Context: an optimization exercise on an open-source flow, tuned for small area. The choices shown serve that exercise and are no tape-out recipe.
In this exercise RTL edits were held to simulation tests only and were not proved equivalent to the original.
The series may have gaps, and a smaller design here may also do less where the tests do not look.
No driver is modelled on the clock port, so clocking that relies on it looks cheaper here than on a real chip.
Power figures rest on the tool's default switching activity, not on a simulated workload.

$ cat flow/run.sh
#!/bin/bash
# synth_recipe.tcl (not shown) runs the flow's synth.tcl, then flattens the netlist and writes it again
# the make line also repeats each setting of config.mk as NAME=value (left out here)
make -C /OpenROAD-flow-scripts/flow DESIGN_CONFIG=/design/flow/config.mk WORK_HOME=/design/flow/orfs CLKGATE_MAP_FILE= SYNTH_SCRIPT=/design/flow/synth_recipe.tcl finish
$ cat flow/config.mk
export PLATFORM = sky130hd
export DESIGN_NAME = L2C010
export DESIGN_NICKNAME = L2C010
export VERILOG_FILES = /design/flow/design.v
export SDC_FILE = /design/flow/constraint.sdc
export NUM_CORES = 4
export LEC_CHECK = 0
export CAP_MARGIN = 20
export CORE_MARGIN = 2
export CORE_UTILIZATION = 40
export SLEW_MARGIN = 20
$ cat flow/constraint.sdc
create_clock -name core_clock -period 5.0 [get_ports {clock}]
set_input_delay 1.0000 -clock core_clock [delete_from_list [all_inputs] [get_ports {clock}]]
set_output_delay 1.0000 -clock core_clock [all_outputs]
set_load 0.01 [all_outputs]
$ cat flow/design.v
module L2C010(
	input [9:0]sw,
	input [3:0]key,
	input clock,
	input rst,
	output [9:0]ledr,
	output [7:0]ledg,
	output reg[6:0]hex3, hex2, hex1, hex0);
	reg[24:0] delay;
	reg[24:0] delay2;
	reg[24:0] delay3;
	reg[24:0] delay4;
	reg signed [5:0]keyCount;
	reg tact;
	reg toggle;
	reg start;
	reg [3:0]last;
	reg first;
	reg fistScroll;
	reg increment;
	reg[1:0] count;
	reg[1:0] count2;
	reg[1:0] count3;
	reg[1:0] count4;			
	reg[24:0] counter_24M;
	reg clk_1Hz;	
	reg initialStart;
	parameter COUNT_24M = 12000;
	assign ledg[0] = tact;
	assign ledg[7:1] = 7'b0000000;
	integer numSel;
	integer LED_Select;
	reg firstTime;
	reg mylatch;
	reg [9:0]LED_reg;
	assign ledr[0] = LED_reg[0];
	assign ledr[1] = LED_reg[1];
	assign ledr[2] = LED_reg[2];
	assign ledr[3] = LED_reg[3];
	assign ledr[4] = LED_reg[4];
	assign ledr[5] = LED_reg[5];
	assign ledr[6] = LED_reg[6];
	assign ledr[7] = LED_reg[7];
	assign ledr[8] = LED_reg[8];
	assign ledr[9] = LED_reg[9];
	parameter COUNT_LEDBLIP = 1335;
	reg[24:0] counter_LEDBLIP;
always @(posedge clock) begin
	if (rst) begin
		counter_LEDBLIP <= 0;
		LED_Select <= 0;
		counter_24M <= 0;
		clk_1Hz <= 1'b0;
		tact <= 1'b0;
	end
	else begin
		if(sw[9:5] == 5'b10000 && start == 1'b1)begin
			if(counter_LEDBLIP == COUNT_LEDBLIP)begin
				counter_LEDBLIP <= 0;
				LED_Select <= LED_Select + 1;
			end
			else begin 
				counter_LEDBLIP <= counter_LEDBLIP + 1;
			end
			if(LED_Select == 18) begin
				LED_Select <= 0;
			end
		end
		else begin
			LED_Select <= 0;
		end 
		if(counter_24M == COUNT_24M) begin
			counter_24M <= 0;
			clk_1Hz <= !clk_1Hz;
		end
		else begin
			counter_24M <= counter_24M + 1;	
		end
		if(sw[8] && !sw[0])begin		
			tact <= !clk_1Hz;
		end 
		else begin
			tact <= 1'b0;
		end
	end
end
wire tick_1Hz = (counter_24M == COUNT_24M) && !clk_1Hz;
always @(posedge clock)begin
	if (rst) begin
		start <= 1'b1;
		numSel <= 0;
		count <= 2'b00;
		count2 <= 2'b00;
		count3 <= 2'b00;
		count4 <= 2'b00;
	end
	else if (tick_1Hz) begin
	if(sw[9:5] == 5'b10000) begin
		start <= 1'b1;
		if(numSel < 19 && !sw[0]) begin
			numSel <= numSel + 1;
		end
		else if(numSel == 19) begin
			numSel <= 0;
		end
	end
	else begin
		start <= 1'b0;
		numSel <= 0;
	end
	if(initialStart != 1'b1 || sw[0])begin
		count <= 2'b00;
		count2 <= 2'b00;
		count3 <= 2'b00;
		count4 <= 2'b00; 
	end
		else if(count == 2'b10)begin
			count <= 2'b00;
			if(count2 == 2'b10)begin
				count2 <= 2'b00;
					if(count3 == 2'b10) begin
						count3 <= 2'b00;
							if(count4 == 2'b10)begin
								count4 <= 2'b00;
							end
							else begin
								count4 <= count4 + 1;
							end
					end
					else begin
						count3 <= count3 + 1;
					end
			end
			else begin
				count2 <= count2 + 1;			
			end
		end
		else
			count <= count + 1;
	end
end
always @ (posedge clock) begin
	if (rst) begin
		keyCount = 6'b000000;
		firstTime = 1'b1;
		fistScroll = 1'b1;
		mylatch <= 1'b0;
		delay <= 0;
		delay2 <= 0;
		initialStart <= 1'b0;
		LED_reg[9:0] <= 0;
		hex3 = 7'b1111111; hex2 = 7'b1111111;
		hex1 = 7'b1111111; hex0 = 7'b1111111;
	end
	else begin
	if (sw[9:5] == 5'b00000)begin
		keyCount = 4'b0000;
		firstTime = 1'b1;
		fistScroll = 1'b1;
		LED_reg[9:0] <= 0;
		display(16, hex3[6:0]); display(0, hex2[6:0]); 
		display(1, hex1[6:0]);  display(0, hex0[6:0]); 				
	end
	else if(sw[9:5] == 5'b00001)begin
		keyCount = 4'b0000;
		firstTime = 1'b1;
		LED_reg[9:0] <= 0;
		case (sw[3:0])
			4'b0000: begin display(0, hex3[6:0]);display(0, hex2[6:0]);
						display(16, hex1[6:0]);display(0, hex0[6:0]);end
			4'b0001: begin display(0, hex3[6:0]);display(1, hex2[6:0]); 
		 				display(16, hex1[6:0]);display(1, hex0[6:0]);end
			4'b0010: begin display(0, hex3[6:0]);display(2, hex2[6:0]); 
		 				display(16, hex1[6:0]);display(2, hex0[6:0]);end
		  4'b0011: begin display(0, hex3[6:0]);display(3, hex2[6:0]); 
		 				display(16, hex1[6:0]);display(3, hex0[6:0]);end
		  4'b0100: begin display(0, hex3[6:0]);display(4, hex2[6:0]); 
		 				display(16, hex1[6:0]);display(4, hex0[6:0]);end
		  4'b0101: begin display(0, hex3[6:0]);display(5, hex2[6:0]); 
		 				display(16, hex1[6:0]);display(5, hex0[6:0]);end
		  4'b0110: begin display(0, hex3[6:0]);display(6, hex2[6:0]); 
		 				display(16, hex1[6:0]);display(6, hex0[6:0]);end
		  4'b0111: begin display(0, hex3[6:0]);display(7, hex2[6:0]); 
		 				display(16, hex1[6:0]);display(7, hex0[6:0]);end
		  4'b1000: begin display(0, hex3[6:0]);display(8, hex2[6:0]); 
		 				display(16, hex1[6:0]);display(8, hex0[6:0]);end
		  4'b1001: begin display(0, hex3[6:0]);display(9, hex2[6:0]); 
		 				display(16, hex1[6:0]);display(9, hex0[6:0]);end
		  4'b1010: begin display(1, hex3[6:0]);display(0, hex2[6:0]); 
		 				display(16, hex1[6:0]);display(10, hex0[6:0]);end
		  4'b1011: begin display(1, hex3[6:0]);display(1, hex2[6:0]); 
		 				display(16, hex1[6:0]);display(11, hex0[6:0]);end
		  4'b1100: begin display(1, hex3[6:0]);display(2, hex2[6:0]); 
		 				display(16, hex1[6:0]);display(12, hex0[6:0]);end
		  4'b1101: begin display(1, hex3[6:0]);display(3, hex2[6:0]); 
		 				display(16, hex1[6:0]);display(13, hex0[6:0]);end
		  4'b1110: begin display(1, hex3[6:0]);display(4, hex2[6:0]); 
		 				display(16, hex1[6:0]);display(14, hex0[6:0]);end
		  4'b1111: begin display(1, hex3[6:0]);display(5, hex2[6:0]); 
		 				display(16, hex1[6:0]);display(15, hex0[6:0]);end
			default:;  
		endcase
	end
	else if(sw[9:5] == 5'b00010)begin
     keyCount = 4'b0000;
     firstTime = 1'b1;
     fistScroll = 1'b1;
     LED_reg[9:0] <= 0;
     if(sw[0] == 1'b0)begin
				display(sw[4:3], hex3[6:0]);
				display(sw[2:1], hex2[6:0]);
				display(16, hex1[6:0]);
				display(sw[4:3] + sw[2:1], hex0[6:0]);
     end
     else if(sw[0] == 1'b1)begin
				display(sw[4:3], hex3[6:0]);
				display(sw[2:1], hex2[6:0]);
				display(16, hex1[6:0]);
				display(sw[4:3] * sw[2:1], hex0[6:0]);
     end    
	end
	if(sw[9:5] == 5'b00100) begin
		fistScroll = 1'b1;
		LED_reg[9:0] <= 0;
		display(16, hex0[6:0]);
		display(16, hex1[6:0]);
		display(16, hex3[6:0]);
	if(firstTime == 1'b1 || sw[0]) begin
		keyCount = 4'b0000;
		firstTime = 1'b0;
		display(keyCount, hex2[6:0]);	
	end
	if(!key[2] && (mylatch == 1'b0)) begin
		if(delay2 >= 20) begin
			mylatch <= 1'b1;
			if(!sw[1]) begin
				keyCount = keyCount + 1;
			end
			else  begin
				keyCount = keyCount - 1;
			end
			display(keyCount, hex2[6:0]);
			delay2 <= 0;
		end
		else begin
			delay2 <= delay2 +1;
		end
	end
	else if(key[2] && (mylatch == 1'b1)) begin
		display(keyCount, hex2[6:0]);
		if(delay >= 20)begin 
			mylatch <= 1'b0;
			delay <= 0;
		end
		else begin
			delay <= delay + 1;
		end
	end
	if(keyCount > 15)begin
		keyCount = 0;
		display(keyCount, hex2[6:0]);
	end
	if(keyCount < 0)begin
		keyCount = 15;
		display(keyCount, hex2[6:0]);
	end
end
	if(sw[9:5] == 5'b01000)begin
		keyCount = 4'b0000;
		firstTime = 1'b1;
		fistScroll = 1'b1;
		LED_reg[9:0] <= 0;
			if(initialStart != 1'b1)begin
				initialStart <= 1'b1;
			end
		display(count4, hex3[6:0]);
		display(count3, hex2[6:0]);
		display(count2, hex1[6:0]);
		display(count, hex0[6:0]);
	end
		else if(!sw[8] || sw[0])begin
			initialStart <= 1'b0;
		end
	if(sw[9:5] == 5'b10000)begin
		if(!sw[0]) begin
			case (numSel)					
			0:  begin display(16, hex3[6:0]);display(16, hex2[6:0]);
								display(16, hex1[6:0]);display(16, hex0[6:0]);end
			1:  begin display(16, hex3[6:0]);display(16, hex2[6:0]);
								display(16, hex1[6:0]);display(17, hex0[6:0]);end
			2:  begin display(16, hex3[6:0]);display(16, hex2[6:0]); 
								display(17, hex1[6:0]);display(18, hex0[6:0]);end
			3:  begin display(16, hex3[6:0]);display(17, hex2[6:0]); 
								display(18, hex1[6:0]);display(19, hex0[6:0]);end
			4:  begin display(17, hex3[6:0]);display(18, hex2[6:0]); 
								display(19, hex1[6:0]);display(19, hex0[6:0]);end
			5:  begin display(18, hex3[6:0]);display(19, hex2[6:0]); 
								display(19, hex1[6:0]);display(20, hex0[6:0]);end
			6:  begin display(19, hex3[6:0]);display(19, hex2[6:0]); 
								display(20, hex1[6:0]);display(16, hex0[6:0]);end
			7:  begin display(19, hex3[6:0]);display(20, hex2[6:0]); 
								display(16, hex1[6:0]);display(16, hex0[6:0]);end
			8:  begin display(20, hex3[6:0]);display(16, hex2[6:0]);
								display(16, hex1[6:0]);display(21, hex0[6:0]);end
			9:  begin display(16, hex3[6:0]);display(16, hex2[6:0]);
								display(21, hex1[6:0]);display(1, hex0[6:0]);	end
			10:  begin display(16, hex3[6:0]);display(21, hex2[6:0]); 
								display(1, hex1[6:0]);display(13, hex0[6:0]);	end
			11:  begin display(21, hex3[6:0]);display(1, hex2[6:0]);
								display(13, hex1[6:0]);display(16, hex0[6:0]);end	
			12:  begin display(1, hex3[6:0]);display(13, hex2[6:0]); 
								display(16, hex1[6:0]);display(0, hex0[6:0]);end
			13:  begin display(13, hex3[6:0]);display(16, hex2[6:0]); 
								display(0, hex1[6:0]);display(1, hex0[6:0]);end	
			14:  begin display(16, hex3[6:0]);display(0, hex2[6:0]); 
								display(1, hex1[6:0]);display(0, hex0[6:0]);end
			15:  begin display(0, hex3[6:0]);display(1, hex2[6:0]);
								display(0, hex1[6:0]);display(16, hex0[6:0]);end
			16:  begin display(1, hex3[6:0]);display(0, hex2[6:0]); 
								display(16, hex1[6:0]);display(16, hex0[6:0]);end
			17:  begin display(0, hex3[6:0]);display(16, hex2[6:0]); 
								display(16, hex1[6:0]);display(16, hex0[6:0]);end
			18:  begin display(16, hex3[6:0]);display(16, hex2[6:0]); 
								display(16, hex1[6:0]);display(16, hex0[6:0]);end
					 default: 			                               ; 
		endcase
		case (LED_Select)					
			0:  begin LED_reg[0] <= 1'b1; LED_reg[9:1] <= 1'b0;end
			1:  begin LED_reg[1] <= 1'b1;	LED_reg[9:2] <= 1'b0; LED_reg[0] <= 1'b0;end
			2:  begin LED_reg[2] <= 1'b1;	LED_reg[9:3] <= 1'b0; LED_reg[1:0] <= 1'b0;end
			3:  begin LED_reg[3] <= 1'b1;	LED_reg[9:4] <= 1'b0; LED_reg[2:0] <= 1'b0;end
			4:  begin LED_reg[4] <= 1'b1;	LED_reg[9:5] <= 1'b0; LED_reg[3:0] <= 1'b0;end
			5:  begin LED_reg[5] <= 1'b1;	LED_reg[9:6] <= 1'b0; LED_reg[4:0] <= 1'b0;end
			6:  begin LED_reg[6] <= 1'b1;	LED_reg[9:7] <= 1'b0; LED_reg[5:0] <= 1'b0;end
			7:  begin LED_reg[7] <= 1'b1;	LED_reg[9:8] <= 1'b0; LED_reg[6:0] <= 1'b0;end
			8:  begin LED_reg[8] <= 1'b1;	LED_reg[9:9] <= 1'b0; LED_reg[7:0] <= 1'b0;end
			9:  begin LED_reg[9] <= 1'b1;	LED_reg[8:0] <= 1'b0;end
			10: begin LED_reg[8] <= 1'b1;	LED_reg[9:9] <= 1'b0; LED_reg[7:0] <= 1'b0;end
			11: begin LED_reg[7] <= 1'b1;	LED_reg[9:8] <= 1'b0; LED_reg[6:0] <= 1'b0;end
			12: begin LED_reg[6] <= 1'b1;	LED_reg[9:7] <= 1'b0; LED_reg[5:0] <= 1'b0;end
			13: begin LED_reg[5] <= 1'b1;	LED_reg[9:6] <= 1'b0; LED_reg[4:0] <= 1'b0;end	
			14: begin LED_reg[4] <= 1'b1;	LED_reg[9:5] <= 1'b0; LED_reg[3:0] <= 1'b0;end
			15: begin LED_reg[3] <= 1'b1;	LED_reg[9:4] <= 1'b0; LED_reg[2:0] <= 1'b0;end
			16: begin LED_reg[2] <= 1'b1;	LED_reg[9:3] <= 1'b0; LED_reg[1:0] <= 1'b0;end
			17: begin LED_reg[1] <= 1'b1;	LED_reg[9:2] <= 1'b0; LED_reg[0] <= 1'b0;end
					default:  ;	
		endcase
		end
		else if(sw[0]) begin
		end
		else if (sw[9:5] != 5'b10000) begin 
			LED_reg[9:0] <= 0;
		end
	end
	end
end
	task display;
		input integer num;
		output reg[6:0]HEX;
		case (num)
			0:  begin HEX[6:0] = 7'b1000000; end
			1:  begin HEX[6:0] = 7'b1111001; end
			2:  begin HEX[6:0] = 7'b0100100; end
			3:  begin HEX[6:0] = 7'b0110000; end
			4:  begin HEX[6:0] = 7'b0011001; end
			5:  begin HEX[6:0] = 7'b0010010; end
			6:  begin HEX[6:0] = 7'b0000010; end
			7:  begin HEX[6:0] = 7'b1111000; end
			8:  begin HEX[6:0] = 7'b0000000; end
			9:  begin HEX[6:0] = 7'b0010000; end
			10: begin HEX[6:0] = 7'b0001000; end
			11: begin HEX[6:0] = 7'b0000011; end
			12: begin HEX[6:0] = 7'b1000110; end
			13: begin HEX[6:0] = 7'b0100001; end
			14: begin HEX[6:0] = 7'b0000110; end
			15: begin HEX[6:0] = 7'b0001110; end
			16: begin HEX[6:0] = 7'b1111111; end
			17: begin HEX[6:0] = 7'b0001001; end 
			18: begin HEX[6:0] = 7'b0000110; end 
			19: begin HEX[6:0] = 7'b1000111; end 
			20: begin HEX[6:0] = 7'b1000000; end 
			21: begin HEX[6:0] = 7'b1000110; end 
			default: begin HEX[6:0] = 7'b1111111; end
		endcase
	endtask 
endmodule 
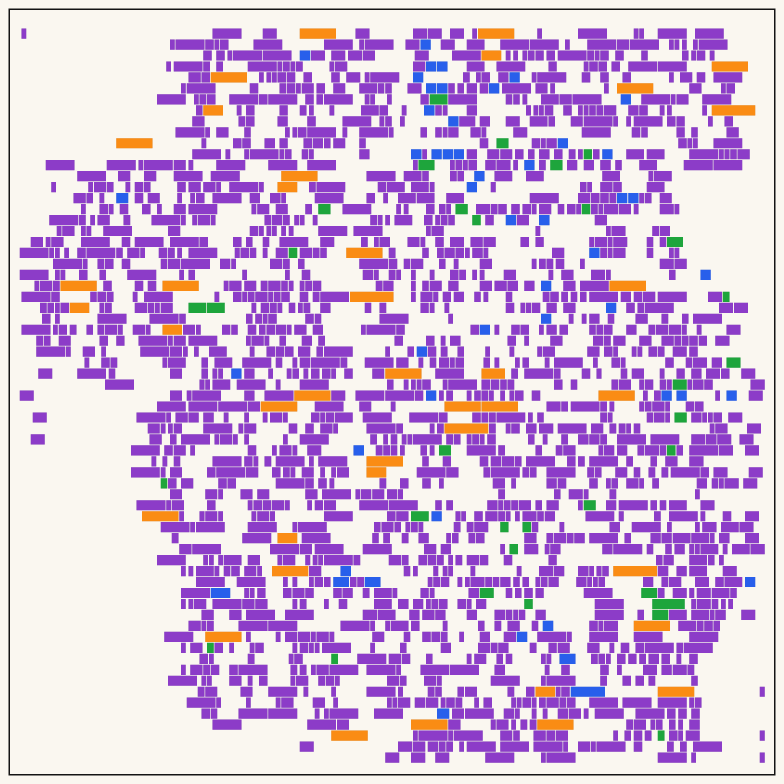
(run_1/sizes.png)
[_6 and larger] orange | cells: 39
[_3 and _4 cells] blue | cells: 50
[_2 cells] green | cells: 33
[_0 and _1 cells] purple | cells: 1723

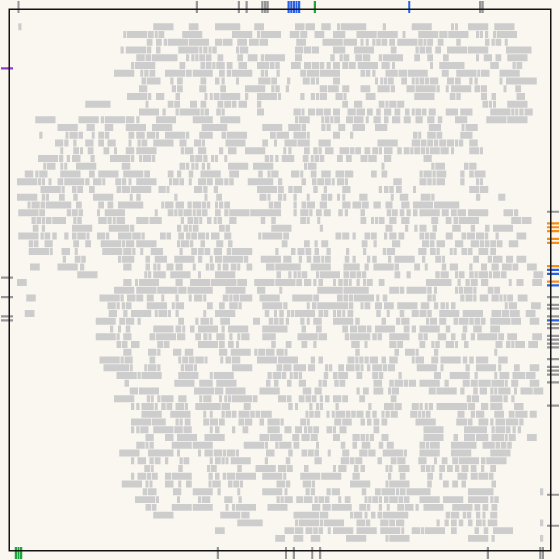
(run_1/io_placement.png)
Pins as bars across the die edge, other pins in grey.
[`hex2`] orange | pins: 7 | direction: output | edge: right
[`sw`] blue | pins: 10 | direction: input | edge: 6 top, 4 right
[`clock`] purple | pins: 1 | direction: input | edge: left
[`key`] green | pins: 4 | direction: input | edge: 3 bottom, 1 top
all pins by edge: 30 right, 16 top, 11 bottom, 5 left

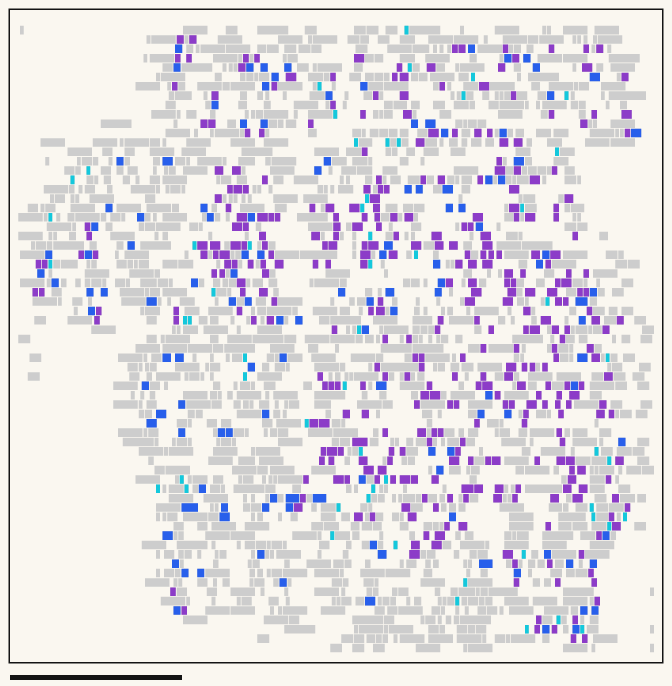
(run_1/logic_types.png)
The bar under the picture is 50 um long.
[AND and OR gates] blue | cells: 127 | most used: and3_1 | where: all over the die
[inverting AOI/OAI gates] purple | cells: 359 | most used: a21oi_1
[inverters] cyan | cells: 55 | most used: inv_1 | where: all over the die

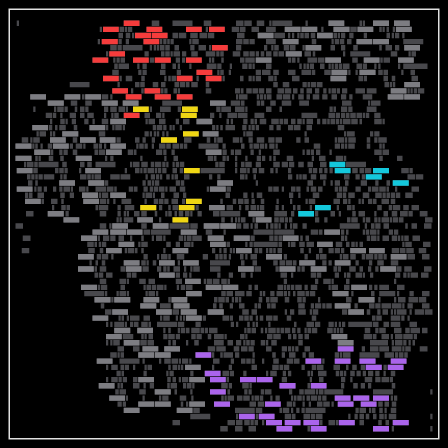
(run_1/flops_by_reg.png)
[`LED_reg`] yellow | sequential cells: 10
[`hex2`] cyan | sequential cells: 7 | where: right middle
[`numSel`] purple | sequential cells: 32
[`delay2`] red | sequential cells: 25
not coloured: 148

==> impl_metrics.env, run 1 <==
export IMPL_tap_cells=448
export IMPL_vdd_drop_max_v=0.000321
export IMPL_cts_buffer_depth=3
export IMPL_vias=13400
export IMPL_grt_pass1_wl_mm=63.7
export IMPL_fmax_mhz=234
export IMPL_slew_viol_final=0
export IMPL_multi_input_area_share_pct=55.5
export IMPL_cts_hold_buffers_added=0
export IMPL_yosysWarnings=1
export IMPL_wl_met1_mm=18.5
export IMPL_critPathMaxFanout=14
export IMPL_synth_edf_count=0
export IMPL_seq_area_share_pct=28.4
export IMPL_cts_tree="built"
export IMPL_fin_crit_sh_pct=85.5
export IMPL_wl_met3_mm=2.56
export IMPL_pg_clk_mw=2.06
export IMPL_buf_share_pct=5.19
export IMPL_drtPass1Iterations=5
export IMPL_clock_skew_ns=0.0195
export IMPL_die_area_um2=35900
export IMPL_seq_area_um2=4440
export IMPL_rows=67
export IMPL_holdPathStages=1
export IMPL_yosys_area_top_type="dfxtp_1"
export IMPL_nFillCells=3371
export IMPL_p_int_mw=3.19
export IMPL_worstPathRequired_ns=5.47
export IMPL_syn_area_um2=13800
export IMPL_grt_util_met3_pct=3.78
export IMPL_placedCellCount=2245
export IMPL_rsz0062_at_grt="false"
export IMPL_drtAntennaViolNets=0
export IMPL_powerDensity_nw_per_um2=266
export IMPL_holdPathEnd="start"
export IMPL_final_setup_viol_count=0
export IMPL_synth_top_area_share_pct=32.3
export IMPL_worst_path_buf_inv=3
export IMPL_nNonClkBuffers=92
export IMPL_met2WireLength_mm=17.2
export IMPL_worst_slack_ns=0.724
export IMPL_switchingPower_mw=0.977
export IMPL_flops_and_latches=222
export IMPL_critPathMaxStageDelay_ns=0.54
export IMPL_worstSetupStartpoint="sw[5]"
export IMPL_final_nets=1888
export IMPL_utilization_pct=46.5
export IMPL_pre_cts_slack_ns=0.215
export IMPL_die_w_um=189
export IMPL_io_pins=62
export IMPL_groute_layer_met2_usage_pct=33.0
export IMPL_rrSetupSlack_ns=1.27
export IMPL_crit_family="simple AND/OR/NAND/NOR gates"
export IMPL_multi_input_area_um2=8690
export IMPL_pg_comb_mw=0.305
export IMPL_placed_area_um2=14700
export IMPL_n_antenna_cell=0
export IMPL_hold_class="flip-flop to flip-flop"
export IMPL_cts_setup_buffers=0
export IMPL_reg2reg_to="hex0[6]"
export IMPL_drcViolationCount=0
export IMPL_reg_largest_list="LED_Select: 32 flops, numSel: 32 flops"
export IMPL_setup_worst_path_start_class="input pin"
export IMPL_avgSynthCellArea_um2=7.62
export IMPL_fin_hold_ws_ns=0.467
export IMPL_post_cts_resized=0
export IMPL_status="complete, no violations"
export IMPL_cap_violations=0
export IMPL_slowest_stage="a2111o_1"
==> run 1: kinds of logic (layout without fill, tap and decap cells) <==
family / count (synthesis) / count (layout) / share of synthesized area, %
buffers and inverters: 161 / 195 / 4.68
adders and majority gates: 47 / 47 / 4.38
and+or+nand+nor: 825 / 825 / 30.2
DFF: 222 / 222 / 32.3
muxes: 21 / 21 / 1.66
xor gates and xnor gates: 108 / 108 / 6.88
AOI/OAI and AO/OA: 420 / 420 / 19.9
other: 1 / 7 / 0.0273
==> run 1: cell usage in the layout (no fill, tap or decap), drive strengths merged, types with 17 or more instances in the layout <==
cell type      count
xnor2             55
a31oi             30
buf               42
clkdlybuf4s50     50
nor4              53
nor2             263
o21ai             86
xor2              53
and3              45
or3               32
nor3              54
inv               55
o211ai            17
nand3             75
clkbuf            35
and2              18
a211oi            22
nand2            144
ha                45
dfxtp            222
nand4             42
a21oi            120
==> run 1: worst reg2reg max path, stage by stage, from the launching register on <==
cell	delay (ns)
dfxtp_1	0.40
inv_1	0.11
ha_1	0.45
nor3_1	0.28
a21oi_1	0.06
o311ai_0	0.66
a211o_1	0.67
nand2_1	0.34
or3_1	0.42
a31o_2	0.24
==> run_1/worst_path.png <==
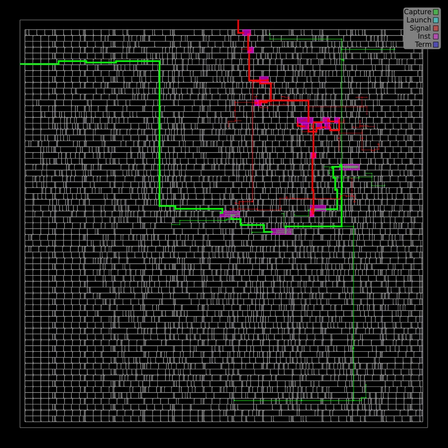

==> run 2: a larger rewrite; changed files in full <==
removed: flow/run.sh
==> flow/design.v <==
module L2C010(
	input [9:0] sw,
	input [3:0] key,
	input clock,
	input rst,
	output [9:0] ledr,
	output [7:0] ledg,
	output [6:0] hex3, hex2, hex1, hex0);
	localparam [4:0] S_BL = 5'd16, S_H = 5'd17, S_E = 5'd14, S_L = 5'd19,
	                 S_O = 5'd0, S_C = 5'd12, S_D = 5'd13;
	wire [4:0] mode = sw[9:5];
	wire m0  = mode == 5'b00000;
	wire m1  = mode == 5'b00001;
	wire m2  = mode == 5'b00010;
	wire m4  = mode == 5'b00100;
	wire m8  = mode == 5'b01000;
	wire m16 = mode == 5'b10000;
	reg [13:0] c24;
	reg clk1;
	reg tact;
	wire wrap24 = c24[0] & ~c24[1] & ~c24[3] & c24[4] & c24[6] & ~c24[7] & ~c24[8] & ~c24[9] & ~c24[10] & ~c24[11] & ~c24[12];
	wire fb24 = c24[2] ^ c24[9] ^ c24[10] ^ c24[13];
	wire tick = wrap24 & ~clk1;
	reg [10:0] blip;
	reg [4:0] sel;
	reg start;
	wire bwrap = blip[0] & blip[1] & blip[3] & ~blip[4] & ~blip[5] & ~blip[6] & ~blip[7] & blip[8] & blip[9];  
	wire fbb = blip[9] ^ blip[10];
	always @(posedge clock) begin
		if (rst) begin
			c24 <= 0; clk1 <= 0; tact <= 0; blip <= 0; sel <= 0;
		end else begin
			if (wrap24) begin
				c24 <= 0; clk1 <= ~clk1;
			end else
				c24 <= ~{c24[12:0], fb24};
			tact <= sw[8] & ~sw[0] & ~clk1;
			if (m16 & start) begin
				if (bwrap) blip <= 0; else blip <= ~{blip[9:0], fbb};
				if (sel == 5'd18) sel <= 0;
				else if (bwrap) sel <= sel + 1'b1;
			end else
				sel <= 0;
		end
	end
	reg [4:0] numSel;
	reg [1:0] cnt0, cnt1, cnt2, cnt3;
	reg initialStart;
	always @(posedge clock) begin
		if (rst) begin
			start <= 1; numSel <= 0; cnt0 <= 0; cnt1 <= 0; cnt2 <= 0; cnt3 <= 0;
		end else if (tick) begin
			if (m16) begin
				start <= 1;
				if (numSel == 5'd19) numSel <= 0;
				else if (~sw[0]) numSel <= numSel + 1'b1;
			end else begin
				start <= 0; numSel <= 0;
			end
			if (~initialStart | sw[0]) begin
				cnt0 <= 0; cnt1 <= 0; cnt2 <= 0; cnt3 <= 0;
			end else if (cnt0 == 2'd2) begin
				cnt0 <= 0;
				if (cnt1 == 2'd2) begin
					cnt1 <= 0;
					if (cnt2 == 2'd2) begin
						cnt2 <= 0;
						cnt3 <= (cnt3 == 2'd2) ? 2'd0 : cnt3 + 1'b1;
					end else cnt2 <= cnt2 + 1'b1;
				end else cnt1 <= cnt1 + 1'b1;
			end else cnt0 <= cnt0 + 1'b1;
		end
	end
	wire [31:0] f3_b0 = 32'h000130d0;
	wire [31:0] f3_b1 = 32'h000000e0;
	wire [31:0] f3_b2 = 32'h00002820;
	wire [31:0] f3_b3 = 32'h00002820;
	wire [31:0] f3_b4 = 32'hfffc46df;
	wire [4:0] f3 = {f3_b4[numSel], f3_b3[numSel], f3_b2[numSel], f3_b1[numSel], f3_b0[numSel]};
	wire [31:0] f2_b0 = 32'h00009868;
	wire [31:0] f2_b1 = 32'h00000070;
	wire [31:0] f2_b2 = 32'h00001410;
	wire [31:0] f2_b3 = 32'h00001410;
	wire [31:0] f2_b4 = 32'hfffe236f;
	wire [4:0] f2 = {f2_b4[numSel], f2_b3[numSel], f2_b2[numSel], f2_b1[numSel], f2_b0[numSel]};
	wire [31:0] f1_b0 = 32'h00004c34;
	wire [31:0] f1_b1 = 32'h00000038;
	wire [31:0] f1_b2 = 32'h00000a08;
	wire [31:0] f1_b3 = 32'h00000a08;
	wire [31:0] f1_b4 = 32'hffff11b7;
	wire [4:0] f1 = {f1_b4[numSel], f1_b3[numSel], f1_b2[numSel], f1_b1[numSel], f1_b0[numSel]};
	wire [31:0] f0_b0 = 32'h0000261a;
	wire [31:0] f0_b1 = 32'h0000001c;
	wire [31:0] f0_b2 = 32'h00000504;
	wire [31:0] f0_b3 = 32'h00000504;
	wire [31:0] f0_b4 = 32'hffff88db;
	wire [4:0] f0 = {f0_b4[numSel], f0_b3[numSel], f0_b2[numSel], f0_b1[numSel], f0_b0[numSel]};
	reg [4:0] h3, h2, h1, h0;
	reg [3:0] led;       
	reg [3:0] kc;
	reg firstTime, mylatch;
	reg [4:0] deb;
	wire debDone = deb[4] & deb[2];  
	wire [3:0] ones = sw[3:0] > 4'd9 ? sw[3:0] - 4'd10 : sw[3:0];
	wire [3:0] res2 = sw[0] ? sw[4:3] * sw[2:1] : sw[4:3] + sw[2:1];
	wire [3:0] ledPos = sel > 5'd9 ? 5'd18 - sel : sel;
	reg [3:0] kcA, kcB;
	reg dispK;
	always @(*) begin
		kcA = (firstTime | sw[0]) ? 4'd0 : kc;
		dispK = firstTime | sw[0];
		kcB = kcA;
		if (~key[2] & ~mylatch) begin
			if (debDone) begin
				kcB = sw[1] ? kcA - 1'b1 : kcA + 1'b1;
				dispK = 1;
			end
		end else if (key[2] & mylatch)
			dispK = 1;
	end
	always @(posedge clock) begin
		if (rst) begin
			h3 <= S_BL; h2 <= S_BL; h1 <= S_BL; h0 <= S_BL;
			led <= 4'd15; kc <= 0; firstTime <= 1; mylatch <= 0; deb <= 0;
			initialStart <= 0;
		end else begin
			if (m0 | m1 | m2 | m8) begin
				kc <= 0; firstTime <= 1;
			end
			if (m0 | m1 | m2 | m4 | m8) led <= 4'd15;
			if (m0) begin
				h3 <= S_BL; h2 <= 5'd0; h1 <= 5'd1; h0 <= 5'd0;
			end
			if (m1) begin
				h3 <= {4'd0, sw[3:0] > 4'd9}; h2 <= {1'b0, ones}; h1 <= S_BL; h0 <= {1'b0, sw[3:0]};
			end
			if (m2) begin
				h3 <= {3'd0, sw[4:3]}; h2 <= {3'd0, sw[2:1]}; h1 <= S_BL; h0 <= {1'b0, res2};
			end
			if (m8) begin
				h3 <= {3'd0, cnt3}; h2 <= {3'd0, cnt2}; h1 <= {3'd0, cnt1}; h0 <= {3'd0, cnt0};
			end
			if (m8) initialStart <= 1;
			else if (~sw[8] | sw[0]) initialStart <= 0;
			if (m4) begin
				h3 <= S_BL; h1 <= S_BL; h0 <= S_BL;
				firstTime <= 0;
				kc <= kcB;
				if (dispK) h2 <= {1'b0, kcB};
				if (~key[2] & ~mylatch) begin
					if (debDone) begin mylatch <= 1; deb <= 0; end
					else deb <= deb + 1'b1;
				end else if (key[2] & mylatch) begin
					if (debDone) begin mylatch <= 0; deb <= 0; end
					else deb <= deb + 1'b1;
				end
			end
			if (m16 & ~sw[0]) begin
				if (numSel != 5'd19) begin
					h3 <= f3; h2 <= f2; h1 <= f1; h0 <= f0;
				end
				if (sel != 5'd18) led <= ledPos;
			end
		end
	end
	localparam [31:0] SEG0 = 32'hffff2812;
	localparam [31:0] SEG1 = 32'hfffdd860;
	localparam [31:0] SEG2 = 32'hfffdd004;
	localparam [31:0] SEG3 = 32'hfff78492;
	localparam [31:0] SEG4 = 32'hfff502ba;
	localparam [31:0] SEG5 = 32'hfff5208e;
	localparam [31:0] SEG6 = 32'hfffd1083;
	assign hex3 = {SEG6[h3], SEG5[h3], SEG4[h3], SEG3[h3], SEG2[h3], SEG1[h3], SEG0[h3]};
	assign hex2 = {SEG6[h2], SEG5[h2], SEG4[h2], SEG3[h2], SEG2[h2], SEG1[h2], SEG0[h2]};
	assign hex1 = {SEG6[h1], SEG5[h1], SEG4[h1], SEG3[h1], SEG2[h1], SEG1[h1], SEG0[h1]};
	assign hex0 = {SEG6[h0], SEG5[h0], SEG4[h0], SEG3[h0], SEG2[h0], SEG1[h0], SEG0[h0]};
	genvar gi;
	generate for (gi = 0; gi < 10; gi = gi + 1) begin : g_led
		assign ledr[gi] = led == gi;
	end endgenerate
	assign ledg = {7'b0, tact};
endmodule
==> flow/flow/run.sh <==
#!/bin/bash
# Layout flow: the standard ORFS flow (standard.sh) with three changes:
#  - the final ABC mapping in synthesis uses an area-oriented script (area.abc),
#  - half/full adders are not extracted (ADDER_MAP_FILE empty), so ABC maps
#    that logic too,
#  - ports are buffered with the smallest buffer cell.
# Everything before the ABC mapping (register inference, naming, flattening,
# renaming) is the standard synthesis; the registers are checked against a
# standard synthesis run, and on any difference the standard flow is used.
set -uo pipefail
W=$(pwd)
F=$W/flow

sed "/synth_preamble.tcl/a set abc_args [lreplace \$abc_args 1 1 $F/area.abc]" \
  "$FLOW_HOME/scripts/synth.tcl" > "$W/custom_synth_body.tcl"
sed "s#\$::env(SCRIPTS_DIR)/synth.tcl#$W/custom_synth_body.tcl#" \
  "$W/synth_recipe.tcl" > "$W/custom_synth.tcl"

regs() {
  grep -E '^\s*sky130_fd_sc_hd__[a-z0-9_]+ .*\$_[A-Z0-9_]*DFF' "$1" \
    | awk '{print $2, $1}' | sed -E 's/_[0-9]+$//' | sort
}

# reference: the standard synthesis
bash standard.sh WORK_HOME="$W/std" synth > "$W/std_synth.log" 2>&1
STD_NET="$W/std/results/$FLOW_PLATFORM/L2C010/base/1_2_yosys.v"

CUSTOM=(SYNTH_SCRIPT="$W/custom_synth.tcl" ADDER_MAP_FILE=
        "BUFFER_PORTS_ARGS=-buffer_cell sky130_fd_sc_hd__buf_1")
bash standard.sh "${CUSTOM[@]}" synth > "$W/custom_synth.log" 2>&1
NET="$W/orfs/results/$FLOW_PLATFORM/L2C010/base/1_2_yosys.v"

regs "$STD_NET" > "$W/regs_std.txt"
regs "$NET" > "$W/regs_custom.txt"
if [[ -s "$W/regs_std.txt" ]] && cmp -s "$W/regs_std.txt" "$W/regs_custom.txt"; then
  echo "registers match the standard synthesis; custom flow" > "$W/flow_choice.log"
  bash standard.sh "${CUSTOM[@]}" finish > "$W/custom_finish.log" 2>&1
else
  echo "registers differ from the standard synthesis; standard flow" > "$W/flow_choice.log"
  rm -rf "$W/orfs"
  bash standard.sh finish > "$W/standard_finish.log" 2>&1
fi
==> flow/flow/area.abc <==
strash
&get -n
&deepsyn -I 1 -J 200 -T 600
&put
strash
dch -f
map -a
topo
==> flow/standard.sh <==
#!/bin/bash
# synth_recipe.tcl (not shown) runs the flow's synth.tcl, then flattens the netlist and writes it again
# the make line also repeats each setting of config.mk as NAME=value (left out here)
make -C /OpenROAD-flow-scripts/flow DESIGN_CONFIG=/design/flow/config.mk WORK_HOME=/design/flow/orfs CLKGATE_MAP_FILE= SYNTH_SCRIPT=/design/flow/synth_recipe.tcl "${@:-finish}"
==> flow/config.mk <==
export PLATFORM = sky130hd
export DESIGN_NAME = L2C010
export DESIGN_NICKNAME = L2C010
export VERILOG_FILES = /design/flow/design.v
export SDC_FILE = /design/flow/constraint.sdc
export NUM_CORES = 4
export LEC_CHECK = 0
export ABC_AREA = 1
export CAP_MARGIN = 20
export CORE_MARGIN = 2
export CORE_UTILIZATION = 40
export SLEW_MARGIN = 20
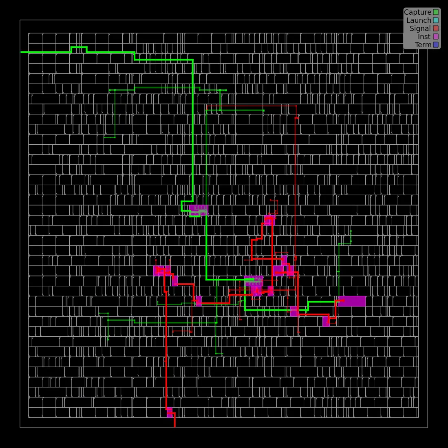
(run_2/worst_path.png)
setup TNS: 0 ns
Final Critical Period: 3.59 ns
Finished Core Util: 46.1%
final worst slack: 1.41 ns
Finished Layout Cells: 887

==> impl_metrics.env, run 2 <==
export IMPL_die_h_um=110
export IMPL_status="complete, no violations"
export IMPL_holdPathEnd="c24[6]"
export IMPL_avgSynthCellArea_um2=6.56
export IMPL_rsz0062_at_grt="false"
export IMPL_place_hpwl_mm=9.25
export IMPL_setup_worst_path_start_class="input pin"
export IMPL_drtPass1Iterations=5
export IMPL_seq_area_um2=1640
export IMPL_final_layout_size_suffix_gt1_share_pct=3.08
export IMPL_worstPathRequired_ns=5.28
export IMPL_powerDensity_nw_per_um2=258
export IMPL_finalHoldViolCount=0
export IMPL_switchingPower_mw=0.361
export IMPL_worst_path_buf_inv=5
export IMPL_synth_top_area_share_pct=36.8
export IMPL_end_kind="flip-flop"
export IMPL_grt_usage_pct=20.4
export IMPL_clockPowerShare_pct=35.1
export IMPL_vias=4712
export IMPL_reg_largest_list="c24: 14 flops, blip: 11 flops"
export IMPL_p_int_mw=0.929
export IMPL_largest_register="c24"
export IMPL_grt_overflow_total=0
export IMPL_cts_hold_buffers_added=0
export IMPL_h_tree_depth=3
export IMPL_die_w_um=110
export IMPL_critPathMaxStageDelay_ns=0.38
export IMPL_yosys_area_top_type="dfxtp_1"
export IMPL_drtAntennaViolNets=0
export IMPL_maxSlewHeadroom_pct=54.9
export IMPL_path_clk_slew_ns=0.08
export IMPL_placed_area_um2=4810
export IMPL_syn_area_um2=4460
export IMPL_clock_skew_ns=0.0109
export IMPL_tightest_slew_ns=0.671
export IMPL_grt_util_met3_pct=3.50
export IMPL_wl_mm=11.8
export IMPL_power_total_mw=1.29
export IMPL_final_setup_viol_count=0
export IMPL_swShare_pct=28.0
export IMPL_top_layer_used="met4"
export IMPL_synth_area_leaders="dfxtp_1, clkinv_1, nor2_1"
export IMPL_rows=38
export IMPL_hold_class="flip-flop to flip-flop"
export IMPL_worstSetupStartpoint="sw[8]"
export IMPL_initial_utilization_pct=41.2
export IMPL_numCtsBuffers=9
export IMPL_nFillCells=1172
export IMPL_reg2reg_to="h2[2]"
export IMPL_wl_met3_um=682
export IMPL_ff2ff_path_depth=11
export IMPL_met2WireLength_mm=5.45
export IMPL_post_cts_resized=0
export IMPL_placedCellCount=871
export IMPL_drtIter0Drc=362
export IMPL_ys_types=36
export IMPL_yosysWarnings=1
export IMPL_synthFlopType="dfxtp_1"
export IMPL_final_nets=758
export IMPL_drcViolationCount=0
export IMPL_portBuffers=51
export IMPL_synth_most_common_cell="clkinv_1"
export IMPL_fmax_mhz=279
export IMPL_crit_chain="buf_1, nor2_1, nand2_1, nor2_1, clkinv_1, nor2_1, clkinv_1, nor2_1, clkinv_1, nor2_1, clkinv_1, nor2_1, o21ai_0, a211oi_1, nand4_1, o21ai_0"
export IMPL_cap_violations=0
export IMPL_cts_buffer_depth=2
export IMPL_critPathMaxFanout=6
export IMPL_rrSetupSlack_ns=2.17
export IMPL_seqPwrFrac_pct=53.3
export IMPL_synth_edf_count=0
export IMPL_async_flop_share_pct=0
export IMPL_multi_input_area_um2=2300
export IMPL_grt_max_degree=19
export IMPL_holdPathStages=1
export IMPL_layout_common_cells="clkinv_1, nor2_1, dfxtp_1"
export IMPL_synthCells=680
export IMPL_hp_start="c24[5]"
export IMPL_slowest_stage="nor2_1"
export IMPL_fin_area_um2=4990
export IMPL_fin_crit_sh_pct=71.7
export IMPL_wl_met1_mm=5.54
export IMPL_slew_viol_final=0
export IMPL_n_antenna_cell=0
export IMPL_timing_rr_start="numSel[0]"
export IMPL_netlist_top_cells_count="clkinv_1, nor2_1, dfxtp_1"
export IMPL_crit_family="simple AND/OR/NAND/NOR gates"
export IMPL_clock_sinks=82
export IMPL_cts_tree="built"
export IMPL_vdd_drop_max_v=0.000182
export IMPL_grt_pass1_wl_mm=19.5
export IMPL_groute_layer_met2_usage_pct=34.3
export IMPL_antenna_found_initial=0
export IMPL_grt_busiest_layer="met2"
export IMPL_final_common_cell="clkinv_1"
export IMPL_io_pins=62
export IMPL_die_area_um2=12000
export IMPL_cts_setup_buffers=0
export IMPL_vias_per_cell=5.31
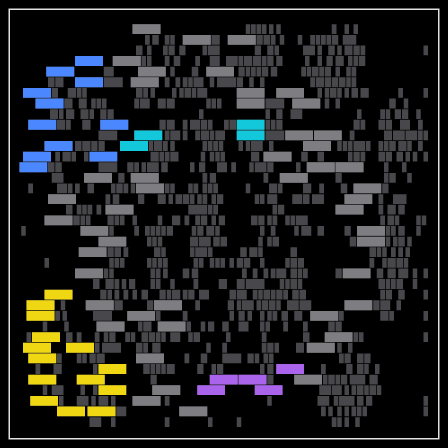
(run_2/flops_by_reg.png)
[`kc`] cyan | sequential cells: 4
[`blip`] blue | sequential cells: 11 | where: top left
[`numSel`] purple | sequential cells: 5 | where: bottom middle
[`c24`] yellow | sequential cells: 14 | where: bottom left

## run 2: layout make-up
type | count | share of cell area, %
clock buffer | 11 | 3.03
clock inverter | 5 | 0.702
inverter | 130 | 9.77
multi-input combinational | 466 | 46.0
sequential | 82 | 32.9
tap | 140 | 3.51
timing repair buffer | 53 | 4.13
## run 2: cells by family (layout without fill, tap and decap cells)
group                     after synthesis  after routing  synth area share (%)
and+or+nand+nor                       285            285                  27.1
AOI/OAI and AO/OA                     169            169                  22.7
buffers and inverters                 138            199                  12.3
DFF                                    82             82                  36.8
xor gates and xnor gates                5              5                 0.981
other                                   1              7                0.0840
## run 2: power groups by stage
stage	logic [mW]	clock network [mW]	registers, mW
finish	0.151	0.452	0.687
CTS	0.151	0.466	0.687
detailed placement	0.150	0	0.702
floorplan	0.106	0	0.698
global route	0.172	0.491	0.690
global placement	0.147	0	0.702
## run 2: per-stage QoR
stage / hold WS [ns] / utilization [%] / setup WS (ns)
floorplan: 0.368 / - / 1.94
global placement: 0.374 / 44.3 / 1.17
detailed placement: 0.380 / 44.3 / 1.12
CTS: 0.393 / 46.1 / 1.50
global route: 0.401 / 46.1 / 1.07
finish: 0.391 / 46.1 / 1.41
==> run_2/logic_types.png <==
The bar under the picture is 20 um long.
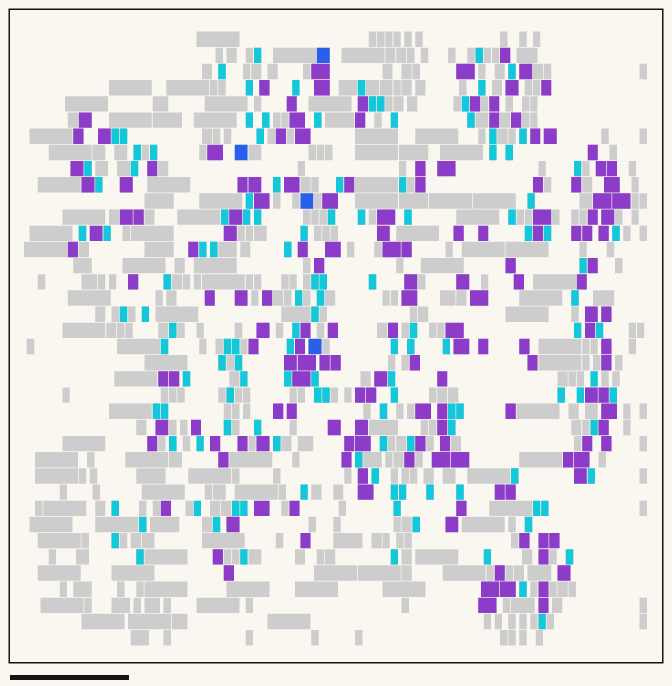

==> run 3: changes to the inputs <==
==> flow/run.sh (new file) <==
#!/bin/bash
# synth_recipe.tcl (not shown) runs the flow's synth.tcl, then flattens the netlist and writes it again
# the make line also repeats each setting of config.mk as NAME=value (left out here)
make -C /OpenROAD-flow-scripts/flow DESIGN_CONFIG=/design/flow/config.mk WORK_HOME=/design/flow/orfs CLKGATE_MAP_FILE= SYNTH_SCRIPT=/design/flow/synth_recipe.tcl finish
removed: flow/flow/run.sh
removed: flow/flow/area.abc
removed: flow/standard.sh
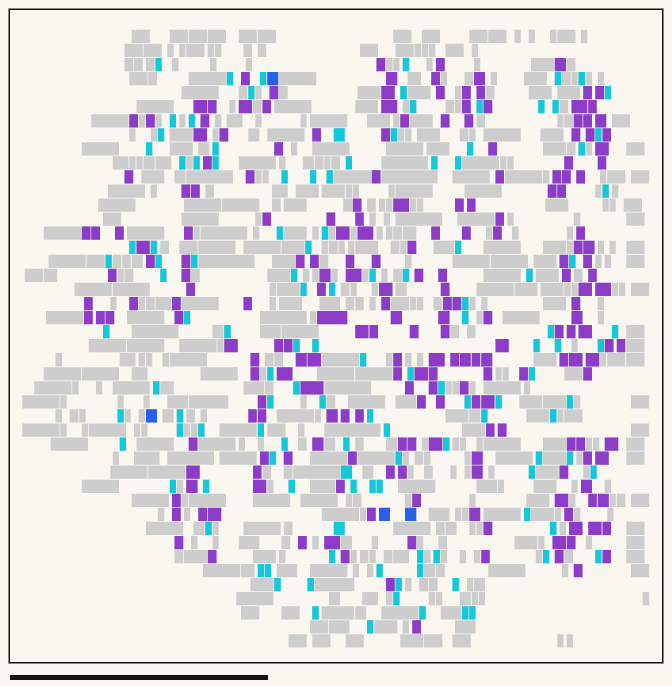
(run_3/logic_types.png)
The bar under the picture is 50 um long.
[inverting AOI/OAI gates] purple | cells: 219 | most used: a21oi_1 | where: all over the die
[inverters] cyan | cells: 123 | most used: inv_1
[AND and OR gates] blue | cells: 4 | most used: or2_2

==> impl_metrics.env, run 3 <==
export IMPL_status="complete, no violations"
export IMPL_drtPass1Iterations=5
export IMPL_fin_hold_ws_ns=0.388
export IMPL_synth_most_common_cell="nand2_1"
export IMPL_h_tree_depth=3
export IMPL_crit_chain="inv_1, ha_1, o211ai_1, a21oi_1, a31oi_1, clkdlybuf4s50_1"
export IMPL_drtAntennaViolNets=0
export IMPL_worstPathRequired_ns=4.00
export IMPL_final_common_cell="nand2_1"
export IMPL_vias=5554
export IMPL_slowest_stage="clkdlybuf4s50_1"
export IMPL_hp_start="c24[5]"
export IMPL_critPathMaxFanout=7
export IMPL_vias_per_cell=5.13
export IMPL_drtIter0Drc=325
export IMPL_timing_rr_start="numSel[2]"
export IMPL_yosysWarnings=1
export IMPL_pre_cts_slack_ns=1.65
export IMPL_worst_slack_ns=1.75
export IMPL_synth_area_leaders="dfxtp_1, ha_1, nand2_1"
export IMPL_cts_hold_buffers_added=0
export IMPL_portBuffers=51
export IMPL_die_h_um=126
export IMPL_placedCellCount=1067
export IMPL_pg_clk_mw=0.775
export IMPL_grt_max_degree=40
export IMPL_syn_area_um2=5970
export IMPL_drcViolationCount=0
export IMPL_seqPwrFrac_pct=41.6
export IMPL_reg_largest_list="c24: 14 flops, blip: 11 flops"
export IMPL_ys_types=52
export IMPL_synth_adder_area_share_pct=11.4
export IMPL_worstSetupStartpoint="h3[0]"
export IMPL_synth_top_area_share_pct=27.5
export IMPL_nFillCells=1511
export IMPL_fin_area_um2=6890
export IMPL_fin_crit_sh_pct=65.0
export IMPL_grt_usage_pct=17.8
export IMPL_die_area_um2=15900
export IMPL_cts_tree="built"
export IMPL_final_nets=963
export IMPL_avgSynthCellArea_um2=6.93
export IMPL_switchingPower_mw=0.384
export IMPL_seq_area_um2=1640
export IMPL_cts_setup_buffers=0
export IMPL_synth_edf_count=0
export IMPL_maxSlewHeadroom_pct=44.9
export IMPL_synthCells=861
export IMPL_clock_sinks=82
export IMPL_final_setup_viol_count=0
export IMPL_numCtsBuffers=9
export IMPL_async_flop_share_pct=0
export IMPL_cap_violations=0
export IMPL_grt_overflow_total=0
export IMPL_clockPowerShare_pct=46.8
export IMPL_synthFlopType="dfxtp_1"
export IMPL_grt_pass1_wl_mm=23.9
export IMPL_layout_common_cells="nand2_1, inv_1, a21oi_1"
export IMPL_largest_register="c24"
export IMPL_io_pins=62
export IMPL_tightest_slew_ns=0.825
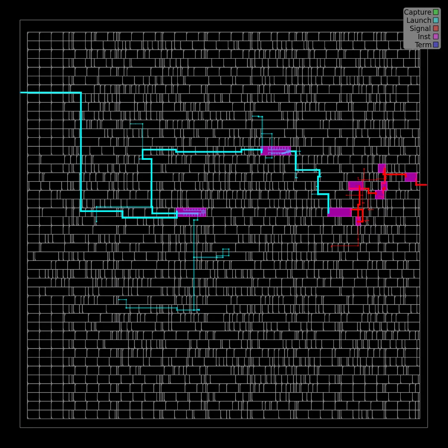
(run_3/worst_path.png)
Finished Core Util: 47.4%
Final Critical Period: 3.25 ns
Finished Layout Cells: 1083

-- run 3: cell types whose count changed in the layout (fill, tap and decap cells not counted), moves of 39 or more --
cell,delta
ha_1,+51
a21oi_1,+39
nand2_1,+77
clkdlybuf4s50_1,+51
nor2_1,-56
clkinv_1,-129
buf_1,-51
inv_1,+113
-- run 3: final timing paths --
check / depth (start not counted) / endpoint / slack (ns)
min reg2reg: 1 / c24[6] / 0.39
min: 1 / c24[6] / 0.39
max: 6 / hex3[3] / 1.75
max reg2reg: 6 / h0[4] / 2.75
-- run 3: final cells by class --
cell class / count / share of cell area, %
sequential: 82 / 23.8
inverter: 123 / 6.81
multi-input combinational: 626 / 53.4
timing repair buffer: 52 / 7.51
clock buffer: 12 / 3.72
tap: 184 / 3.34
clock inverter: 4 / 1.42
-- run 3: routing by layer --
layer	vias up	global-route usage, %	part of all wire [%]
met3	21	2.76	4.0
met4	0	4.01	1.3
li1	2922	-	-
met2	124	29.5	46
met1	2487	24.5	48
met5	-	0	0
-- run 3: critical path, delay by kind of cell, from the launching register on --
| kind | cells | cell delay [ns] |
|---|---|---|
| fa+ha+maj | 1 | 0.34 |
| compound gates | 3 | 0.42 |
| flops | 1 | 0.44 |
| buf+inv | 2 | 0.72 |
==> run_3/flops_by_reg.png <==
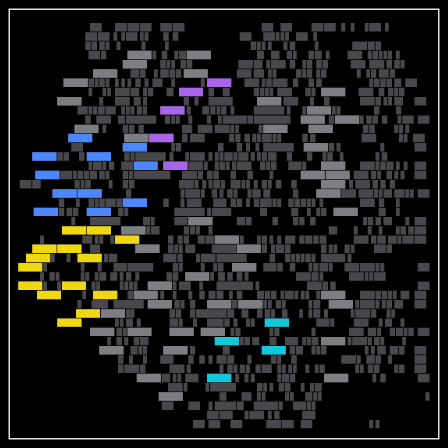

--- run 4 (changed files replaced; the others as in run 3) ---
removed: flow/run.sh
==> flow/design.v <==
module L2C010(
	input [9:0] sw,
	input [3:0] key,
	input clock,
	input rst,
	output [9:0] ledr,
	output [7:0] ledg,
	output [6:0] hex3, hex2, hex1, hex0);
	wire [4:0] mode = sw[9:5];
	wire m0  = mode == 5'b00000;
	wire m1  = mode == 5'b00001;
	wire m2  = mode == 5'b00010;
	wire m4  = mode == 5'b00100;
	wire m8  = mode == 5'b01000;
	wire m16 = mode == 5'b10000;
	reg [13:0] c24;
	reg clk1;
	reg tact;
	wire wrap24 = c24[0] & ~c24[1] & ~c24[3] & c24[4] & c24[6] & ~c24[7] & ~c24[8] & ~c24[9] & ~c24[10] & ~c24[11] & ~c24[12];
	wire fb24 = c24[2] ^ c24[9] ^ c24[10] ^ c24[13];
	wire tick = wrap24 & ~clk1;
	reg [10:0] blip;
	reg [4:0] sel;
	reg start;
	wire bwrap = blip[0] & blip[1] & blip[3] & ~blip[4] & ~blip[5] & ~blip[6] & ~blip[7] & blip[8] & blip[9];
	wire fbb = blip[9] ^ blip[10];
	always @(posedge clock) begin
		if (rst) begin
			c24 <= 0; clk1 <= 0; tact <= 0; blip <= 0; sel <= 0;
		end else begin
			if (wrap24) begin
				c24 <= 0; clk1 <= ~clk1;
			end else
				c24 <= ~{c24[12:0], fb24};
			tact <= sw[8] & ~sw[0] & ~clk1;
			if (m16 & start) begin
				if (bwrap) blip <= 0; else blip <= ~{blip[9:0], fbb};
				if (sel[4] & sel[1]) sel <= 0;     
				else if (bwrap) sel <= sel + 1'b1;
			end else
				sel <= 0;
		end
	end
	reg [4:0] numSel;
	reg [1:0] cnt0, cnt1, cnt2, cnt3;
	reg initialStart;
	always @(posedge clock) begin
		if (rst) begin
			start <= 1; numSel <= 0; cnt0 <= 0; cnt1 <= 0; cnt2 <= 0; cnt3 <= 0;
		end else if (tick) begin
			if (m16) begin
				start <= 1;
				if (numSel[4] & numSel[1] & numSel[0]) numSel <= 0;     
				else if (~sw[0]) numSel <= numSel + 1'b1;
			end else begin
				start <= 0; numSel <= 0;
			end
			if (~initialStart | sw[0]) begin
				cnt0 <= 0; cnt1 <= 0; cnt2 <= 0; cnt3 <= 0;
			end else if (cnt0[1]) begin     
				cnt0 <= 0;
				if (cnt1[1]) begin
					cnt1 <= 0;
					if (cnt2[1]) begin
						cnt2 <= 0;
						cnt3 <= {cnt3[0], ~cnt3[1] & ~cnt3[0]};
					end else cnt2 <= {cnt2[0], ~cnt2[0]};
				end else cnt1 <= {cnt1[0], ~cnt1[0]};
			end else cnt0 <= {cnt0[0], ~cnt0[0]};
		end
	end
	wire [31:0] f3_t0 = 32'h7615761f;
	wire [31:0] f3_t1 = 32'h20202020;
	wire [31:0] f3_t2 = 32'h44e44eef;
	wire [31:0] f3_t3 = 32'h20d020d0;
	wire [3:0] f3 = {f3_t3[numSel], f3_t2[numSel], f3_t1[numSel], f3_t0[numSel]};
	wire [31:0] f2_t0 = 32'haa06bb07;
	wire [31:0] f2_t1 = 32'h00180018;
	wire [31:0] f2_t2 = 32'h14101410;
	wire [31:0] f2_t3 = 32'h14181418;
	wire [31:0] f2_t4 = 32'h226e236f;
	wire [4:0] f2 = {f2_t4[numSel], f2_t3[numSel], f2_t2[numSel], f2_t1[numSel], f2_t0[numSel]};
	wire [31:0] f1_t0 = 32'h55875587;
	wire [31:0] f1_t1 = 32'h0808080c;
	wire [31:0] f1_t2 = 32'hffff13bb;
	wire [31:0] f1_t3 = 32'h08300834;
	wire [3:0] f1 = {f1_t3[numSel], f1_t2[numSel], f1_t1[numSel], f1_t0[numSel]};
	wire [31:0] f0_t0 = 32'hffffaec1;
	wire [31:0] f0_t1 = 32'h00000006;
	wire [31:0] f0_t2 = 32'h05000504;
	wire [31:0] f0_t3 = 32'h00000506;
	wire [31:0] f0_t4 = 32'hffff88db;
	wire [4:0] f0 = {f0_t4[numSel], f0_t3[numSel], f0_t2[numSel], f0_t1[numSel], f0_t0[numSel]};
	reg [3:0] h3, h1;
	reg [4:0] h2, h0;
	reg [3:0] led;       
	reg [3:0] kc;
	reg firstTime, mylatch;
	reg [4:0] deb;       
	wire debDone = deb[4] & deb[2];  
	wire [3:0] ones = sw[3:0] > 4'd9 ? sw[3:0] - 4'd10 : sw[3:0];
	wire [3:0] res2 = sw[0] ? sw[4:3] * sw[2:1] : sw[4:3] + sw[2:1];
	wire [3:0] ledPos;
	wire [31:0] ledPos_t0 = 32'haaaaaaaa;
	wire [31:0] ledPos_t1 = 32'hdddd98cc;
	wire [31:0] ledPos_t2 = 32'h78f078f0;
	wire [31:0] ledPos_t3 = 32'h7000700;
	assign ledPos = {ledPos_t3[sel], ledPos_t2[sel], ledPos_t1[sel], ledPos_t0[sel]};
	reg [3:0] kcA, kcB;
	reg dispK;
	always @(*) begin
		kcA = (firstTime | sw[0]) ? 4'd0 : kc;
		dispK = firstTime | sw[0];
		kcB = kcA;
		if (~key[2] & ~mylatch) begin
			if (debDone) begin
				kcB = sw[1] ? kcA - 1'b1 : kcA + 1'b1;
				dispK = 1;
			end
		end else if (key[2] & mylatch)
			dispK = 1;
	end
	always @(posedge clock) begin
		if (rst) begin
			h3 <= 4'd5; h2 <= 5'd17; h1 <= 4'd5; h0 <= 5'd17;
			led <= 4'd15; kc <= 0; firstTime <= 1; mylatch <= 0; deb <= 0;
			initialStart <= 0;
		end else begin
			if (m0 | m1 | m2 | m8) begin
				kc <= 0; firstTime <= 1;
			end
			if (m0 | m1 | m2 | m4 | m8) led <= 4'd15;
			if (m0) begin
				h3 <= 4'd5; h2 <= 5'd0; h1 <= 4'd1; h0 <= 5'd0;
			end
			if (m1) begin
				h3 <= {3'd0, sw[3:0] > 4'd9}; h2 <= {1'b0, ones}; h1 <= 4'd5; h0 <= {1'b0, sw[3:0]};
			end
			if (m2) begin
				h3 <= {2'd0, sw[4:3]}; h2 <= {3'd0, sw[2:1]}; h1 <= 4'd5; h0 <= {1'b0, res2};
			end
			if (m8) begin
				h3 <= {2'd0, cnt3}; h2 <= {3'd0, cnt2}; h1 <= {2'd0, cnt1}; h0 <= {3'd0, cnt0};
			end
			if (m8) initialStart <= 1;
			else if (~sw[8] | sw[0]) initialStart <= 0;
			if (m4) begin
				h3 <= 4'd5; h1 <= 4'd5; h0 <= 5'd17;
				firstTime <= 0;
				kc <= kcB;
				if (dispK) h2 <= {1'b0, kcB};
				if (~key[2] & ~mylatch) begin
					if (debDone) begin mylatch <= 1; deb <= 0; end
					else deb <= deb + 1'b1;
				end else if (key[2] & mylatch) begin
					if (debDone) begin mylatch <= 0; deb <= 0; end
					else deb <= deb + 1'b1;
				end
			end
			if (m16 & ~sw[0]) begin
				if (~(numSel[4] & numSel[1] & numSel[0])) begin
					h3 <= f3; h2 <= f2; h1 <= f1; h0 <= f0;
				end
				if (~(sel[4] & sel[1])) led <= ledPos;
			end
		end
	end
	localparam [15:0] HEX3_S0 = 16'hff22;
	localparam [15:0] HEX3_S1 = 16'hf0f0;
	localparam [15:0] HEX3_S2 = 16'hf4f4;
	localparam [15:0] HEX3_S3 = 16'h2222;
	localparam [15:0] HEX3_S4 = 16'haa;
	localparam [15:0] HEX3_S5 = 16'hcae;
	localparam [15:0] HEX3_S6 = 16'h1133;
	assign hex3 = {HEX3_S6[h3], HEX3_S5[h3], HEX3_S4[h3], HEX3_S3[h3], HEX3_S2[h3], HEX3_S1[h3], HEX3_S0[h3]};
	localparam [31:0] HEX2_S0 = 32'hffff2812;
	localparam [31:0] HEX2_S1 = 32'hfb73d860;
	localparam [31:0] HEX2_S2 = 32'hf337d004;
	localparam [31:0] HEX2_S3 = 32'h84928492;
	localparam [31:0] HEX2_S4 = 32'h2ba02ba;
	localparam [31:0] HEX2_S5 = 32'h208e208e;
	localparam [31:0] HEX2_S6 = 32'h10831083;
	assign hex2 = {HEX2_S6[h2], HEX2_S5[h2], HEX2_S4[h2], HEX2_S3[h2], HEX2_S2[h2], HEX2_S1[h2], HEX2_S0[h2]};
	localparam [15:0] HEX1_S0 = 16'hffaa;
	localparam [15:0] HEX1_S1 = 16'hf0f0;
	localparam [15:0] HEX1_S2 = 16'hf0fc;
	localparam [15:0] HEX1_S3 = 16'haaaa;
	localparam [15:0] HEX1_S4 = 16'h2222;
	localparam [15:0] HEX1_S5 = 16'h2626;
	localparam [15:0] HEX1_S6 = 16'h3333;
	assign hex1 = {HEX1_S6[h1], HEX1_S5[h1], HEX1_S4[h1], HEX1_S3[h1], HEX1_S2[h1], HEX1_S1[h1], HEX1_S0[h1]};
	localparam [31:0] HEX0_S0 = 32'hffff2812;
	localparam [31:0] HEX0_S1 = 32'hfb73d860;
	localparam [31:0] HEX0_S2 = 32'hf337d004;
	localparam [31:0] HEX0_S3 = 32'h84928492;
	localparam [31:0] HEX0_S4 = 32'h2ba02ba;
	localparam [31:0] HEX0_S5 = 32'h208e208e;
	localparam [31:0] HEX0_S6 = 32'h10831083;
	assign hex0 = {HEX0_S6[h0], HEX0_S5[h0], HEX0_S4[h0], HEX0_S3[h0], HEX0_S2[h0], HEX0_S1[h0], HEX0_S0[h0]};
	wire [15:0] ledr_t0 = 16'h1;
	wire [15:0] ledr_t1 = 16'h2;
	wire [15:0] ledr_t2 = 16'h404;
	wire [15:0] ledr_t3 = 16'h808;
	wire [15:0] ledr_t4 = 16'h1010;
	wire [15:0] ledr_t5 = 16'h2020;
	wire [15:0] ledr_t6 = 16'h4040;
	wire [15:0] ledr_t7 = 16'h80;
	wire [15:0] ledr_t8 = 16'h5500;
	wire [15:0] ledr_t9 = 16'h2200;
	assign ledr = {ledr_t9[led], ledr_t8[led], ledr_t7[led], ledr_t6[led], ledr_t5[led], ledr_t4[led], ledr_t3[led], ledr_t2[led], ledr_t1[led], ledr_t0[led]};
	assign ledg = {7'b0, tact};
endmodule
==> flow/flow/run.sh <==
#!/bin/bash
# Layout flow: the standard ORFS flow (standard.sh) with three changes:
#  - the final ABC mapping in synthesis uses an area-oriented script (area.abc),
#  - half/full adders are not extracted (ADDER_MAP_FILE empty), so ABC maps
#    that logic too,
#  - ports are buffered with the smallest buffer cell.
# Everything before the ABC mapping (register inference, naming, flattening,
# renaming) is the standard synthesis; the registers are checked against a
# standard synthesis run, and on any difference the standard flow is used.
set -uo pipefail
W=$(pwd)
F=$W/flow

sed "/synth_preamble.tcl/a set abc_args [lreplace \$abc_args 1 1 $F/area.abc]" \
  "$FLOW_HOME/scripts/synth.tcl" > "$W/custom_synth_body.tcl"
sed "s#\$::env(SCRIPTS_DIR)/synth.tcl#$W/custom_synth_body.tcl#" \
  "$W/synth_recipe.tcl" > "$W/custom_synth.tcl"

regs() {
  grep -E '^\s*sky130_fd_sc_hd__[a-z0-9_]+ .*\$_[A-Z0-9_]*DFF' "$1" \
    | awk '{print $2, $1}' | sed -E 's/_[0-9]+$//' | sort
}

# reference: the standard synthesis
bash standard.sh WORK_HOME="$W/std" synth > "$W/std_synth.log" 2>&1
STD_NET="$W/std/results/$FLOW_PLATFORM/L2C010/base/1_2_yosys.v"

CUSTOM=(SYNTH_SCRIPT="$W/custom_synth.tcl" ADDER_MAP_FILE=
        "BUFFER_PORTS_ARGS=-buffer_cell sky130_fd_sc_hd__buf_1")
bash standard.sh "${CUSTOM[@]}" synth > "$W/custom_synth.log" 2>&1
NET="$W/orfs/results/$FLOW_PLATFORM/L2C010/base/1_2_yosys.v"

regs "$STD_NET" > "$W/regs_std.txt"
regs "$NET" > "$W/regs_custom.txt"
if [[ -s "$W/regs_std.txt" ]] && cmp -s "$W/regs_std.txt" "$W/regs_custom.txt"; then
  echo "registers match the standard synthesis; custom flow" > "$W/flow_choice.log"
  bash standard.sh "${CUSTOM[@]}" finish > "$W/custom_finish.log" 2>&1
else
  echo "registers differ from the standard synthesis; standard flow" > "$W/flow_choice.log"
  rm -rf "$W/orfs"
  bash standard.sh finish > "$W/standard_finish.log" 2>&1
fi
==> flow/flow/area.abc <==
strash
&get -n
&deepsyn -I 1 -J 30 -T 600
&put
strash
dch -f
amap
topo
==> flow/standard.sh <==
#!/bin/bash
# synth_recipe.tcl (not shown) runs the flow's synth.tcl, then flattens the netlist and writes it again
# the make line also repeats each setting of config.mk as NAME=value (left out here)
make -C /OpenROAD-flow-scripts/flow DESIGN_CONFIG=/design/flow/config.mk WORK_HOME=/design/flow/orfs CLKGATE_MAP_FILE= SYNTH_SCRIPT=/design/flow/synth_recipe.tcl "${@:-finish}"
==> flow/config.mk <==
export PLATFORM = sky130hd
export DESIGN_NAME = L2C010
export DESIGN_NICKNAME = L2C010
export VERILOG_FILES = /design/flow/design.v
export SDC_FILE = /design/flow/constraint.sdc
export NUM_CORES = 4
export LEC_CHECK = 0
export CAP_MARGIN = 20
export CORE_MARGIN = 2
export CORE_UTILIZATION = 40
export SLEW_MARGIN = 20
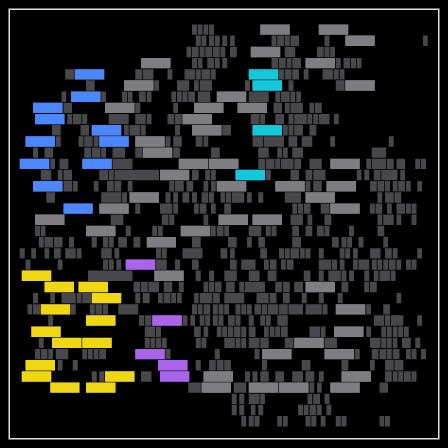
(run_4/flops_by_reg.png)
[`blip`] blue | sequential cells: 11
[`numSel`] purple | sequential cells: 5
[`c24`] yellow | sequential cells: 14 | where: bottom left
[`kc`] cyan | sequential cells: 4 | where: top middle

==> impl_metrics.env, run 4 <==
export IMPL_status="complete, no violations"
export IMPL_grt_overflow_total=0
export IMPL_pre_cts_slack_ns=1.12
export IMPL_groute_layer_met2_usage_pct=30.2
export IMPL_holdPathEnd="c24[6]"
export IMPL_reg_largest_list="c24: 14 flops, blip: 11 flops"
export IMPL_tightest_slew_ns=0.738
export IMPL_switchingPower_mw=0.334
export IMPL_crit_family="simple AND/OR/NAND/NOR gates"
export IMPL_clock_sinks=80
export IMPL_drtAntennaViolNets=0
export IMPL_synth_top_area_share_pct=40.0
export IMPL_layout_common_cells="nor2_1, clkinv_1, dfxtp_1"
export IMPL_slowest_stage="nor3_1"
export IMPL_utilization_pct=46.6
export IMPL_fin_area_um2=4540
export IMPL_final_nets=641
export IMPL_vias_per_cell=5.37
export IMPL_drtIter0Drc=294
export IMPL_crit_path_end="led[3]"
export IMPL_crit_chain="buf_1, or3_1, nor3_1, clkinv_1, nand2_1, clkinv_1, nand3_1, or2_0, a31o_1, o21a_1"
export IMPL_synthCells=566
export IMPL_ys_types=48
export IMPL_rrSetupSlack_ns=2.40
export IMPL_drcViolationCount=0
export IMPL_clockPowerShare_pct=40.5
export IMPL_maxSlewHeadroom_pct=50.4
export IMPL_worst_path_buf_inv=3
export IMPL_hp_start="c24[5]"
export IMPL_cts_tree="built"
export IMPL_top_layer_used="met4"
export IMPL_vias=4096
export IMPL_die_area_um2=10800
export IMPL_pg_clk_mw=0.530
export IMPL_synthFlopType="dfxtp_1"
export IMPL_critPathMaxFanout=9
export IMPL_drtPass1Iterations=6
export IMPL_rsz0062_at_grt="false"
export IMPL_h_tree_depth=3
export IMPL_hold_class="flip-flop to flip-flop"
export IMPL_die_h_um=104
export IMPL_critPathMaxStageDelay_ns=0.58
export IMPL_synth_most_common_cell="nor2_1"
export IMPL_io_pins=62
export IMPL_grt_busiest_layer="met2"
export IMPL_portBuffers=51
export IMPL_nFillCells=1033
export IMPL_async_flop_share_pct=0
export IMPL_met2WireLength_mm=4.60
export IMPL_final_setup_viol_count=0
export IMPL_seqPwrFrac_pct=50.9
export IMPL_grt_max_degree=17
export IMPL_synth_area_leaders="dfxtp_1, nor2_1, clkinv_1"
export IMPL_timing_rr_start="c24[7]"
export IMPL_ff2ff_path_depth=14
export IMPL_path_depth=10
export IMPL_synth_edf_count=0
export IMPL_fin_crit_sh_pct=72.0
export IMPL_wl_met1_mm=4.78
export IMPL_cts_setup_buffers=0
export IMPL_worstPathRequired_ns=5.30
export IMPL_final_common_cell="nor2_1"
export IMPL_syn_area_um2=4000
export IMPL_holdPathStages=1
export IMPL_cts_hold_buffers_added=0
export IMPL_grt_pass1_wl_mm=16.9
export IMPL_grt_usage_pct=18.9
export IMPL_grt_use_met1_pct=25.5
export IMPL_worstSetupStartpoint="sw[6]"
export IMPL_yosys_area_top_type="dfxtp_1"
export IMPL_wl_met3_um=644
export IMPL_yosysWarnings=1
export IMPL_pg_comb_mw=0.113
export IMPL_worst_slack_ns=1.40
export IMPL_grt_util_met3_pct=3.07
export IMPL_numCtsBuffers=9
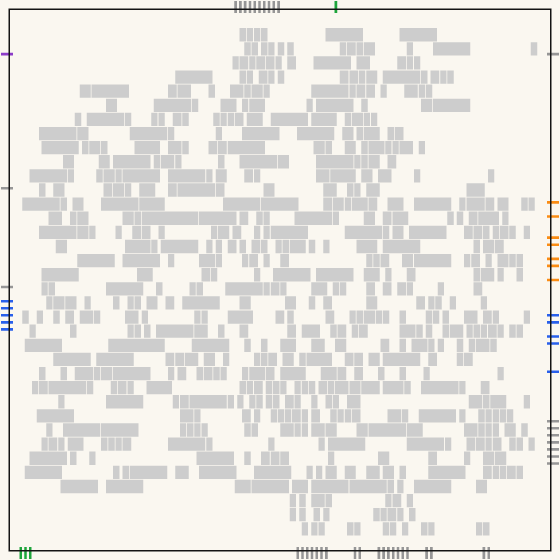
(run_4/io_placement.png)
Pins as bars across the die edge, other pins in grey.
[`hex2`] orange | pins: 7 | direction: output | edge: right
[`key`] green | pins: 4 | direction: input | edge: 3 bottom, 1 top
[`sw`] blue | pins: 10 | direction: input | edge: 5 right, 5 left
[`clock`] purple | pins: 1 | direction: input | edge: left
all pins by edge: 23 bottom, 20 right, 11 top, 8 left

==> run 4: cell types whose count changed after synthesis, moves of 16 or more <==
cell and delta:
clkinv_1 +87, o22ai_1 +16, o21ai_0 -33, a21oi_1 -63, nand3_1 -41, clkbuf_1 -17
nor2_1 +59, ha_1 -51, inv_1 -113, nand2_1 -105
==> run 4: through the flow <==
stage	std cells	hold slack [ns]
global route	763	0.424
global placement	747	0.372
finish	763	0.400
floorplan	572	0.368
CTS	763	0.400
detailed placement	747	0.374
==> run 4: kinds of logic (layout without fill, tap and decap cells) <==
| kind of cell | Yosys count | after routing | share of synthesized area (%) |
|---|---|---|---|
| buffers and inverters | 99 | 157 | 10.3 |
| AND/OR/NAND/NOR | 240 | 240 | 25.8 |
| other | 1 | 7 | 0.0937 |
| AO/OA/AOI/OAI | 146 | 146 | 23.8 |
| flip-flops | 80 | 80 | 40.0 |
==> run 4: layout make-up <==
type | instances | area [um2] | share of cell area, %
clock buffer | 10 | 128 | 2.81
clock inverter | 6 | 92.6 | 2.04
inverter | 88 | 330 | 7.28
multi-input combinational | 393 | 2010 | 44.3
sequential | 80 | 1600 | 35.3
tap | 133 | 166 | 3.67
timing repair buffer | 53 | 206 | 4.55
==> run_4/sizes.png <==
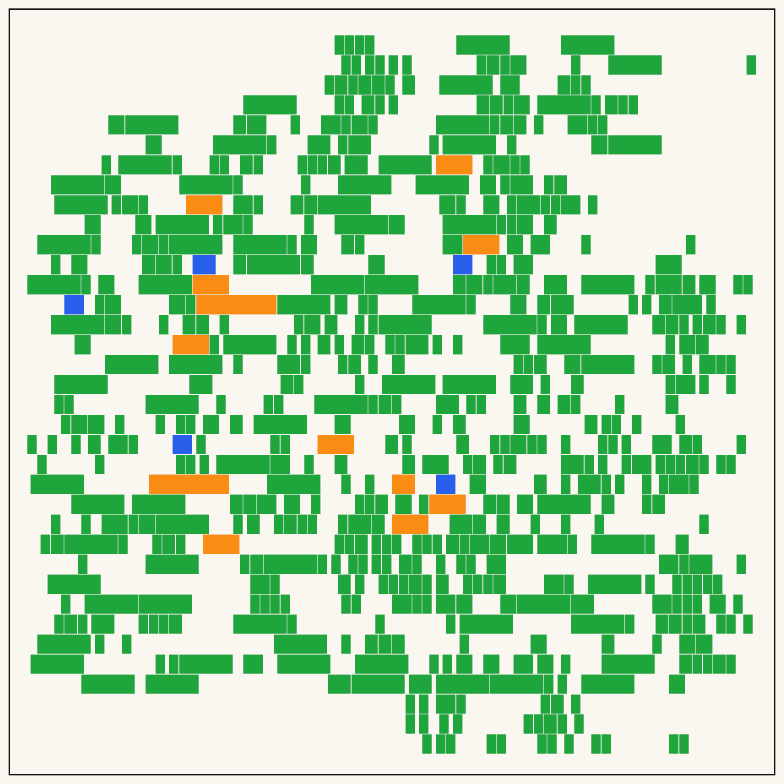

==> run 5: changes to the inputs <==
--- a/flow/flow/run.sh
+++ b/flow/flow/run.sh
@@ -28,4 +28,10 @@
 CUSTOM=(SYNTH_SCRIPT="$W/custom_synth.tcl" ADDER_MAP_FILE=
         "BUFFER_PORTS_ARGS=-buffer_cell sky130_fd_sc_hd__buf_1")
+# further ORFS make variables, one assignment per line
+if [[ -f "$F/make_args.txt" ]]; then
+  while IFS= read -r line; do
+    [[ -n "$line" && "$line" != \#* ]] && CUSTOM+=("$line")
+  done < "$F/make_args.txt"
+fi
 bash standard.sh "${CUSTOM[@]}" synth > "$W/custom_synth.log" 2>&1
 NET="$W/orfs/results/$FLOW_PLATFORM/L2C010/base/1_2_yosys.v"
==> flow/flow/make_args.txt (new file) <==
CTS_ARGS=-sink_clustering_enable -repair_clock_nets -dont_use_dummy_load -sink_clustering_size 90 -sink_clustering_max_diameter 400 -buf_list sky130_fd_sc_hd__clkbuf_16
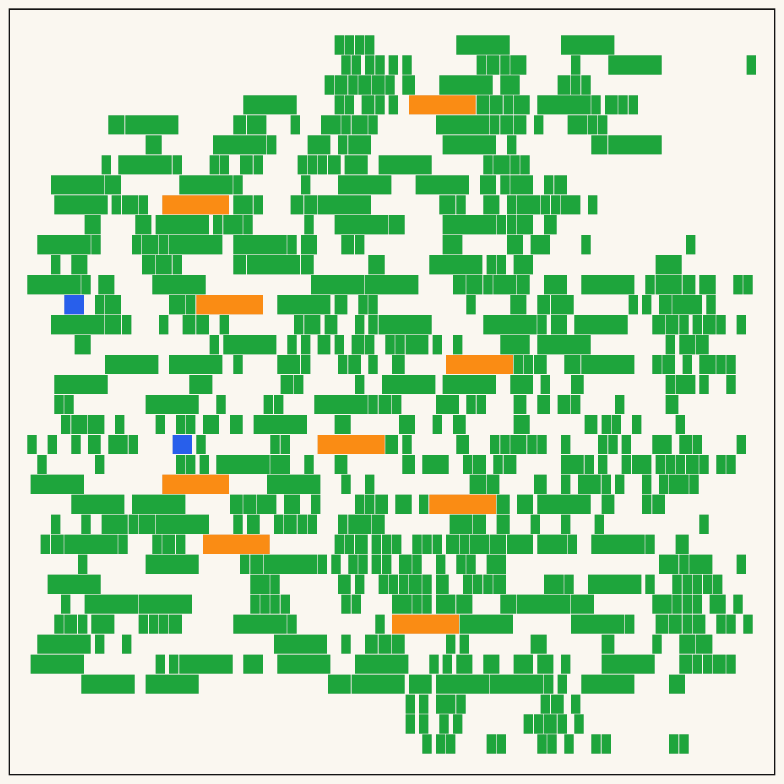
(run_5/sizes.png)
[_6 and larger] orange | cells: 9
[_3 and _4 cells] blue | cells: 2
[_0 and _1 cells] green | cells: 612

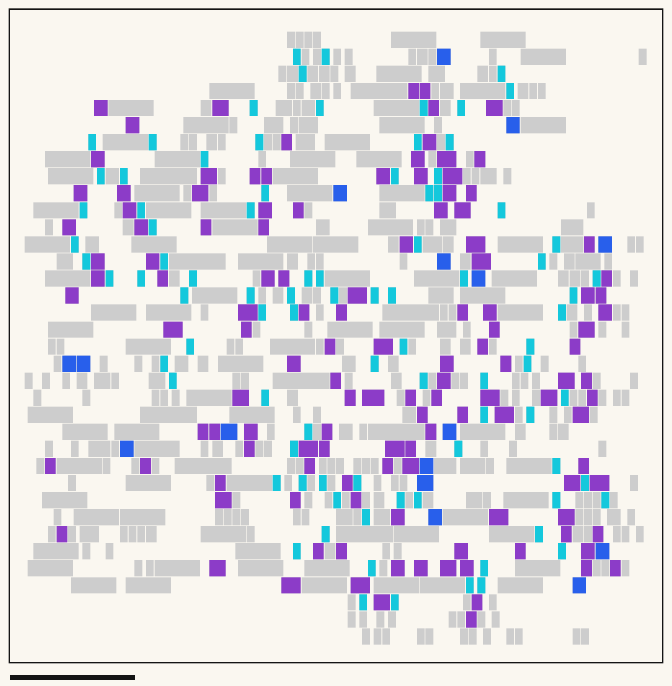
(run_5/logic_types.png)
The bar under the picture is 20 um long.
[inverters] cyan | cells: 88 | most used: clkinv_1 | where: all over the die
[inverting AOI/OAI gates] purple | cells: 127 | most used: o21ai_0
[AND and OR gates] blue | cells: 16 | most used: or3_1

==> impl_metrics.env, run 5 <==
export IMPL_rrSetupSlack_ns=2.38
export IMPL_drtIter0Drc=273
export IMPL_min_period_ns=3.63
export IMPL_placed_area_um2=4320
export IMPL_nNonClkBuffers=53
export IMPL_clock_buffer_count=9
export IMPL_grt_usage_pct=18.9
export IMPL_placedCellCount=747
export IMPL_die_h_um=104
export IMPL_drtPass1Iterations=5
export IMPL_synth_edf_count=0
export IMPL_final_nets=641
export IMPL_grt_overflow_total=0
export IMPL_vias_per_cell=5.41
export IMPL_slowest_stage="nor3_1"
export IMPL_clock_latency_ns=0.33
export IMPL_grt_pass1_wl_mm=16.8
export IMPL_seq_area_um2=1600
export IMPL_clock_area_share_pct=4.96
export IMPL_final_cell_count_no_fill=756
export IMPL_flops_and_latches=80
export IMPL_multi_input_area_um2=2010
export IMPL_grt_max_degree=17
export IMPL_critPathMaxStageDelay_ns=0.57
export IMPL_fin_crit_sh_pct=72.6
export IMPL_portBuffers=51
export IMPL_tightest_slew_ns=0.734
export IMPL_drcViolationCount=0
export IMPL_final_setup_viol_count=0
export IMPL_holdPathEnd="c24[6]"
export IMPL_die_area_um2=10800
export IMPL_maxSlewHeadroom_pct=50.7
export IMPL_synth_top_area_share_pct=40.0
export IMPL_cts_setup_buffers=0
export IMPL_worst_slack_ns=1.37
export IMPL_synthFlopType="dfxtp_1"
export IMPL_comb_multi_input_count=393
export IMPL_netlist_top_cells_count="nor2_1, clkinv_1, dfxtp_1"
export IMPL_drtAntennaViolNets=0
export IMPL_tap_cells=133
export IMPL_worst_path_buf_inv=3
export IMPL_final_common_cell="nor2_1"
export IMPL_synthCells=566
export IMPL_hold_class="flip-flop to flip-flop"
export IMPL_numCtsBuffers=9
export IMPL_utilization_pct=46.7
export IMPL_crit_family="simple AND/OR/NAND/NOR gates"
export IMPL_syn_area_um2=4000
export IMPL_crit_chain="buf_1, or3_1, nor3_1, clkinv_1, nand2_1, clkinv_1, nand3_1, or2_0, a31o_1, o21a_1"
export IMPL_fin_hold_ws_ns=0.397
export IMPL_status="complete, no violations"
export IMPL_worstPathRequired_ns=5.28
export IMPL_pre_cts_slack_ns=1.12
export IMPL_synth_most_common_cell="nor2_1"
export IMPL_place_gp_congestion=0.960
export IMPL_timing_rr_start="c24[7]"
export IMPL_h_tree_depth=3
export IMPL_die_w_um=104
export IMPL_reg_largest_list="c24: 14 flops, blip: 11 flops"
export IMPL_async_flop_share_pct=0
export IMPL_biggestCellCategory="multi-input combinational cells"
export IMPL_synth_area_leaders="dfxtp_1, nor2_1, clkinv_1"
export IMPL_layout_common_cells="nor2_1, clkinv_1, dfxtp_1"
export IMPL_num_nonclk_inverters=88
export IMPL_buf_share_pct=4.55
export IMPL_seq_area_share_pct=35.3
export IMPL_holdPathStages=1
export IMPL_ff2ff_path_depth=14
export IMPL_io_pins=62
export IMPL_ys_types=48
export IMPL_nFillCells=1028
export IMPL_multi_input_area_share_pct=44.3
export IMPL_largest_reg_flops=14
export IMPL_rsz0062_at_grt="false"
export IMPL_cts_tree="built"
export IMPL_clock_sinks=80
export IMPL_vias=4089
export IMPL_critPathMaxFanout=9
export IMPL_fin_area_um2=4540
export IMPL_yosys_area_top_type="dfxtp_1"
export IMPL_hp_start="c24[5]"
export IMPL_yosysWarnings=1
run 5: where the power goes:
group	switching, mW	total, mW	internal [mW]
Clock	0.221	0.537	0.316
Sequential	0.0119	0.667	0.656
Combinational	0.0761	0.113	0.0369
Total	0.309	1.32	1.01
run 5: worst max path at each step:
stage | start | slack [ns] | endpoint | depth (start not counted)
after floorplan | sw[6] | 1.99 | led[3] | 9
after global placement | sw[6] | 1.22 | led[3] | 10
after detailed placement | sw[6] | 1.12 | led[3] | 10
after CTS | sw[6] | 1.47 | led[3] | 10
after global routing | sw[6] | 1.26 | led[3] | 10
final | sw[6] | 1.37 | led[3] | 10
run 5: per-layer routing:
| layer | vias up | part of all wire (%) | GRT usage, % |
|---|---|---|---|
| li1 | 2091 | - | - |
| met1 | 1852 | 47 | 25.1 |
| met2 | 128 | 45 | 30.3 |
| met3 | 18 | 5.3 | 2.88 |
| met4 | 0 | 2.1 | 8.78 |
| met5 | - | 0 | 0 |
run 5: logic make-up after synthesis:
logic type | after synthesis | share of synthesized area [%]
buf+inv | 99 | 10.3
simple gates | 240 | 25.8
compound gates | 146 | 23.8
other cells | 1 | 0.0937
flops | 80 | 40.0
==> run_5/flops_by_reg.png <==
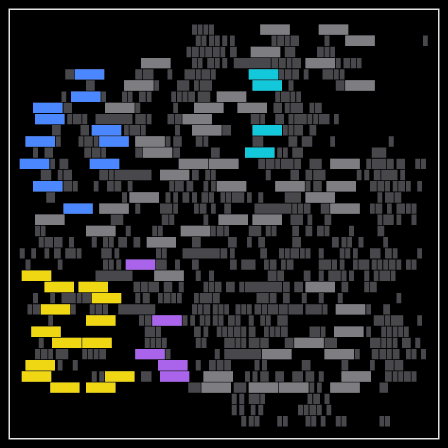

==> run 6: changes to the inputs <==
==> flow/flow/make_args.txt (replaced) <==
CTS_ARGS=-sink_clustering_enable -repair_clock_nets -dont_use_dummy_load -buf_list {sky130_fd_sc_hd__clkbuf_4 sky130_fd_sc_hd__clkbuf_8}
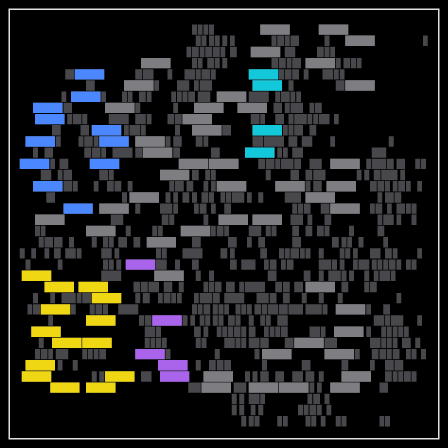
(run_6/flops_by_reg.png)
[`blip`] blue | sequential cells: 11
[`numSel`] purple | sequential cells: 5
[`kc`] cyan | sequential cells: 4 | where: top middle
[`c24`] yellow | sequential cells: 14 | where: bottom left

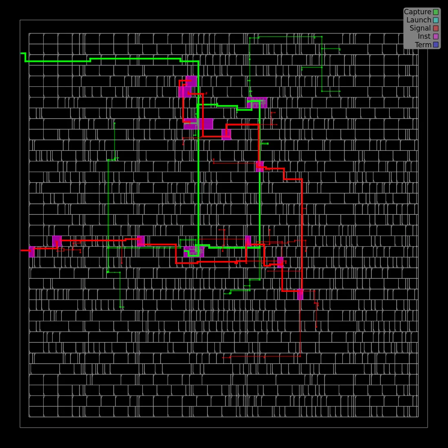
(run_6/worst_path.png)
Finished Layout Cells: 756
final worst slack: 1.41 ns
Finished Core Util: 45.6%
Final Critical Period: 3.59 ns

==> impl_metrics.env, run 6 <==
export IMPL_p_int_mw=0.852
export IMPL_ys_seq_elements=80
export IMPL_powerSeq_mw=0.666
export IMPL_vdd_drop_max_v=0.000160
export IMPL_synth_edf_count=0
export IMPL_num_nonclk_inverters=88
export IMPL_largest_reg_flops=14
export IMPL_biggestCellCategory="multi-input combinational cells"
export IMPL_drtIter0Drc=330
export IMPL_yosysWarnings=1
export IMPL_fin_crit_sh_pct=71.8
export IMPL_buf_share_pct=4.65
export IMPL_vias=4068
export IMPL_numCtsBuffers=9
export IMPL_cpMostUsedCell="clkinv_1"
export IMPL_post_cts_resized=0
export IMPL_fp_coreArea_um2=9730
export IMPL_seqPwrFrac_pct=58.2
export IMPL_yosys_area_top_type="dfxtp_1"
export IMPL_worstPathRequired_ns=5.30
export IMPL_pg_clk_mw=0.366
export IMPL_multi_input_area_um2=2010
export IMPL_drcViolationCount=0
export IMPL_reg_largest_list="c24: 14 flops, blip: 11 flops"
export IMPL_clockPowerShare_pct=32.0
export IMPL_nFillCells=1045
export IMPL_seq_area_um2=1600
export IMPL_syn_area_um2=4000
export IMPL_place_hpwl_mm=7.91
export IMPL_clock_buffer_count=9
export IMPL_clock_sinks=80
export IMPL_synth_area_leaders="dfxtp_1, nor2_1, clkinv_1"
export IMPL_path_clk_slew_ns=0.08
export IMPL_synthCells=566
export IMPL_worst_path_buf_inv=3
export IMPL_grt_pass1_wl_mm=16.9
export IMPL_power_group_top="registers"
export IMPL_die_area_um2=10800
export IMPL_layout_common_cells="nor2_1, clkinv_1, dfxtp_1"
export IMPL_pwr_share_comb_pct=9.9
export IMPL_h_tree_depth=3
export IMPL_flops_and_latches=80
export IMPL_portBuffers=51
export IMPL_final_common_cell="nor2_1"
export IMPL_comb_multi_input_count=393
export IMPL_cts_tree="built"
export IMPL_netlist_top_cells_count="nor2_1, clkinv_1, dfxtp_1"
export IMPL_grt_overflow_total=0
export IMPL_place_gp_congestion=0.960
export IMPL_crit_chain="buf_1, or3_1, nor3_1, clkinv_1, nand2_1, clkinv_1, nand3_1, or2_0, a31o_1, o21a_1"
export IMPL_switchingPower_mw=0.293
export IMPL_critPathMaxFanout=9
export IMPL_drtPass1Iterations=4
export IMPL_fin_hold_ws_ns=0.400
export IMPL_synth_most_common_cell="nor2_1"
export IMPL_synth_top_area_share_pct=40.0
export IMPL_vias_per_cell=5.38
export IMPL_cts_setup_buffers=0
export IMPL_die_h_um=104
export IMPL_hold_class="flip-flop to flip-flop"
export IMPL_grt_usage_pct=18.8
export IMPL_status="complete, no violations"
export IMPL_synthFlopType="dfxtp_1"
export IMPL_arrival_ns=3.89
export IMPL_placedCellCount=747
export IMPL_clock_latency_ns=0.35
export IMPL_crit_family="simple AND/OR/NAND/NOR gates"
export IMPL_grt_max_degree=17
export IMPL_seq_area_share_pct=36.1
export IMPL_async_flop_share_pct=0
export IMPL_io_pins=62
export IMPL_final_nets=641
export IMPL_die_w_um=104
export IMPL_cap_violations=0
export IMPL_critPathMaxStageDelay_ns=0.58
export IMPL_leakagePower_nw=1.46
export IMPL_rsz0062_at_grt="false"
export IMPL_maxSlewHeadroom_pct=50.6
export IMPL_drtAntennaViolNets=0
export IMPL_final_setup_viol_count=0
export IMPL_tightest_slew_ns=0.735
export IMPL_ys_seq_area_share_pct=40.0
export IMPL_multi_input_area_share_pct=45.3
export IMPL_swShare_pct=25.6
export IMPL_ys_types=48
export IMPL_pre_cts_slack_ns=1.12
export IMPL_tap_cells=133
export IMPL_pg_comb_mw=0.113
export IMPL_clock_area_share_pct=2.79
export IMPL_nNonClkBuffers=53
export IMPL_slowest_stage="nor3_1"
## run 6: cell counts after synthesis
No cell type changed its count.
## run 6: path summary, 6_finish.rpt
check / to / cells past startpoint / startpoint / slack, ns
worst max-delay path: led[3] / 10 / sw[6] / 1.41
worst min-delay path: c24[6] / 1 / c24[5] / 0.40
worst max register to register: cnt3[0] / 14 / c24[7] / 2.37
worst min register to register: c24[6] / 1 / c24[5] / 0.40
## run 6: cells by family (layout without fill, tap and decap cells)
family	after synthesis	in the layout	share of synthesized area (%)
AOI/OAI and AO/OA	146	146	23.8
DFF	80	80	40.0
and+or+nand+nor	240	240	25.8
buffers and inverters	99	150	10.3
other	1	7	0.0937
## run 6: per-stage QoR
stage	power, mW	instance area [um2]
after global placement	0.790	4320
after CTS	1.16	4440
after detailed placement	0.793	4320
final	1.15	4440
after floorplan	0.759	4030
after global routing	1.20	4440
## run 6: metal layers
| metal | vias up | GRT usage, % | wire length, um |
|---|---|---|---|
| li1 | 2086 | - | - |
| met1 | 1839 | 25.3 | 4820 |
| met2 | 126 | 30.3 | 4540 |
| met5 | - | 0 | 0 |
| met3 | 17 | 2.88 | 577 |
| met4 | 0 | 7.82 | 202 |
==> run 7: changes to the inputs <==
==> flow/flow/make_args.txt (replaced) <==
CTS_ARGS=-sink_clustering_enable -repair_clock_nets -dont_use_dummy_load
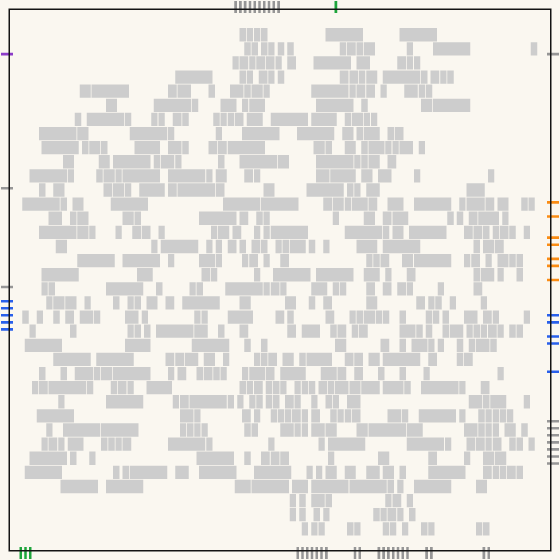
(run_7/io_placement.png)
Pins as bars across the die edge, other pins in grey.
[`clock`] purple | pins: 1 | direction: input | edge: left
[`key`] green | pins: 4 | direction: input | edge: 3 bottom, 1 top
[`sw`] blue | pins: 10 | direction: input | edge: 5 right, 5 left
[`hex2`] orange | pins: 7 | direction: output | edge: right
all pins by edge: 23 bottom, 20 right, 11 top, 8 left

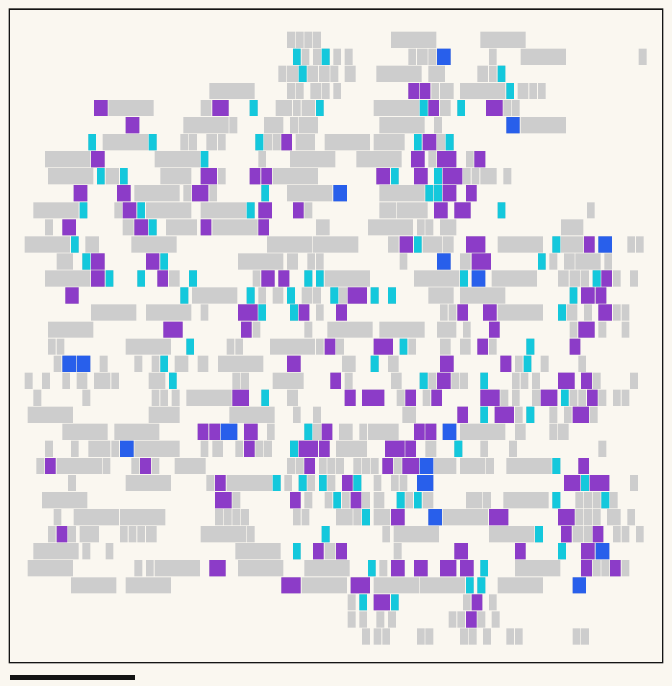
(run_7/logic_types.png)
The bar under the picture is 20 um long.
[inverters] cyan | cells: 88 | most used: clkinv_1 | where: all over the die
[inverting AOI/OAI gates] purple | cells: 127 | most used: o21ai_0
[AND and OR gates] blue | cells: 16 | most used: or3_1

==> impl_metrics.env, run 7 <==
export IMPL_status="complete, no violations"
export IMPL_portBuffers=51
export IMPL_holdPathStages=1
export IMPL_vdd_drop_max_v=0.000160
export IMPL_drtIter0Drc=330
export IMPL_synth_top_family_by_area="simple AND/OR/NAND/NOR gates"
export IMPL_numCtsBuffers=9
export IMPL_yosysWarnings=1
export IMPL_synth_compound_area_share_pct=23.8
export IMPL_die_w_um=104
export IMPL_vias_per_cell=5.38
export IMPL_leakagePower_nw=1.46
export IMPL_pg_clk_mw=0.366
export IMPL_async_flop_share_pct=0
export IMPL_post_cts_resized=0
export IMPL_synth_top_area_share_pct=40.0
export IMPL_vias=4068
export IMPL_crit_chain="buf_1, or3_1, nor3_1, clkinv_1, nand2_1, clkinv_1, nand3_1, or2_0, a31o_1, o21a_1"
export IMPL_fp_coreArea_um2=9730
export IMPL_rsz0062_at_grt="false"
export IMPL_reg_largest_list="c24: 14 flops, blip: 11 flops"
export IMPL_crit_family="simple AND/OR/NAND/NOR gates"
export IMPL_p_int_mw=0.852
export IMPL_holdPathEnd="c24[6]"
export IMPL_pg_comb_mw=0.113
export IMPL_syn_area_um2=4000
export IMPL_fin_area_um2=4440
export IMPL_slowest_stage="nor3_1"
export IMPL_yosys_area_top_type="dfxtp_1"
export IMPL_seq_area_um2=1600
export IMPL_synth_xor_area_share_pct=0
export IMPL_cpMostUsedCell="clkinv_1"
export IMPL_arrival_ns=3.89
export IMPL_worst_slack_ns=1.41
export IMPL_worstPathRequired_ns=5.30
export IMPL_final_setup_viol_count=0
export IMPL_drtAntennaViolNets=0
export IMPL_grt_max_degree=17
export IMPL_die_area_um2=10800
export IMPL_synth_area_leaders="dfxtp_1, nor2_1, clkinv_1"
export IMPL_io_pins=62
export IMPL_cts_tree="built"
export IMPL_drcViolationCount=0
export IMPL_synth_adder_area_share_pct=0
export IMPL_maxSlewHeadroom_pct=50.6
export IMPL_fin_crit_sh_pct=71.8
export IMPL_clock_latency_ns=0.35
export IMPL_seqPwrFrac_pct=58.2
export IMPL_synth_mux_area_share_pct=0
export IMPL_worst_path_buf_inv=3
export IMPL_die_h_um=104
export IMPL_place_gp_congestion=0.960
export IMPL_cap_violations=0
export IMPL_grt_usage_pct=18.8
export IMPL_multi_input_area_um2=2010
export IMPL_reg2reg_to="cnt3[0]"
export IMPL_path_depth=10
export IMPL_final_common_cell="nor2_1"
export IMPL_netlist_top_cells_count="nor2_1, clkinv_1, dfxtp_1"
export IMPL_wl_mm=10.1
export IMPL_critPathMaxFanout=9
export IMPL_placedCellCount=747
export IMPL_synth_edf_count=0
export IMPL_pwr_share_comb_pct=9.9
export IMPL_ys_seq_area_share_pct=40.0
export IMPL_clockPowerShare_pct=32.0
export IMPL_h_tree_depth=3
export IMPL_final_cell_count_no_fill=756
export IMPL_min_period_ns=3.59
export IMPL_path_clk_slew_ns=0.08
export IMPL_placed_area_um2=4320
export IMPL_nFillCells=1045
export IMPL_pre_cts_slack_ns=1.12
export IMPL_clock_sinks=80
export IMPL_power_total_mw=1.15
export IMPL_hold_class="flip-flop to flip-flop"
export IMPL_final_nets=641
export IMPL_place_hpwl_mm=7.91
export IMPL_yosys_area_share_simple_pct=25.8
export IMPL_cts_root_buf="clkbuf_8"
export IMPL_grt_pass1_wl_mm=16.9
export IMPL_grt_overflow_total=0
export IMPL_ys_types=48
export IMPL_synthCells=566
export IMPL_swShare_pct=25.6
export IMPL_n_antenna_cell=0
export IMPL_drtPass1Iterations=4
export IMPL_ff2ff_path_depth=14
export IMPL_timing_rr_start="c24[7]"
export IMPL_synth_most_common_cell="nor2_1"
export IMPL_synthFlopType="dfxtp_1"
export IMPL_switchingPower_mw=0.293
export IMPL_ys_seq_elements=80
export IMPL_cts_setup_buffers=0
export IMPL_critPathMaxStageDelay_ns=0.58
export IMPL_hp_start="c24[5]"
export IMPL_tightest_slew_ns=0.735
export IMPL_rrSetupSlack_ns=2.37
export IMPL_end_kind="flip-flop"
export IMPL_cts_hold_buffers_added=0
export IMPL_layout_common_cells="nor2_1, clkinv_1, dfxtp_1"
export IMPL_powerSeq_mw=0.666
export IMPL_largest_reg_flops=14
export IMPL_power_group_top="registers"
[run 7: cell counts in the layout (fill, tap and decap cells not counted)]
Identical to the previous run, type by type.
[run 7: area by class of cell]
class                   instances  share of cell area [%]
multi-input cells             393                    45.3
clock buffers                   9                    2.79
flip-flops and latches         80                    36.1
inverters                      88                    7.44
repair buffers                 53                    4.65
well taps                     133                    3.75
[run 7: metrics by stage]
stage	hold WS, ns	utilization (%)
global route	0.424	45.6
global placement	0.372	44.4
finish	0.400	45.6
detailed placement	0.374	44.4
floorplan	0.368	-
CTS	0.400	45.6
[run 7: routing by layer]
layer / vias up / track usage (%) / part of all wire [%]
met2: 126 / 30.3 / 45
li1: 2086 / - / -
met3: 17 / 2.88 / 5.7
met4: 0 / 7.82 / 2.0
met5: - / 0 / 0
met1: 1839 / 25.3 / 48
[run 7: worst max path at each step]
| stage | start | end |
|---|---|---|
| global placement | sw[6] | led[3] |
| finish | sw[6] | led[3] |
| global route | sw[6] | led[3] |
| detailed placement | sw[6] | led[3] |
| floorplan | sw[6] | led[3] |
| CTS | sw[6] | led[3] |
==> run_7/sizes.png <==
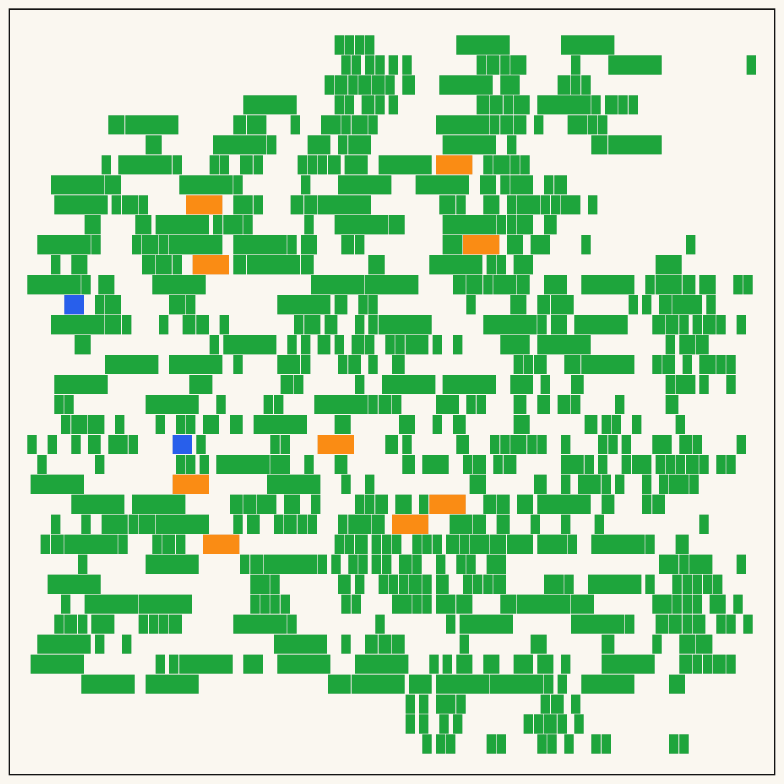

==> run 8: changes to the inputs <==
--- a/flow/design.v
+++ b/flow/design.v
@@ -22,4 +22,6 @@
 	reg [10:0] blip;
 	reg [4:0] sel;
+	wire [4:0] selSucc;
+	wire selLast;
 	reg start;
 	wire bwrap = blip[0] & blip[1] & blip[3] & ~blip[4] & ~blip[5] & ~blip[6] & ~blip[7] & blip[8] & blip[9];
@@ -36,6 +38,6 @@
 			if (m16 & start) begin
 				if (bwrap) blip <= 0; else blip <= ~{blip[9:0], fbb};
-				if (sel[4] & sel[1]) sel <= 0;     
-				else if (bwrap) sel <= sel + 1'b1;
+				if (selLast) sel <= 0;
+				else if (bwrap) sel <= selSucc;
 			end else
 				sel <= 0;
@@ -43,4 +45,14 @@
 	end
 	reg [4:0] numSel;
+	wire [4:0] nsSucc;
+	wire nsLast;
+	wire [31:0] nsSucc_t0 = 32'h55555555;
+	wire [31:0] nsSucc_t1 = 32'h66666666;
+	wire [31:0] nsSucc_t2 = 32'h78787878;
+	wire [31:0] nsSucc_t3 = 32'h7f807f80;
+	wire [31:0] nsSucc_t4 = 32'hffff8000;
+	assign nsSucc = {nsSucc_t4[numSel], nsSucc_t3[numSel], nsSucc_t2[numSel], nsSucc_t1[numSel], nsSucc_t0[numSel]};
+	wire [31:0] nsLast_t0 = 32'h88880000;
+	assign nsLast = {nsLast_t0[numSel]};
 	reg [1:0] cnt0, cnt1, cnt2, cnt3;
 	reg initialStart;
@@ -51,6 +63,6 @@
 			if (m16) begin
 				start <= 1;
-				if (numSel[4] & numSel[1] & numSel[0]) numSel <= 0;     
-				else if (~sw[0]) numSel <= numSel + 1'b1;
+				if (nsLast) numSel <= 0;
+				else if (~sw[0]) numSel <= nsSucc;
 			end else begin
 				start <= 0; numSel <= 0;
@@ -98,5 +110,14 @@
 	reg firstTime, mylatch;
 	reg [4:0] deb;       
-	wire debDone = deb[4] & deb[2];  
+	wire [4:0] debSucc;
+	wire debLast;
+	wire [31:0] debSucc_t0 = 32'h55555555;
+	wire [31:0] debSucc_t1 = 32'h66666666;
+	wire [31:0] debSucc_t2 = 32'h78787878;
+	wire [31:0] debSucc_t3 = 32'h7f807f80;
+	wire [31:0] debSucc_t4 = 32'hffff8000;
+	assign debSucc = {debSucc_t4[deb], debSucc_t3[deb], debSucc_t2[deb], debSucc_t1[deb], debSucc_t0[deb]};
+	wire [31:0] debLast_t0 = 32'hf0f00000;
+	assign debLast = {debLast_t0[deb]};
 	wire [3:0] ones = sw[3:0] > 4'd9 ? sw[3:0] - 4'd10 : sw[3:0];
 	wire [3:0] res2 = sw[0] ? sw[4:3] * sw[2:1] : sw[4:3] + sw[2:1];
@@ -107,4 +128,12 @@
 	wire [31:0] ledPos_t3 = 32'h7000700;
 	assign ledPos = {ledPos_t3[sel], ledPos_t2[sel], ledPos_t1[sel], ledPos_t0[sel]};
+	wire [31:0] selSucc_t0 = 32'h55555555;
+	wire [31:0] selSucc_t1 = 32'h66666666;
+	wire [31:0] selSucc_t2 = 32'h78787878;
+	wire [31:0] selSucc_t3 = 32'h7f807f80;
+	wire [31:0] selSucc_t4 = 32'hffff8000;
+	assign selSucc = {selSucc_t4[sel], selSucc_t3[sel], selSucc_t2[sel], selSucc_t1[sel], selSucc_t0[sel]};
+	wire [31:0] selLast_t0 = 32'hcccc0000;
+	assign selLast = {selLast_t0[sel]};
 	reg [3:0] kcA, kcB;
 	reg dispK;
@@ -114,5 +143,5 @@
 		kcB = kcA;
 		if (~key[2] & ~mylatch) begin
-			if (debDone) begin
+			if (debLast) begin
 				kcB = sw[1] ? kcA - 1'b1 : kcA + 1'b1;
 				dispK = 1;
@@ -151,16 +180,16 @@
 				if (dispK) h2 <= {1'b0, kcB};
 				if (~key[2] & ~mylatch) begin
-					if (debDone) begin mylatch <= 1; deb <= 0; end
-					else deb <= deb + 1'b1;
+					if (debLast) begin mylatch <= 1; deb <= 0; end
+					else deb <= debSucc;
 				end else if (key[2] & mylatch) begin
-					if (debDone) begin mylatch <= 0; deb <= 0; end
-					else deb <= deb + 1'b1;
+					if (debLast) begin mylatch <= 0; deb <= 0; end
+					else deb <= debSucc;
 				end
 			end
 			if (m16 & ~sw[0]) begin
-				if (~(numSel[4] & numSel[1] & numSel[0])) begin
+				if (~nsLast) begin
 					h3 <= f3; h2 <= f2; h1 <= f1; h0 <= f0;
 				end
-				if (~(sel[4] & sel[1])) led <= ledPos;
+				if (~selLast) led <= ledPos;
 			end
 		end
==> flow/flow/run.sh (replaced) <==
#!/bin/bash
# Layout flow: the standard ORFS flow (standard.sh) with these changes:
#  - synthesis: the final ABC mapping uses area-oriented scripts; several
#    candidate scripts (flow/abc_*.abc) are tried and the one giving the
#    smallest synthesized area is kept,
#  - half/full adders are not extracted (ADDER_MAP_FILE empty), so ABC maps
#    that logic too,
#  - ports are buffered with the smallest buffer cell,
#  - further ORFS make variables from flow/make_args.txt (one per line).
# Everything before the ABC mapping (register inference, naming, flattening,
# renaming) is the standard synthesis; the registers are checked against a
# standard synthesis run, and on any difference the standard flow is used.
# Each tool's output goes to a log file in this folder (and ORFS's own logs).
set -uo pipefail
W=$(pwd)
F=$W/flow
PLAT_DIR=results/$FLOW_PLATFORM/L2C010/base

EXTRA=()
if [[ -f "$F/make_args.txt" ]]; then
  while IFS= read -r line; do
    [[ -n "$line" && "$line" != \#* ]] && EXTRA+=("$line")
  done < "$F/make_args.txt"
fi

mk_synth_script() {  # $1 abc script, $2 name
  sed "/synth_preamble.tcl/a set abc_args [lreplace \$abc_args 1 1 $1]" \
    "$FLOW_HOME/scripts/synth.tcl" > "$W/synth_body_$2.tcl"
  sed "s#\$::env(SCRIPTS_DIR)/synth.tcl#$W/synth_body_$2.tcl#" \
    "$W/synth_recipe.tcl" > "$W/synth_$2.tcl"
}

regs() {
  grep -E '^\s*sky130_fd_sc_hd__[a-z0-9_]+ .*\$_[A-Z0-9_]*DFF' "$1" \
    | awk '{print $2, $1}' | sed -E 's/_[0-9]+$//' | sort
}

area_of() {
  grep -i "chip area" "$1/reports/$FLOW_PLATFORM/L2C010/base/synth_stat.txt" 2>/dev/null \
    | tail -n 1 | awk '{print $NF}'
}

# reference: the standard synthesis
bash standard.sh WORK_HOME="$W/std" synth > "$W/std_synth.log" 2>&1

# candidate syntheses, up to NUM_CORES at a time
names=()
for a in "$F"/abc_*.abc; do
  n=$(basename "$a" .abc)
  names+=("$n")
  mk_synth_script "$a" "$n"
done
running=0
for n in "${names[@]}"; do
  bash standard.sh WORK_HOME="$W/cand_$n" SYNTH_SCRIPT="$W/synth_$n.tcl" ADDER_MAP_FILE= \
    > "$W/cand_${n}_synth.log" 2>&1 synth &
  running=$((running + 1))
  if (( running >= ${NUM_CORES:-4} )); then wait -n; running=$((running - 1)); fi
done
wait

best=""; best_area=""
regs "$W/std/$PLAT_DIR/1_2_yosys.v" > "$W/regs_std.txt"
: > "$W/candidates.log"
for n in "${names[@]}"; do
  a=$(area_of "$W/cand_$n")
  regs "$W/cand_$n/$PLAT_DIR/1_2_yosys.v" > "$W/regs_$n.txt"
  same=no
  if [[ -s "$W/regs_std.txt" ]] && cmp -s "$W/regs_std.txt" "$W/regs_$n.txt"; then same=yes; fi
  echo "$n area=${a:-none} registers_match=$same" >> "$W/candidates.log"
  if [[ $same == yes && -n "$a" ]]; then
    if [[ -z "$best" ]] || awk -v x="$a" -v y="$best_area" 'BEGIN{exit !(x < y)}'; then
      best=$n; best_area=$a
    fi
  fi
done

if [[ -n "$best" ]]; then
  echo "custom flow with $best (synthesized area $best_area)" > "$W/flow_choice.log"
  CUSTOM=(SYNTH_SCRIPT="$W/synth_$best.tcl" ADDER_MAP_FILE=
          "BUFFER_PORTS_ARGS=-buffer_cell sky130_fd_sc_hd__buf_1" "${EXTRA[@]}")
  bash standard.sh "${CUSTOM[@]}" synth > "$W/custom_synth.log" 2>&1
  regs "$W/orfs/$PLAT_DIR/1_2_yosys.v" > "$W/regs_custom.txt"
  if cmp -s "$W/regs_std.txt" "$W/regs_custom.txt"; then
    bash standard.sh "${CUSTOM[@]}" finish > "$W/custom_finish.log" 2>&1
    exit 0
  fi
  echo "final synthesis registers differ; standard flow" >> "$W/flow_choice.log"
else
  echo "no candidate matches the standard registers; standard flow" > "$W/flow_choice.log"
fi
rm -rf "$W/orfs"
bash standard.sh finish > "$W/standard_finish.log" 2>&1
==> flow/flow/abc_amap_s0.abc (new file) <==
strash
&get -n
&deepsyn -S 0 -I 1 -J 50 -T 600
&put
strash
dch -f
amap
topo
==> flow/flow/abc_amap_s1.abc (new file) <==
strash
&get -n
&deepsyn -S 1 -I 1 -J 50 -T 600
&put
strash
dch -f
amap
topo
==> flow/flow/abc_amap_s2.abc (new file) <==
strash
&get -n
&deepsyn -S 2 -I 1 -J 50 -T 600
&put
strash
dch -f
amap
topo
==> flow/flow/abc_amap_s3.abc (new file) <==
strash
&get -n
&deepsyn -S 3 -I 1 -J 50 -T 600
&put
strash
dch -f
amap
topo
==> flow/flow/abc_nf_s0.abc (new file) <==
strash
&get -n
&deepsyn -S 0 -I 1 -J 50 -T 600
&put
strash
&get -n
&dch -f
&nf -R 1000
&put
topo
==> flow/flow/abc_nf_s1.abc (new file) <==
strash
&get -n
&deepsyn -S 1 -I 1 -J 50 -T 600
&put
strash
&get -n
&dch -f
&nf -R 1000
&put
topo
==> flow/flow/abc_nf_s2.abc (new file) <==
strash
&get -n
&deepsyn -S 2 -I 1 -J 50 -T 600
&put
strash
&get -n
&dch -f
&nf -R 1000
&put
topo
==> flow/flow/abc_nf_s3.abc (new file) <==
strash
&get -n
&deepsyn -S 3 -I 1 -J 50 -T 600
&put
strash
&get -n
&dch -f
&nf -R 1000
&put
topo
removed: flow/flow/area.abc
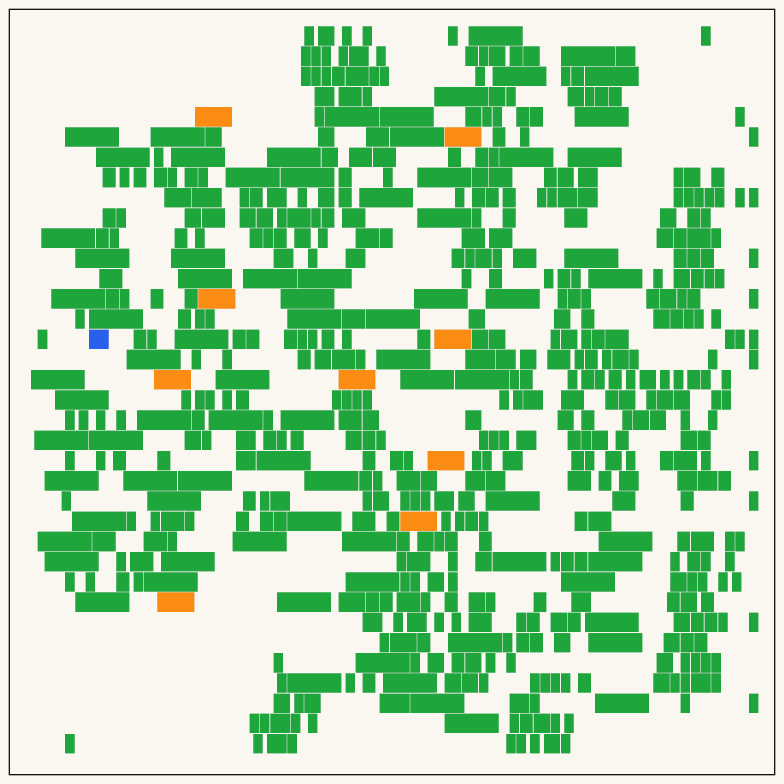
(run_8/sizes.png)
[_6 and larger] orange | cells: 9
[_3 and _4 cells] blue | cells: 1
[_0 and _1 cells] green | cells: 556

==> impl_metrics.env, run 8 <==
export IMPL_final_common_cell="dfxtp_1"
export IMPL_yosys_area_top_type="dfxtp_1"
export IMPL_fin_crit_sh_pct=66.2
export IMPL_holdPathStages=1
export IMPL_groute_layer_met2_usage_pct=31.4
export IMPL_clock_sinks=80
export IMPL_hp_start="c24[5]"
export IMPL_final_nets=584
export IMPL_cts_hold_buffers_added=0
export IMPL_fin_hold_ws_ns=0.387
export IMPL_rsz0062_at_grt="false"
export IMPL_nFillCells=1015
export IMPL_crit_family="simple AND/OR/NAND/NOR gates"
export IMPL_critPathMaxFanout=8
export IMPL_seq_area_um2=1600
export IMPL_fin_area_um2=4330
export IMPL_synth_edf_count=0
export IMPL_worstSetupStartpoint="sw[8]"
export IMPL_top_layer_used="met4"
export IMPL_crit_chain="buf_1, nor3_1, nand2_1, nor2_1, nand2_1, nor2_1, nand2_1, nor3_1, o21bai_1, o21a_1, o22ai_1"
export IMPL_drtIter0Drc=270
export IMPL_final_setup_viol_count=0
export IMPL_synth_adder_area_share_pct=0
export IMPL_synth_compound_area_share_pct=21.3
export IMPL_leakagePower_nw=1.58
export IMPL_synth_area_leaders="dfxtp_1, nand2_1, nor2_1"
export IMPL_async_flop_share_pct=0
export IMPL_fp_coreArea_um2=9640
export IMPL_yosysWarnings=1
export IMPL_n_antenna_cell=0
export IMPL_hold_class="flip-flop to flip-flop"
export IMPL_status="complete, no violations"
export IMPL_die_w_um=103
export IMPL_ys_types=50
export IMPL_synthFlopType="dfxtp_1"
export IMPL_ys_seq_area_share_pct=41.0
export IMPL_vias_per_cell=5.57
export IMPL_end_kind="flip-flop"
export IMPL_grt_pass1_wl_mm=16.0
export IMPL_pre_cts_slack_ns=1.41
export IMPL_clock_latency_ns=0.35
export IMPL_drtAntennaViolNets=0
export IMPL_synth_xor_area_share_pct=1.80
export IMPL_vdd_drop_max_v=0.000166
export IMPL_grt_util_met3_pct=3.05
export IMPL_synth_top_family_by_area="simple AND/OR/NAND/NOR gates"
export IMPL_placed_area_um2=4210
export IMPL_syn_area_um2=3900
export IMPL_drcViolationCount=0
export IMPL_largest_reg_flops=14
export IMPL_place_gp_congestion=0.864
export IMPL_yosys_area_share_simple_pct=32.2
export IMPL_grt_use_met1_pct=25.3
export IMPL_die_h_um=103
export IMPL_grt_busiest_layer="met2"
export IMPL_reg2reg_to="h2[3]"
export IMPL_io_pins=62
export IMPL_maxSlewHeadroom_pct=38.6
export IMPL_cap_violations=0
export IMPL_multi_input_area_um2=2190
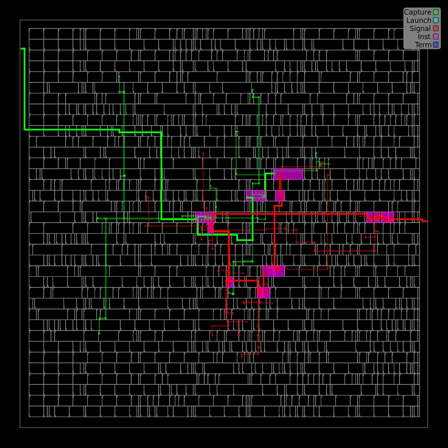
(run_8/worst_path.png)
Final Critical Period: 3.31 ns
final worst slack: 1.69 ns
Finished Core Util: 44.9%
Finished Layout Cells: 699

-- run 8: cell count changes in the layout (fill, tap and decap cells not counted), sizes merged, moves of 6 or more --
cell | before | now
clkinv | 88 | 13
nor2 | 124 | 74
nand2 | 48 | 76
nand3 | 10 | 32
o22ai | 27 | 7
a21oi | 22 | 32
nor3 | 29 | 20
a21o | 0 | 7
and3 | 1 | 8
nor2b | 0 | 7
or3 | 7 | 1
xnor2 | 0 | 6
-- run 8: worst max-delay path by stage --
stage,endpoint,depth (start not counted)
after floorplan,h2[1],10
after global placement,h2[1],11
after detailed placement,h2[1],11
after CTS,h2[1],11
after global routing,h2[1],11
final,h2[1],11
-- run 8: power by group --
part / internal, mW / switching [mW] / total, mW
clock: 0.161 / 0.201 / 0.362
sequential: 0.658 / 0.0220 / 0.680
combinational: 0.0448 / 0.0831 / 0.128
-- run 8: layout make-up --
class,instances,area share (%)
Tap cell,133,3.84
Timing Repair Buffer,52,4.59
Clock buffer,9,2.86
Inverter,13,1.13
Sequential cell,80,37.0
Multi-Input combinational cell,412,50.6
-- run 8: logic make-up after synthesis --
logic type | Yosys count
flops | 80
simple gates | 266
buf+inv | 24
other cells | 1
xor+xnor | 8
compound gates | 130
mux | 1
==> run_8/io_placement.png <==
Pins as bars across the die edge, other pins in grey.
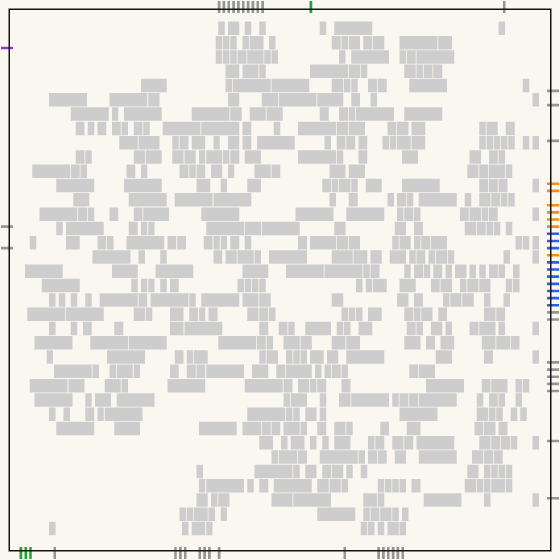

==> run 9: changes to the inputs <==
--- a/flow/flow/run.sh
+++ b/flow/flow/run.sh
@@ -20,5 +20,5 @@
 if [[ -f "$F/make_args.txt" ]]; then
   while IFS= read -r line; do
-    [[ -n "$line" && "$line" != \#* ]] && EXTRA+=("$line")
+    [[ -n "$line" && "$line" != \#* ]] && EXTRA+=("${line//@F@/$F}")
   done < "$F/make_args.txt"
 fi
@@ -80,4 +80,6 @@
   CUSTOM=(SYNTH_SCRIPT="$W/synth_$best.tcl" ADDER_MAP_FILE=
           "BUFFER_PORTS_ARGS=-buffer_cell sky130_fd_sc_hd__buf_1" "${EXTRA[@]}")
+  # reuse the chosen candidate's synthesis (make finds it up to date)
+  cp -a "$W/cand_$best" "$W/orfs"
   bash standard.sh "${CUSTOM[@]}" synth > "$W/custom_synth.log" 2>&1
   regs "$W/orfs/$PLAT_DIR/1_2_yosys.v" > "$W/regs_custom.txt"
==> flow/flow/make_args.txt (replaced) <==
CTS_ARGS=-sink_clustering_enable -repair_clock_nets -dont_use_dummy_load -buf_list sky130_fd_sc_hd__clkbuf_4
POST_CTS_TCL=@F@/post_cts.tcl
==> flow/flow/post_cts.tcl (new file) <==
set block [ord::get_db_block]
set changed 0
foreach inst [$block getInsts] {
  if {[[$inst getMaster] getName] ne "sky130_fd_sc_hd__clkbuf_4"} { continue }
  set net [[$inst findITerm X] getNet]
  if {$net eq "NULL"} { continue }
  set fanout [expr {[llength [$net getITerms]] - 1}]
  if {$fanout >= 12} {
    puts "post_cts: [$inst getName] drives $fanout pins, upsized to clkbuf_8"
    replace_cell [$inst getName] sky130_fd_sc_hd__clkbuf_8
    incr changed
  }
}
if {$changed > 0} {
  detailed_placement
  check_placement -verbose
}
removed: flow/flow/abc_amap_s0.abc
removed: flow/flow/abc_amap_s1.abc
removed: flow/flow/abc_amap_s2.abc
removed: flow/flow/abc_amap_s3.abc
removed: flow/flow/abc_nf_s2.abc
removed: flow/flow/abc_nf_s3.abc
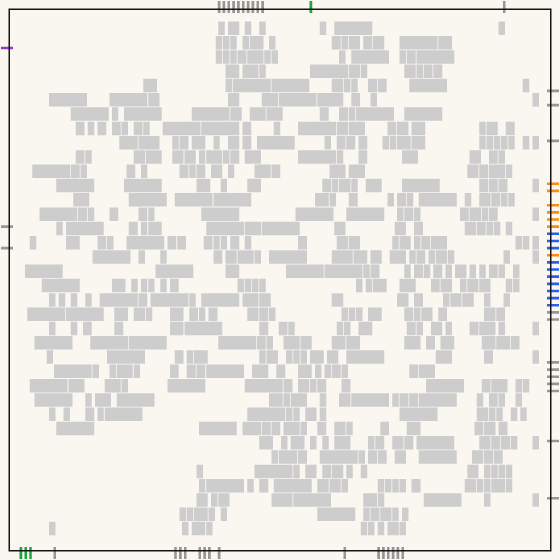
(run_9/io_placement.png)
Pins as bars across the die edge, other pins in grey.
[`key`] green | pins: 4 | direction: input | edge: 3 bottom, 1 top
[`sw`] blue | pins: 10 | direction: input | edge: right
[`clock`] purple | pins: 1 | direction: input | edge: left
[`hex2`] orange | pins: 7 | direction: output | edge: right
all pins by edge: 29 right, 18 bottom, 12 top, 3 left

==> impl_metrics.env, run 9 <==
export IMPL_status="complete, no violations"
export IMPL_multi_input_area_um2=2190
export IMPL_rsz0062_at_grt="false"
export IMPL_grt_use_met1_pct=25.0
export IMPL_final_nets=584
export IMPL_final_setup_viol_count=0
export IMPL_async_flop_share_pct=0
export IMPL_die_w_um=103
export IMPL_cpMostUsedCell="nand2_1"
export IMPL_cts_tree="built"
export IMPL_pg_clk_mw=0.283
export IMPL_grt_busiest_layer="met2"
export IMPL_layout_common_cells="dfxtp_1, nand2_1, nor2_1"
export IMPL_swShare_pct=27.1
export IMPL_leakagePower_nw=1.56
export IMPL_io_pins=62
export IMPL_vias=3873
export IMPL_yosys_area_share_simple_pct=32.2
export IMPL_grt_pass1_vias=3430
export IMPL_synth_top_family_by_area="simple AND/OR/NAND/NOR gates"
export IMPL_switchingPower_mw=0.295
export IMPL_antenna_found_initial=0
export IMPL_synth_area_leaders="dfxtp_1, nand2_1, nor2_1"
export IMPL_synth_most_common_cell="dfxtp_1"
export IMPL_final_layout_size_suffix_gt1_share_pct=1.77
export IMPL_maxSlewHeadroom_pct=38.9
export IMPL_grt_pass1_wl_mm=15.9
export IMPL_powerSeq_mw=0.680
export IMPL_drcViolationCount=0
export IMPL_synthFlopType="dfxtp_1"
export IMPL_finalHoldViolCount=0
export IMPL_fin_area_um2=4280
export IMPL_grt_overflow_total=0
export IMPL_vdd_drop_max_v=0.000139
export IMPL_yosys_area_top_type="dfxtp_1"
export IMPL_syn_area_um2=3900
export IMPL_end_kind="flip-flop"
export IMPL_grt_max_degree=18
export IMPL_ys_types=50
export IMPL_synth_mux_area_share_pct=0.289
export IMPL_fin_hold_ws_ns=0.393
export IMPL_groute_layer_met2_usage_pct=31.4
export IMPL_synth_adder_area_share_pct=0
export IMPL_clockPowerShare_pct=25.9
export IMPL_power_group_top="registers"
export IMPL_grt_util_met3_pct=3.86
export IMPL_seq_area_um2=1600
export IMPL_initial_utilization_pct=40.5
export IMPL_n_antenna_cell=0
export IMPL_nFillCells=1013
export IMPL_rows=36
export IMPL_tightest_slew_ns=0.909
export IMPL_tns_ns=0
export IMPL_fmax_mhz=311
export IMPL_drtAntennaViolNets=0
export IMPL_vias_per_cell=5.54
export IMPL_pg_comb_mw=0.128
export IMPL_p_int_mw=0.795
export IMPL_ys_seq_area_share_pct=41.0
export IMPL_largest_reg_flops=14
export IMPL_synth_edf_count=0
export IMPL_die_h_um=103
export IMPL_synth_compound_area_share_pct=21.3
export IMPL_powerDensity_nw_per_um2=255
export IMPL_fp_coreArea_um2=9640
export IMPL_worstPathRequired_ns=5.28
export IMPL_seqPwrFrac_pct=62.4
export IMPL_cap_violations=0
export IMPL_reg_largest_list="c24: 14 flops, blip: 11 flops"
export IMPL_top_layer_used="met4"
export IMPL_pwr_share_comb_pct=11.7
export IMPL_clock_sinks=80
export IMPL_final_common_cell="dfxtp_1"
export IMPL_synth_xor_area_share_pct=1.80
export IMPL_crit_chain="buf_1, nor3_1, nand2_1, nor2_1, nand2_1, nor2_1, nand2_1, nor3_1, o21bai_1, o21a_1, o22ai_1"
export IMPL_place_gp_congestion=0.864
export IMPL_hold_class="flip-flop to flip-flop"
export IMPL_pre_cts_slack_ns=1.41
export IMPL_drtPass1Iterations=4
export IMPL_placed_area_um2=4210
export IMPL_drtIter0Drc=261
export IMPL_path_class="input pin to flip-flop"
export IMPL_critPathMaxFanout=8
export IMPL_yosysWarnings=1
export IMPL_slowest_stage="nor2_1"
export IMPL_final_cell_count_no_fill=699
export IMPL_clock_latency_ns=0.41
export IMPL_fin_crit_sh_pct=64.3
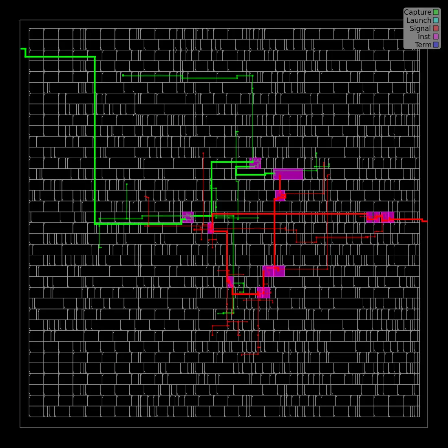
(run_9/worst_path.png)
Final Critical Period: 3.21 ns
Finished Core Util: 44.4%
final worst slack: 1.79 ns

==> run 9: worst paths after layout <==
kind / start / to / slack, ns / cells after the start
worst min-delay path: c24[5] / c24[6] / 0.39 / 1
worst min register to register: c24[5] / c24[6] / 0.39 / 1
worst max-delay path: sw[8] / h2[1] / 1.79 / 11
worst max register to register: firstTime / h2[3] / 2.73 / 10
==> run 9: cell families (layout without fill, tap and decap cells) <==
logic type,after synthesis,after routing
AND/OR/NAND/NOR,266,266
AO/OA/AOI/OAI,130,130
flip-flops,80,80
buffers and inverters,24,74
XOR/XNOR,8,8
other,1,7
multiplexers,1,1
==> run 9: layout make-up <==
| class | count | area share [%] |
|---|---|---|
| Sequential cell | 80 | 37.4 |
| Clock buffer | 9 | 1.72 |
| Multi-Input combinational cell | 412 | 51.2 |
| Inverter | 13 | 1.14 |
| Tap cell | 133 | 3.89 |
| Timing Repair Buffer | 52 | 4.65 |
==> run 9: worst max-delay path, delay by kind of cell <==
family                 cells  cell delay (ns)
buffers and inverters      1             0.19
AND/OR/NAND/NOR            7             1.79
AO/OA/AOI/OAI              3             0.50

[static timing again, ports no longer ideal]
The results above use ideal ports. As a check the final layouts listed here were re-extracted and re-timed, cells and wires unchanged. Step 1, drivers: a clkbuf_16 drives clock and a buf_2 each remaining input, both assumed. Step 2 moves the port delays by t, midway between the first and last clock arrival at a register: inputs arrive t later, outputs are due t later. That takes back most of the time a late clock gives input paths. a / b / c = ideal ports / drivers / drivers and shift; a / b = the first two.
run	t (ns)	setup WS [ns]	slew at the worst register clock pin (ns)
run 1	0.585	0.724 / 0.753 / 0.168	0.07 / 0.07
run 2	0.391	1.414 / 1.428 / 1.037	0.09 / 0.09
run 3	0.368	1.751 / 1.715 / 1.639	0.06 / 0.06
run 4	0.384	1.402 / 1.417 / 1.034	0.09 / 0.09
run 5	0.361	1.372 / 1.389 / 1.028	0.06 / 0.06
run 6	0.377	1.410 / 1.426 / 1.049	0.08 / 0.08
run 7	0.377	1.410 / 1.426 / 1.049	0.08 / 0.08
run 8	0.370	1.692 / 1.695 / 1.325	0.08 / 0.08
run 9	0.424	1.787 / 1.789 / 1.365	0.12 / 0.12
After both steps every run listed still meets setup and hold. The setup slack of run 1, which loses most, moves by +0.029 ns with the drivers and by -0.556 ns with both steps.
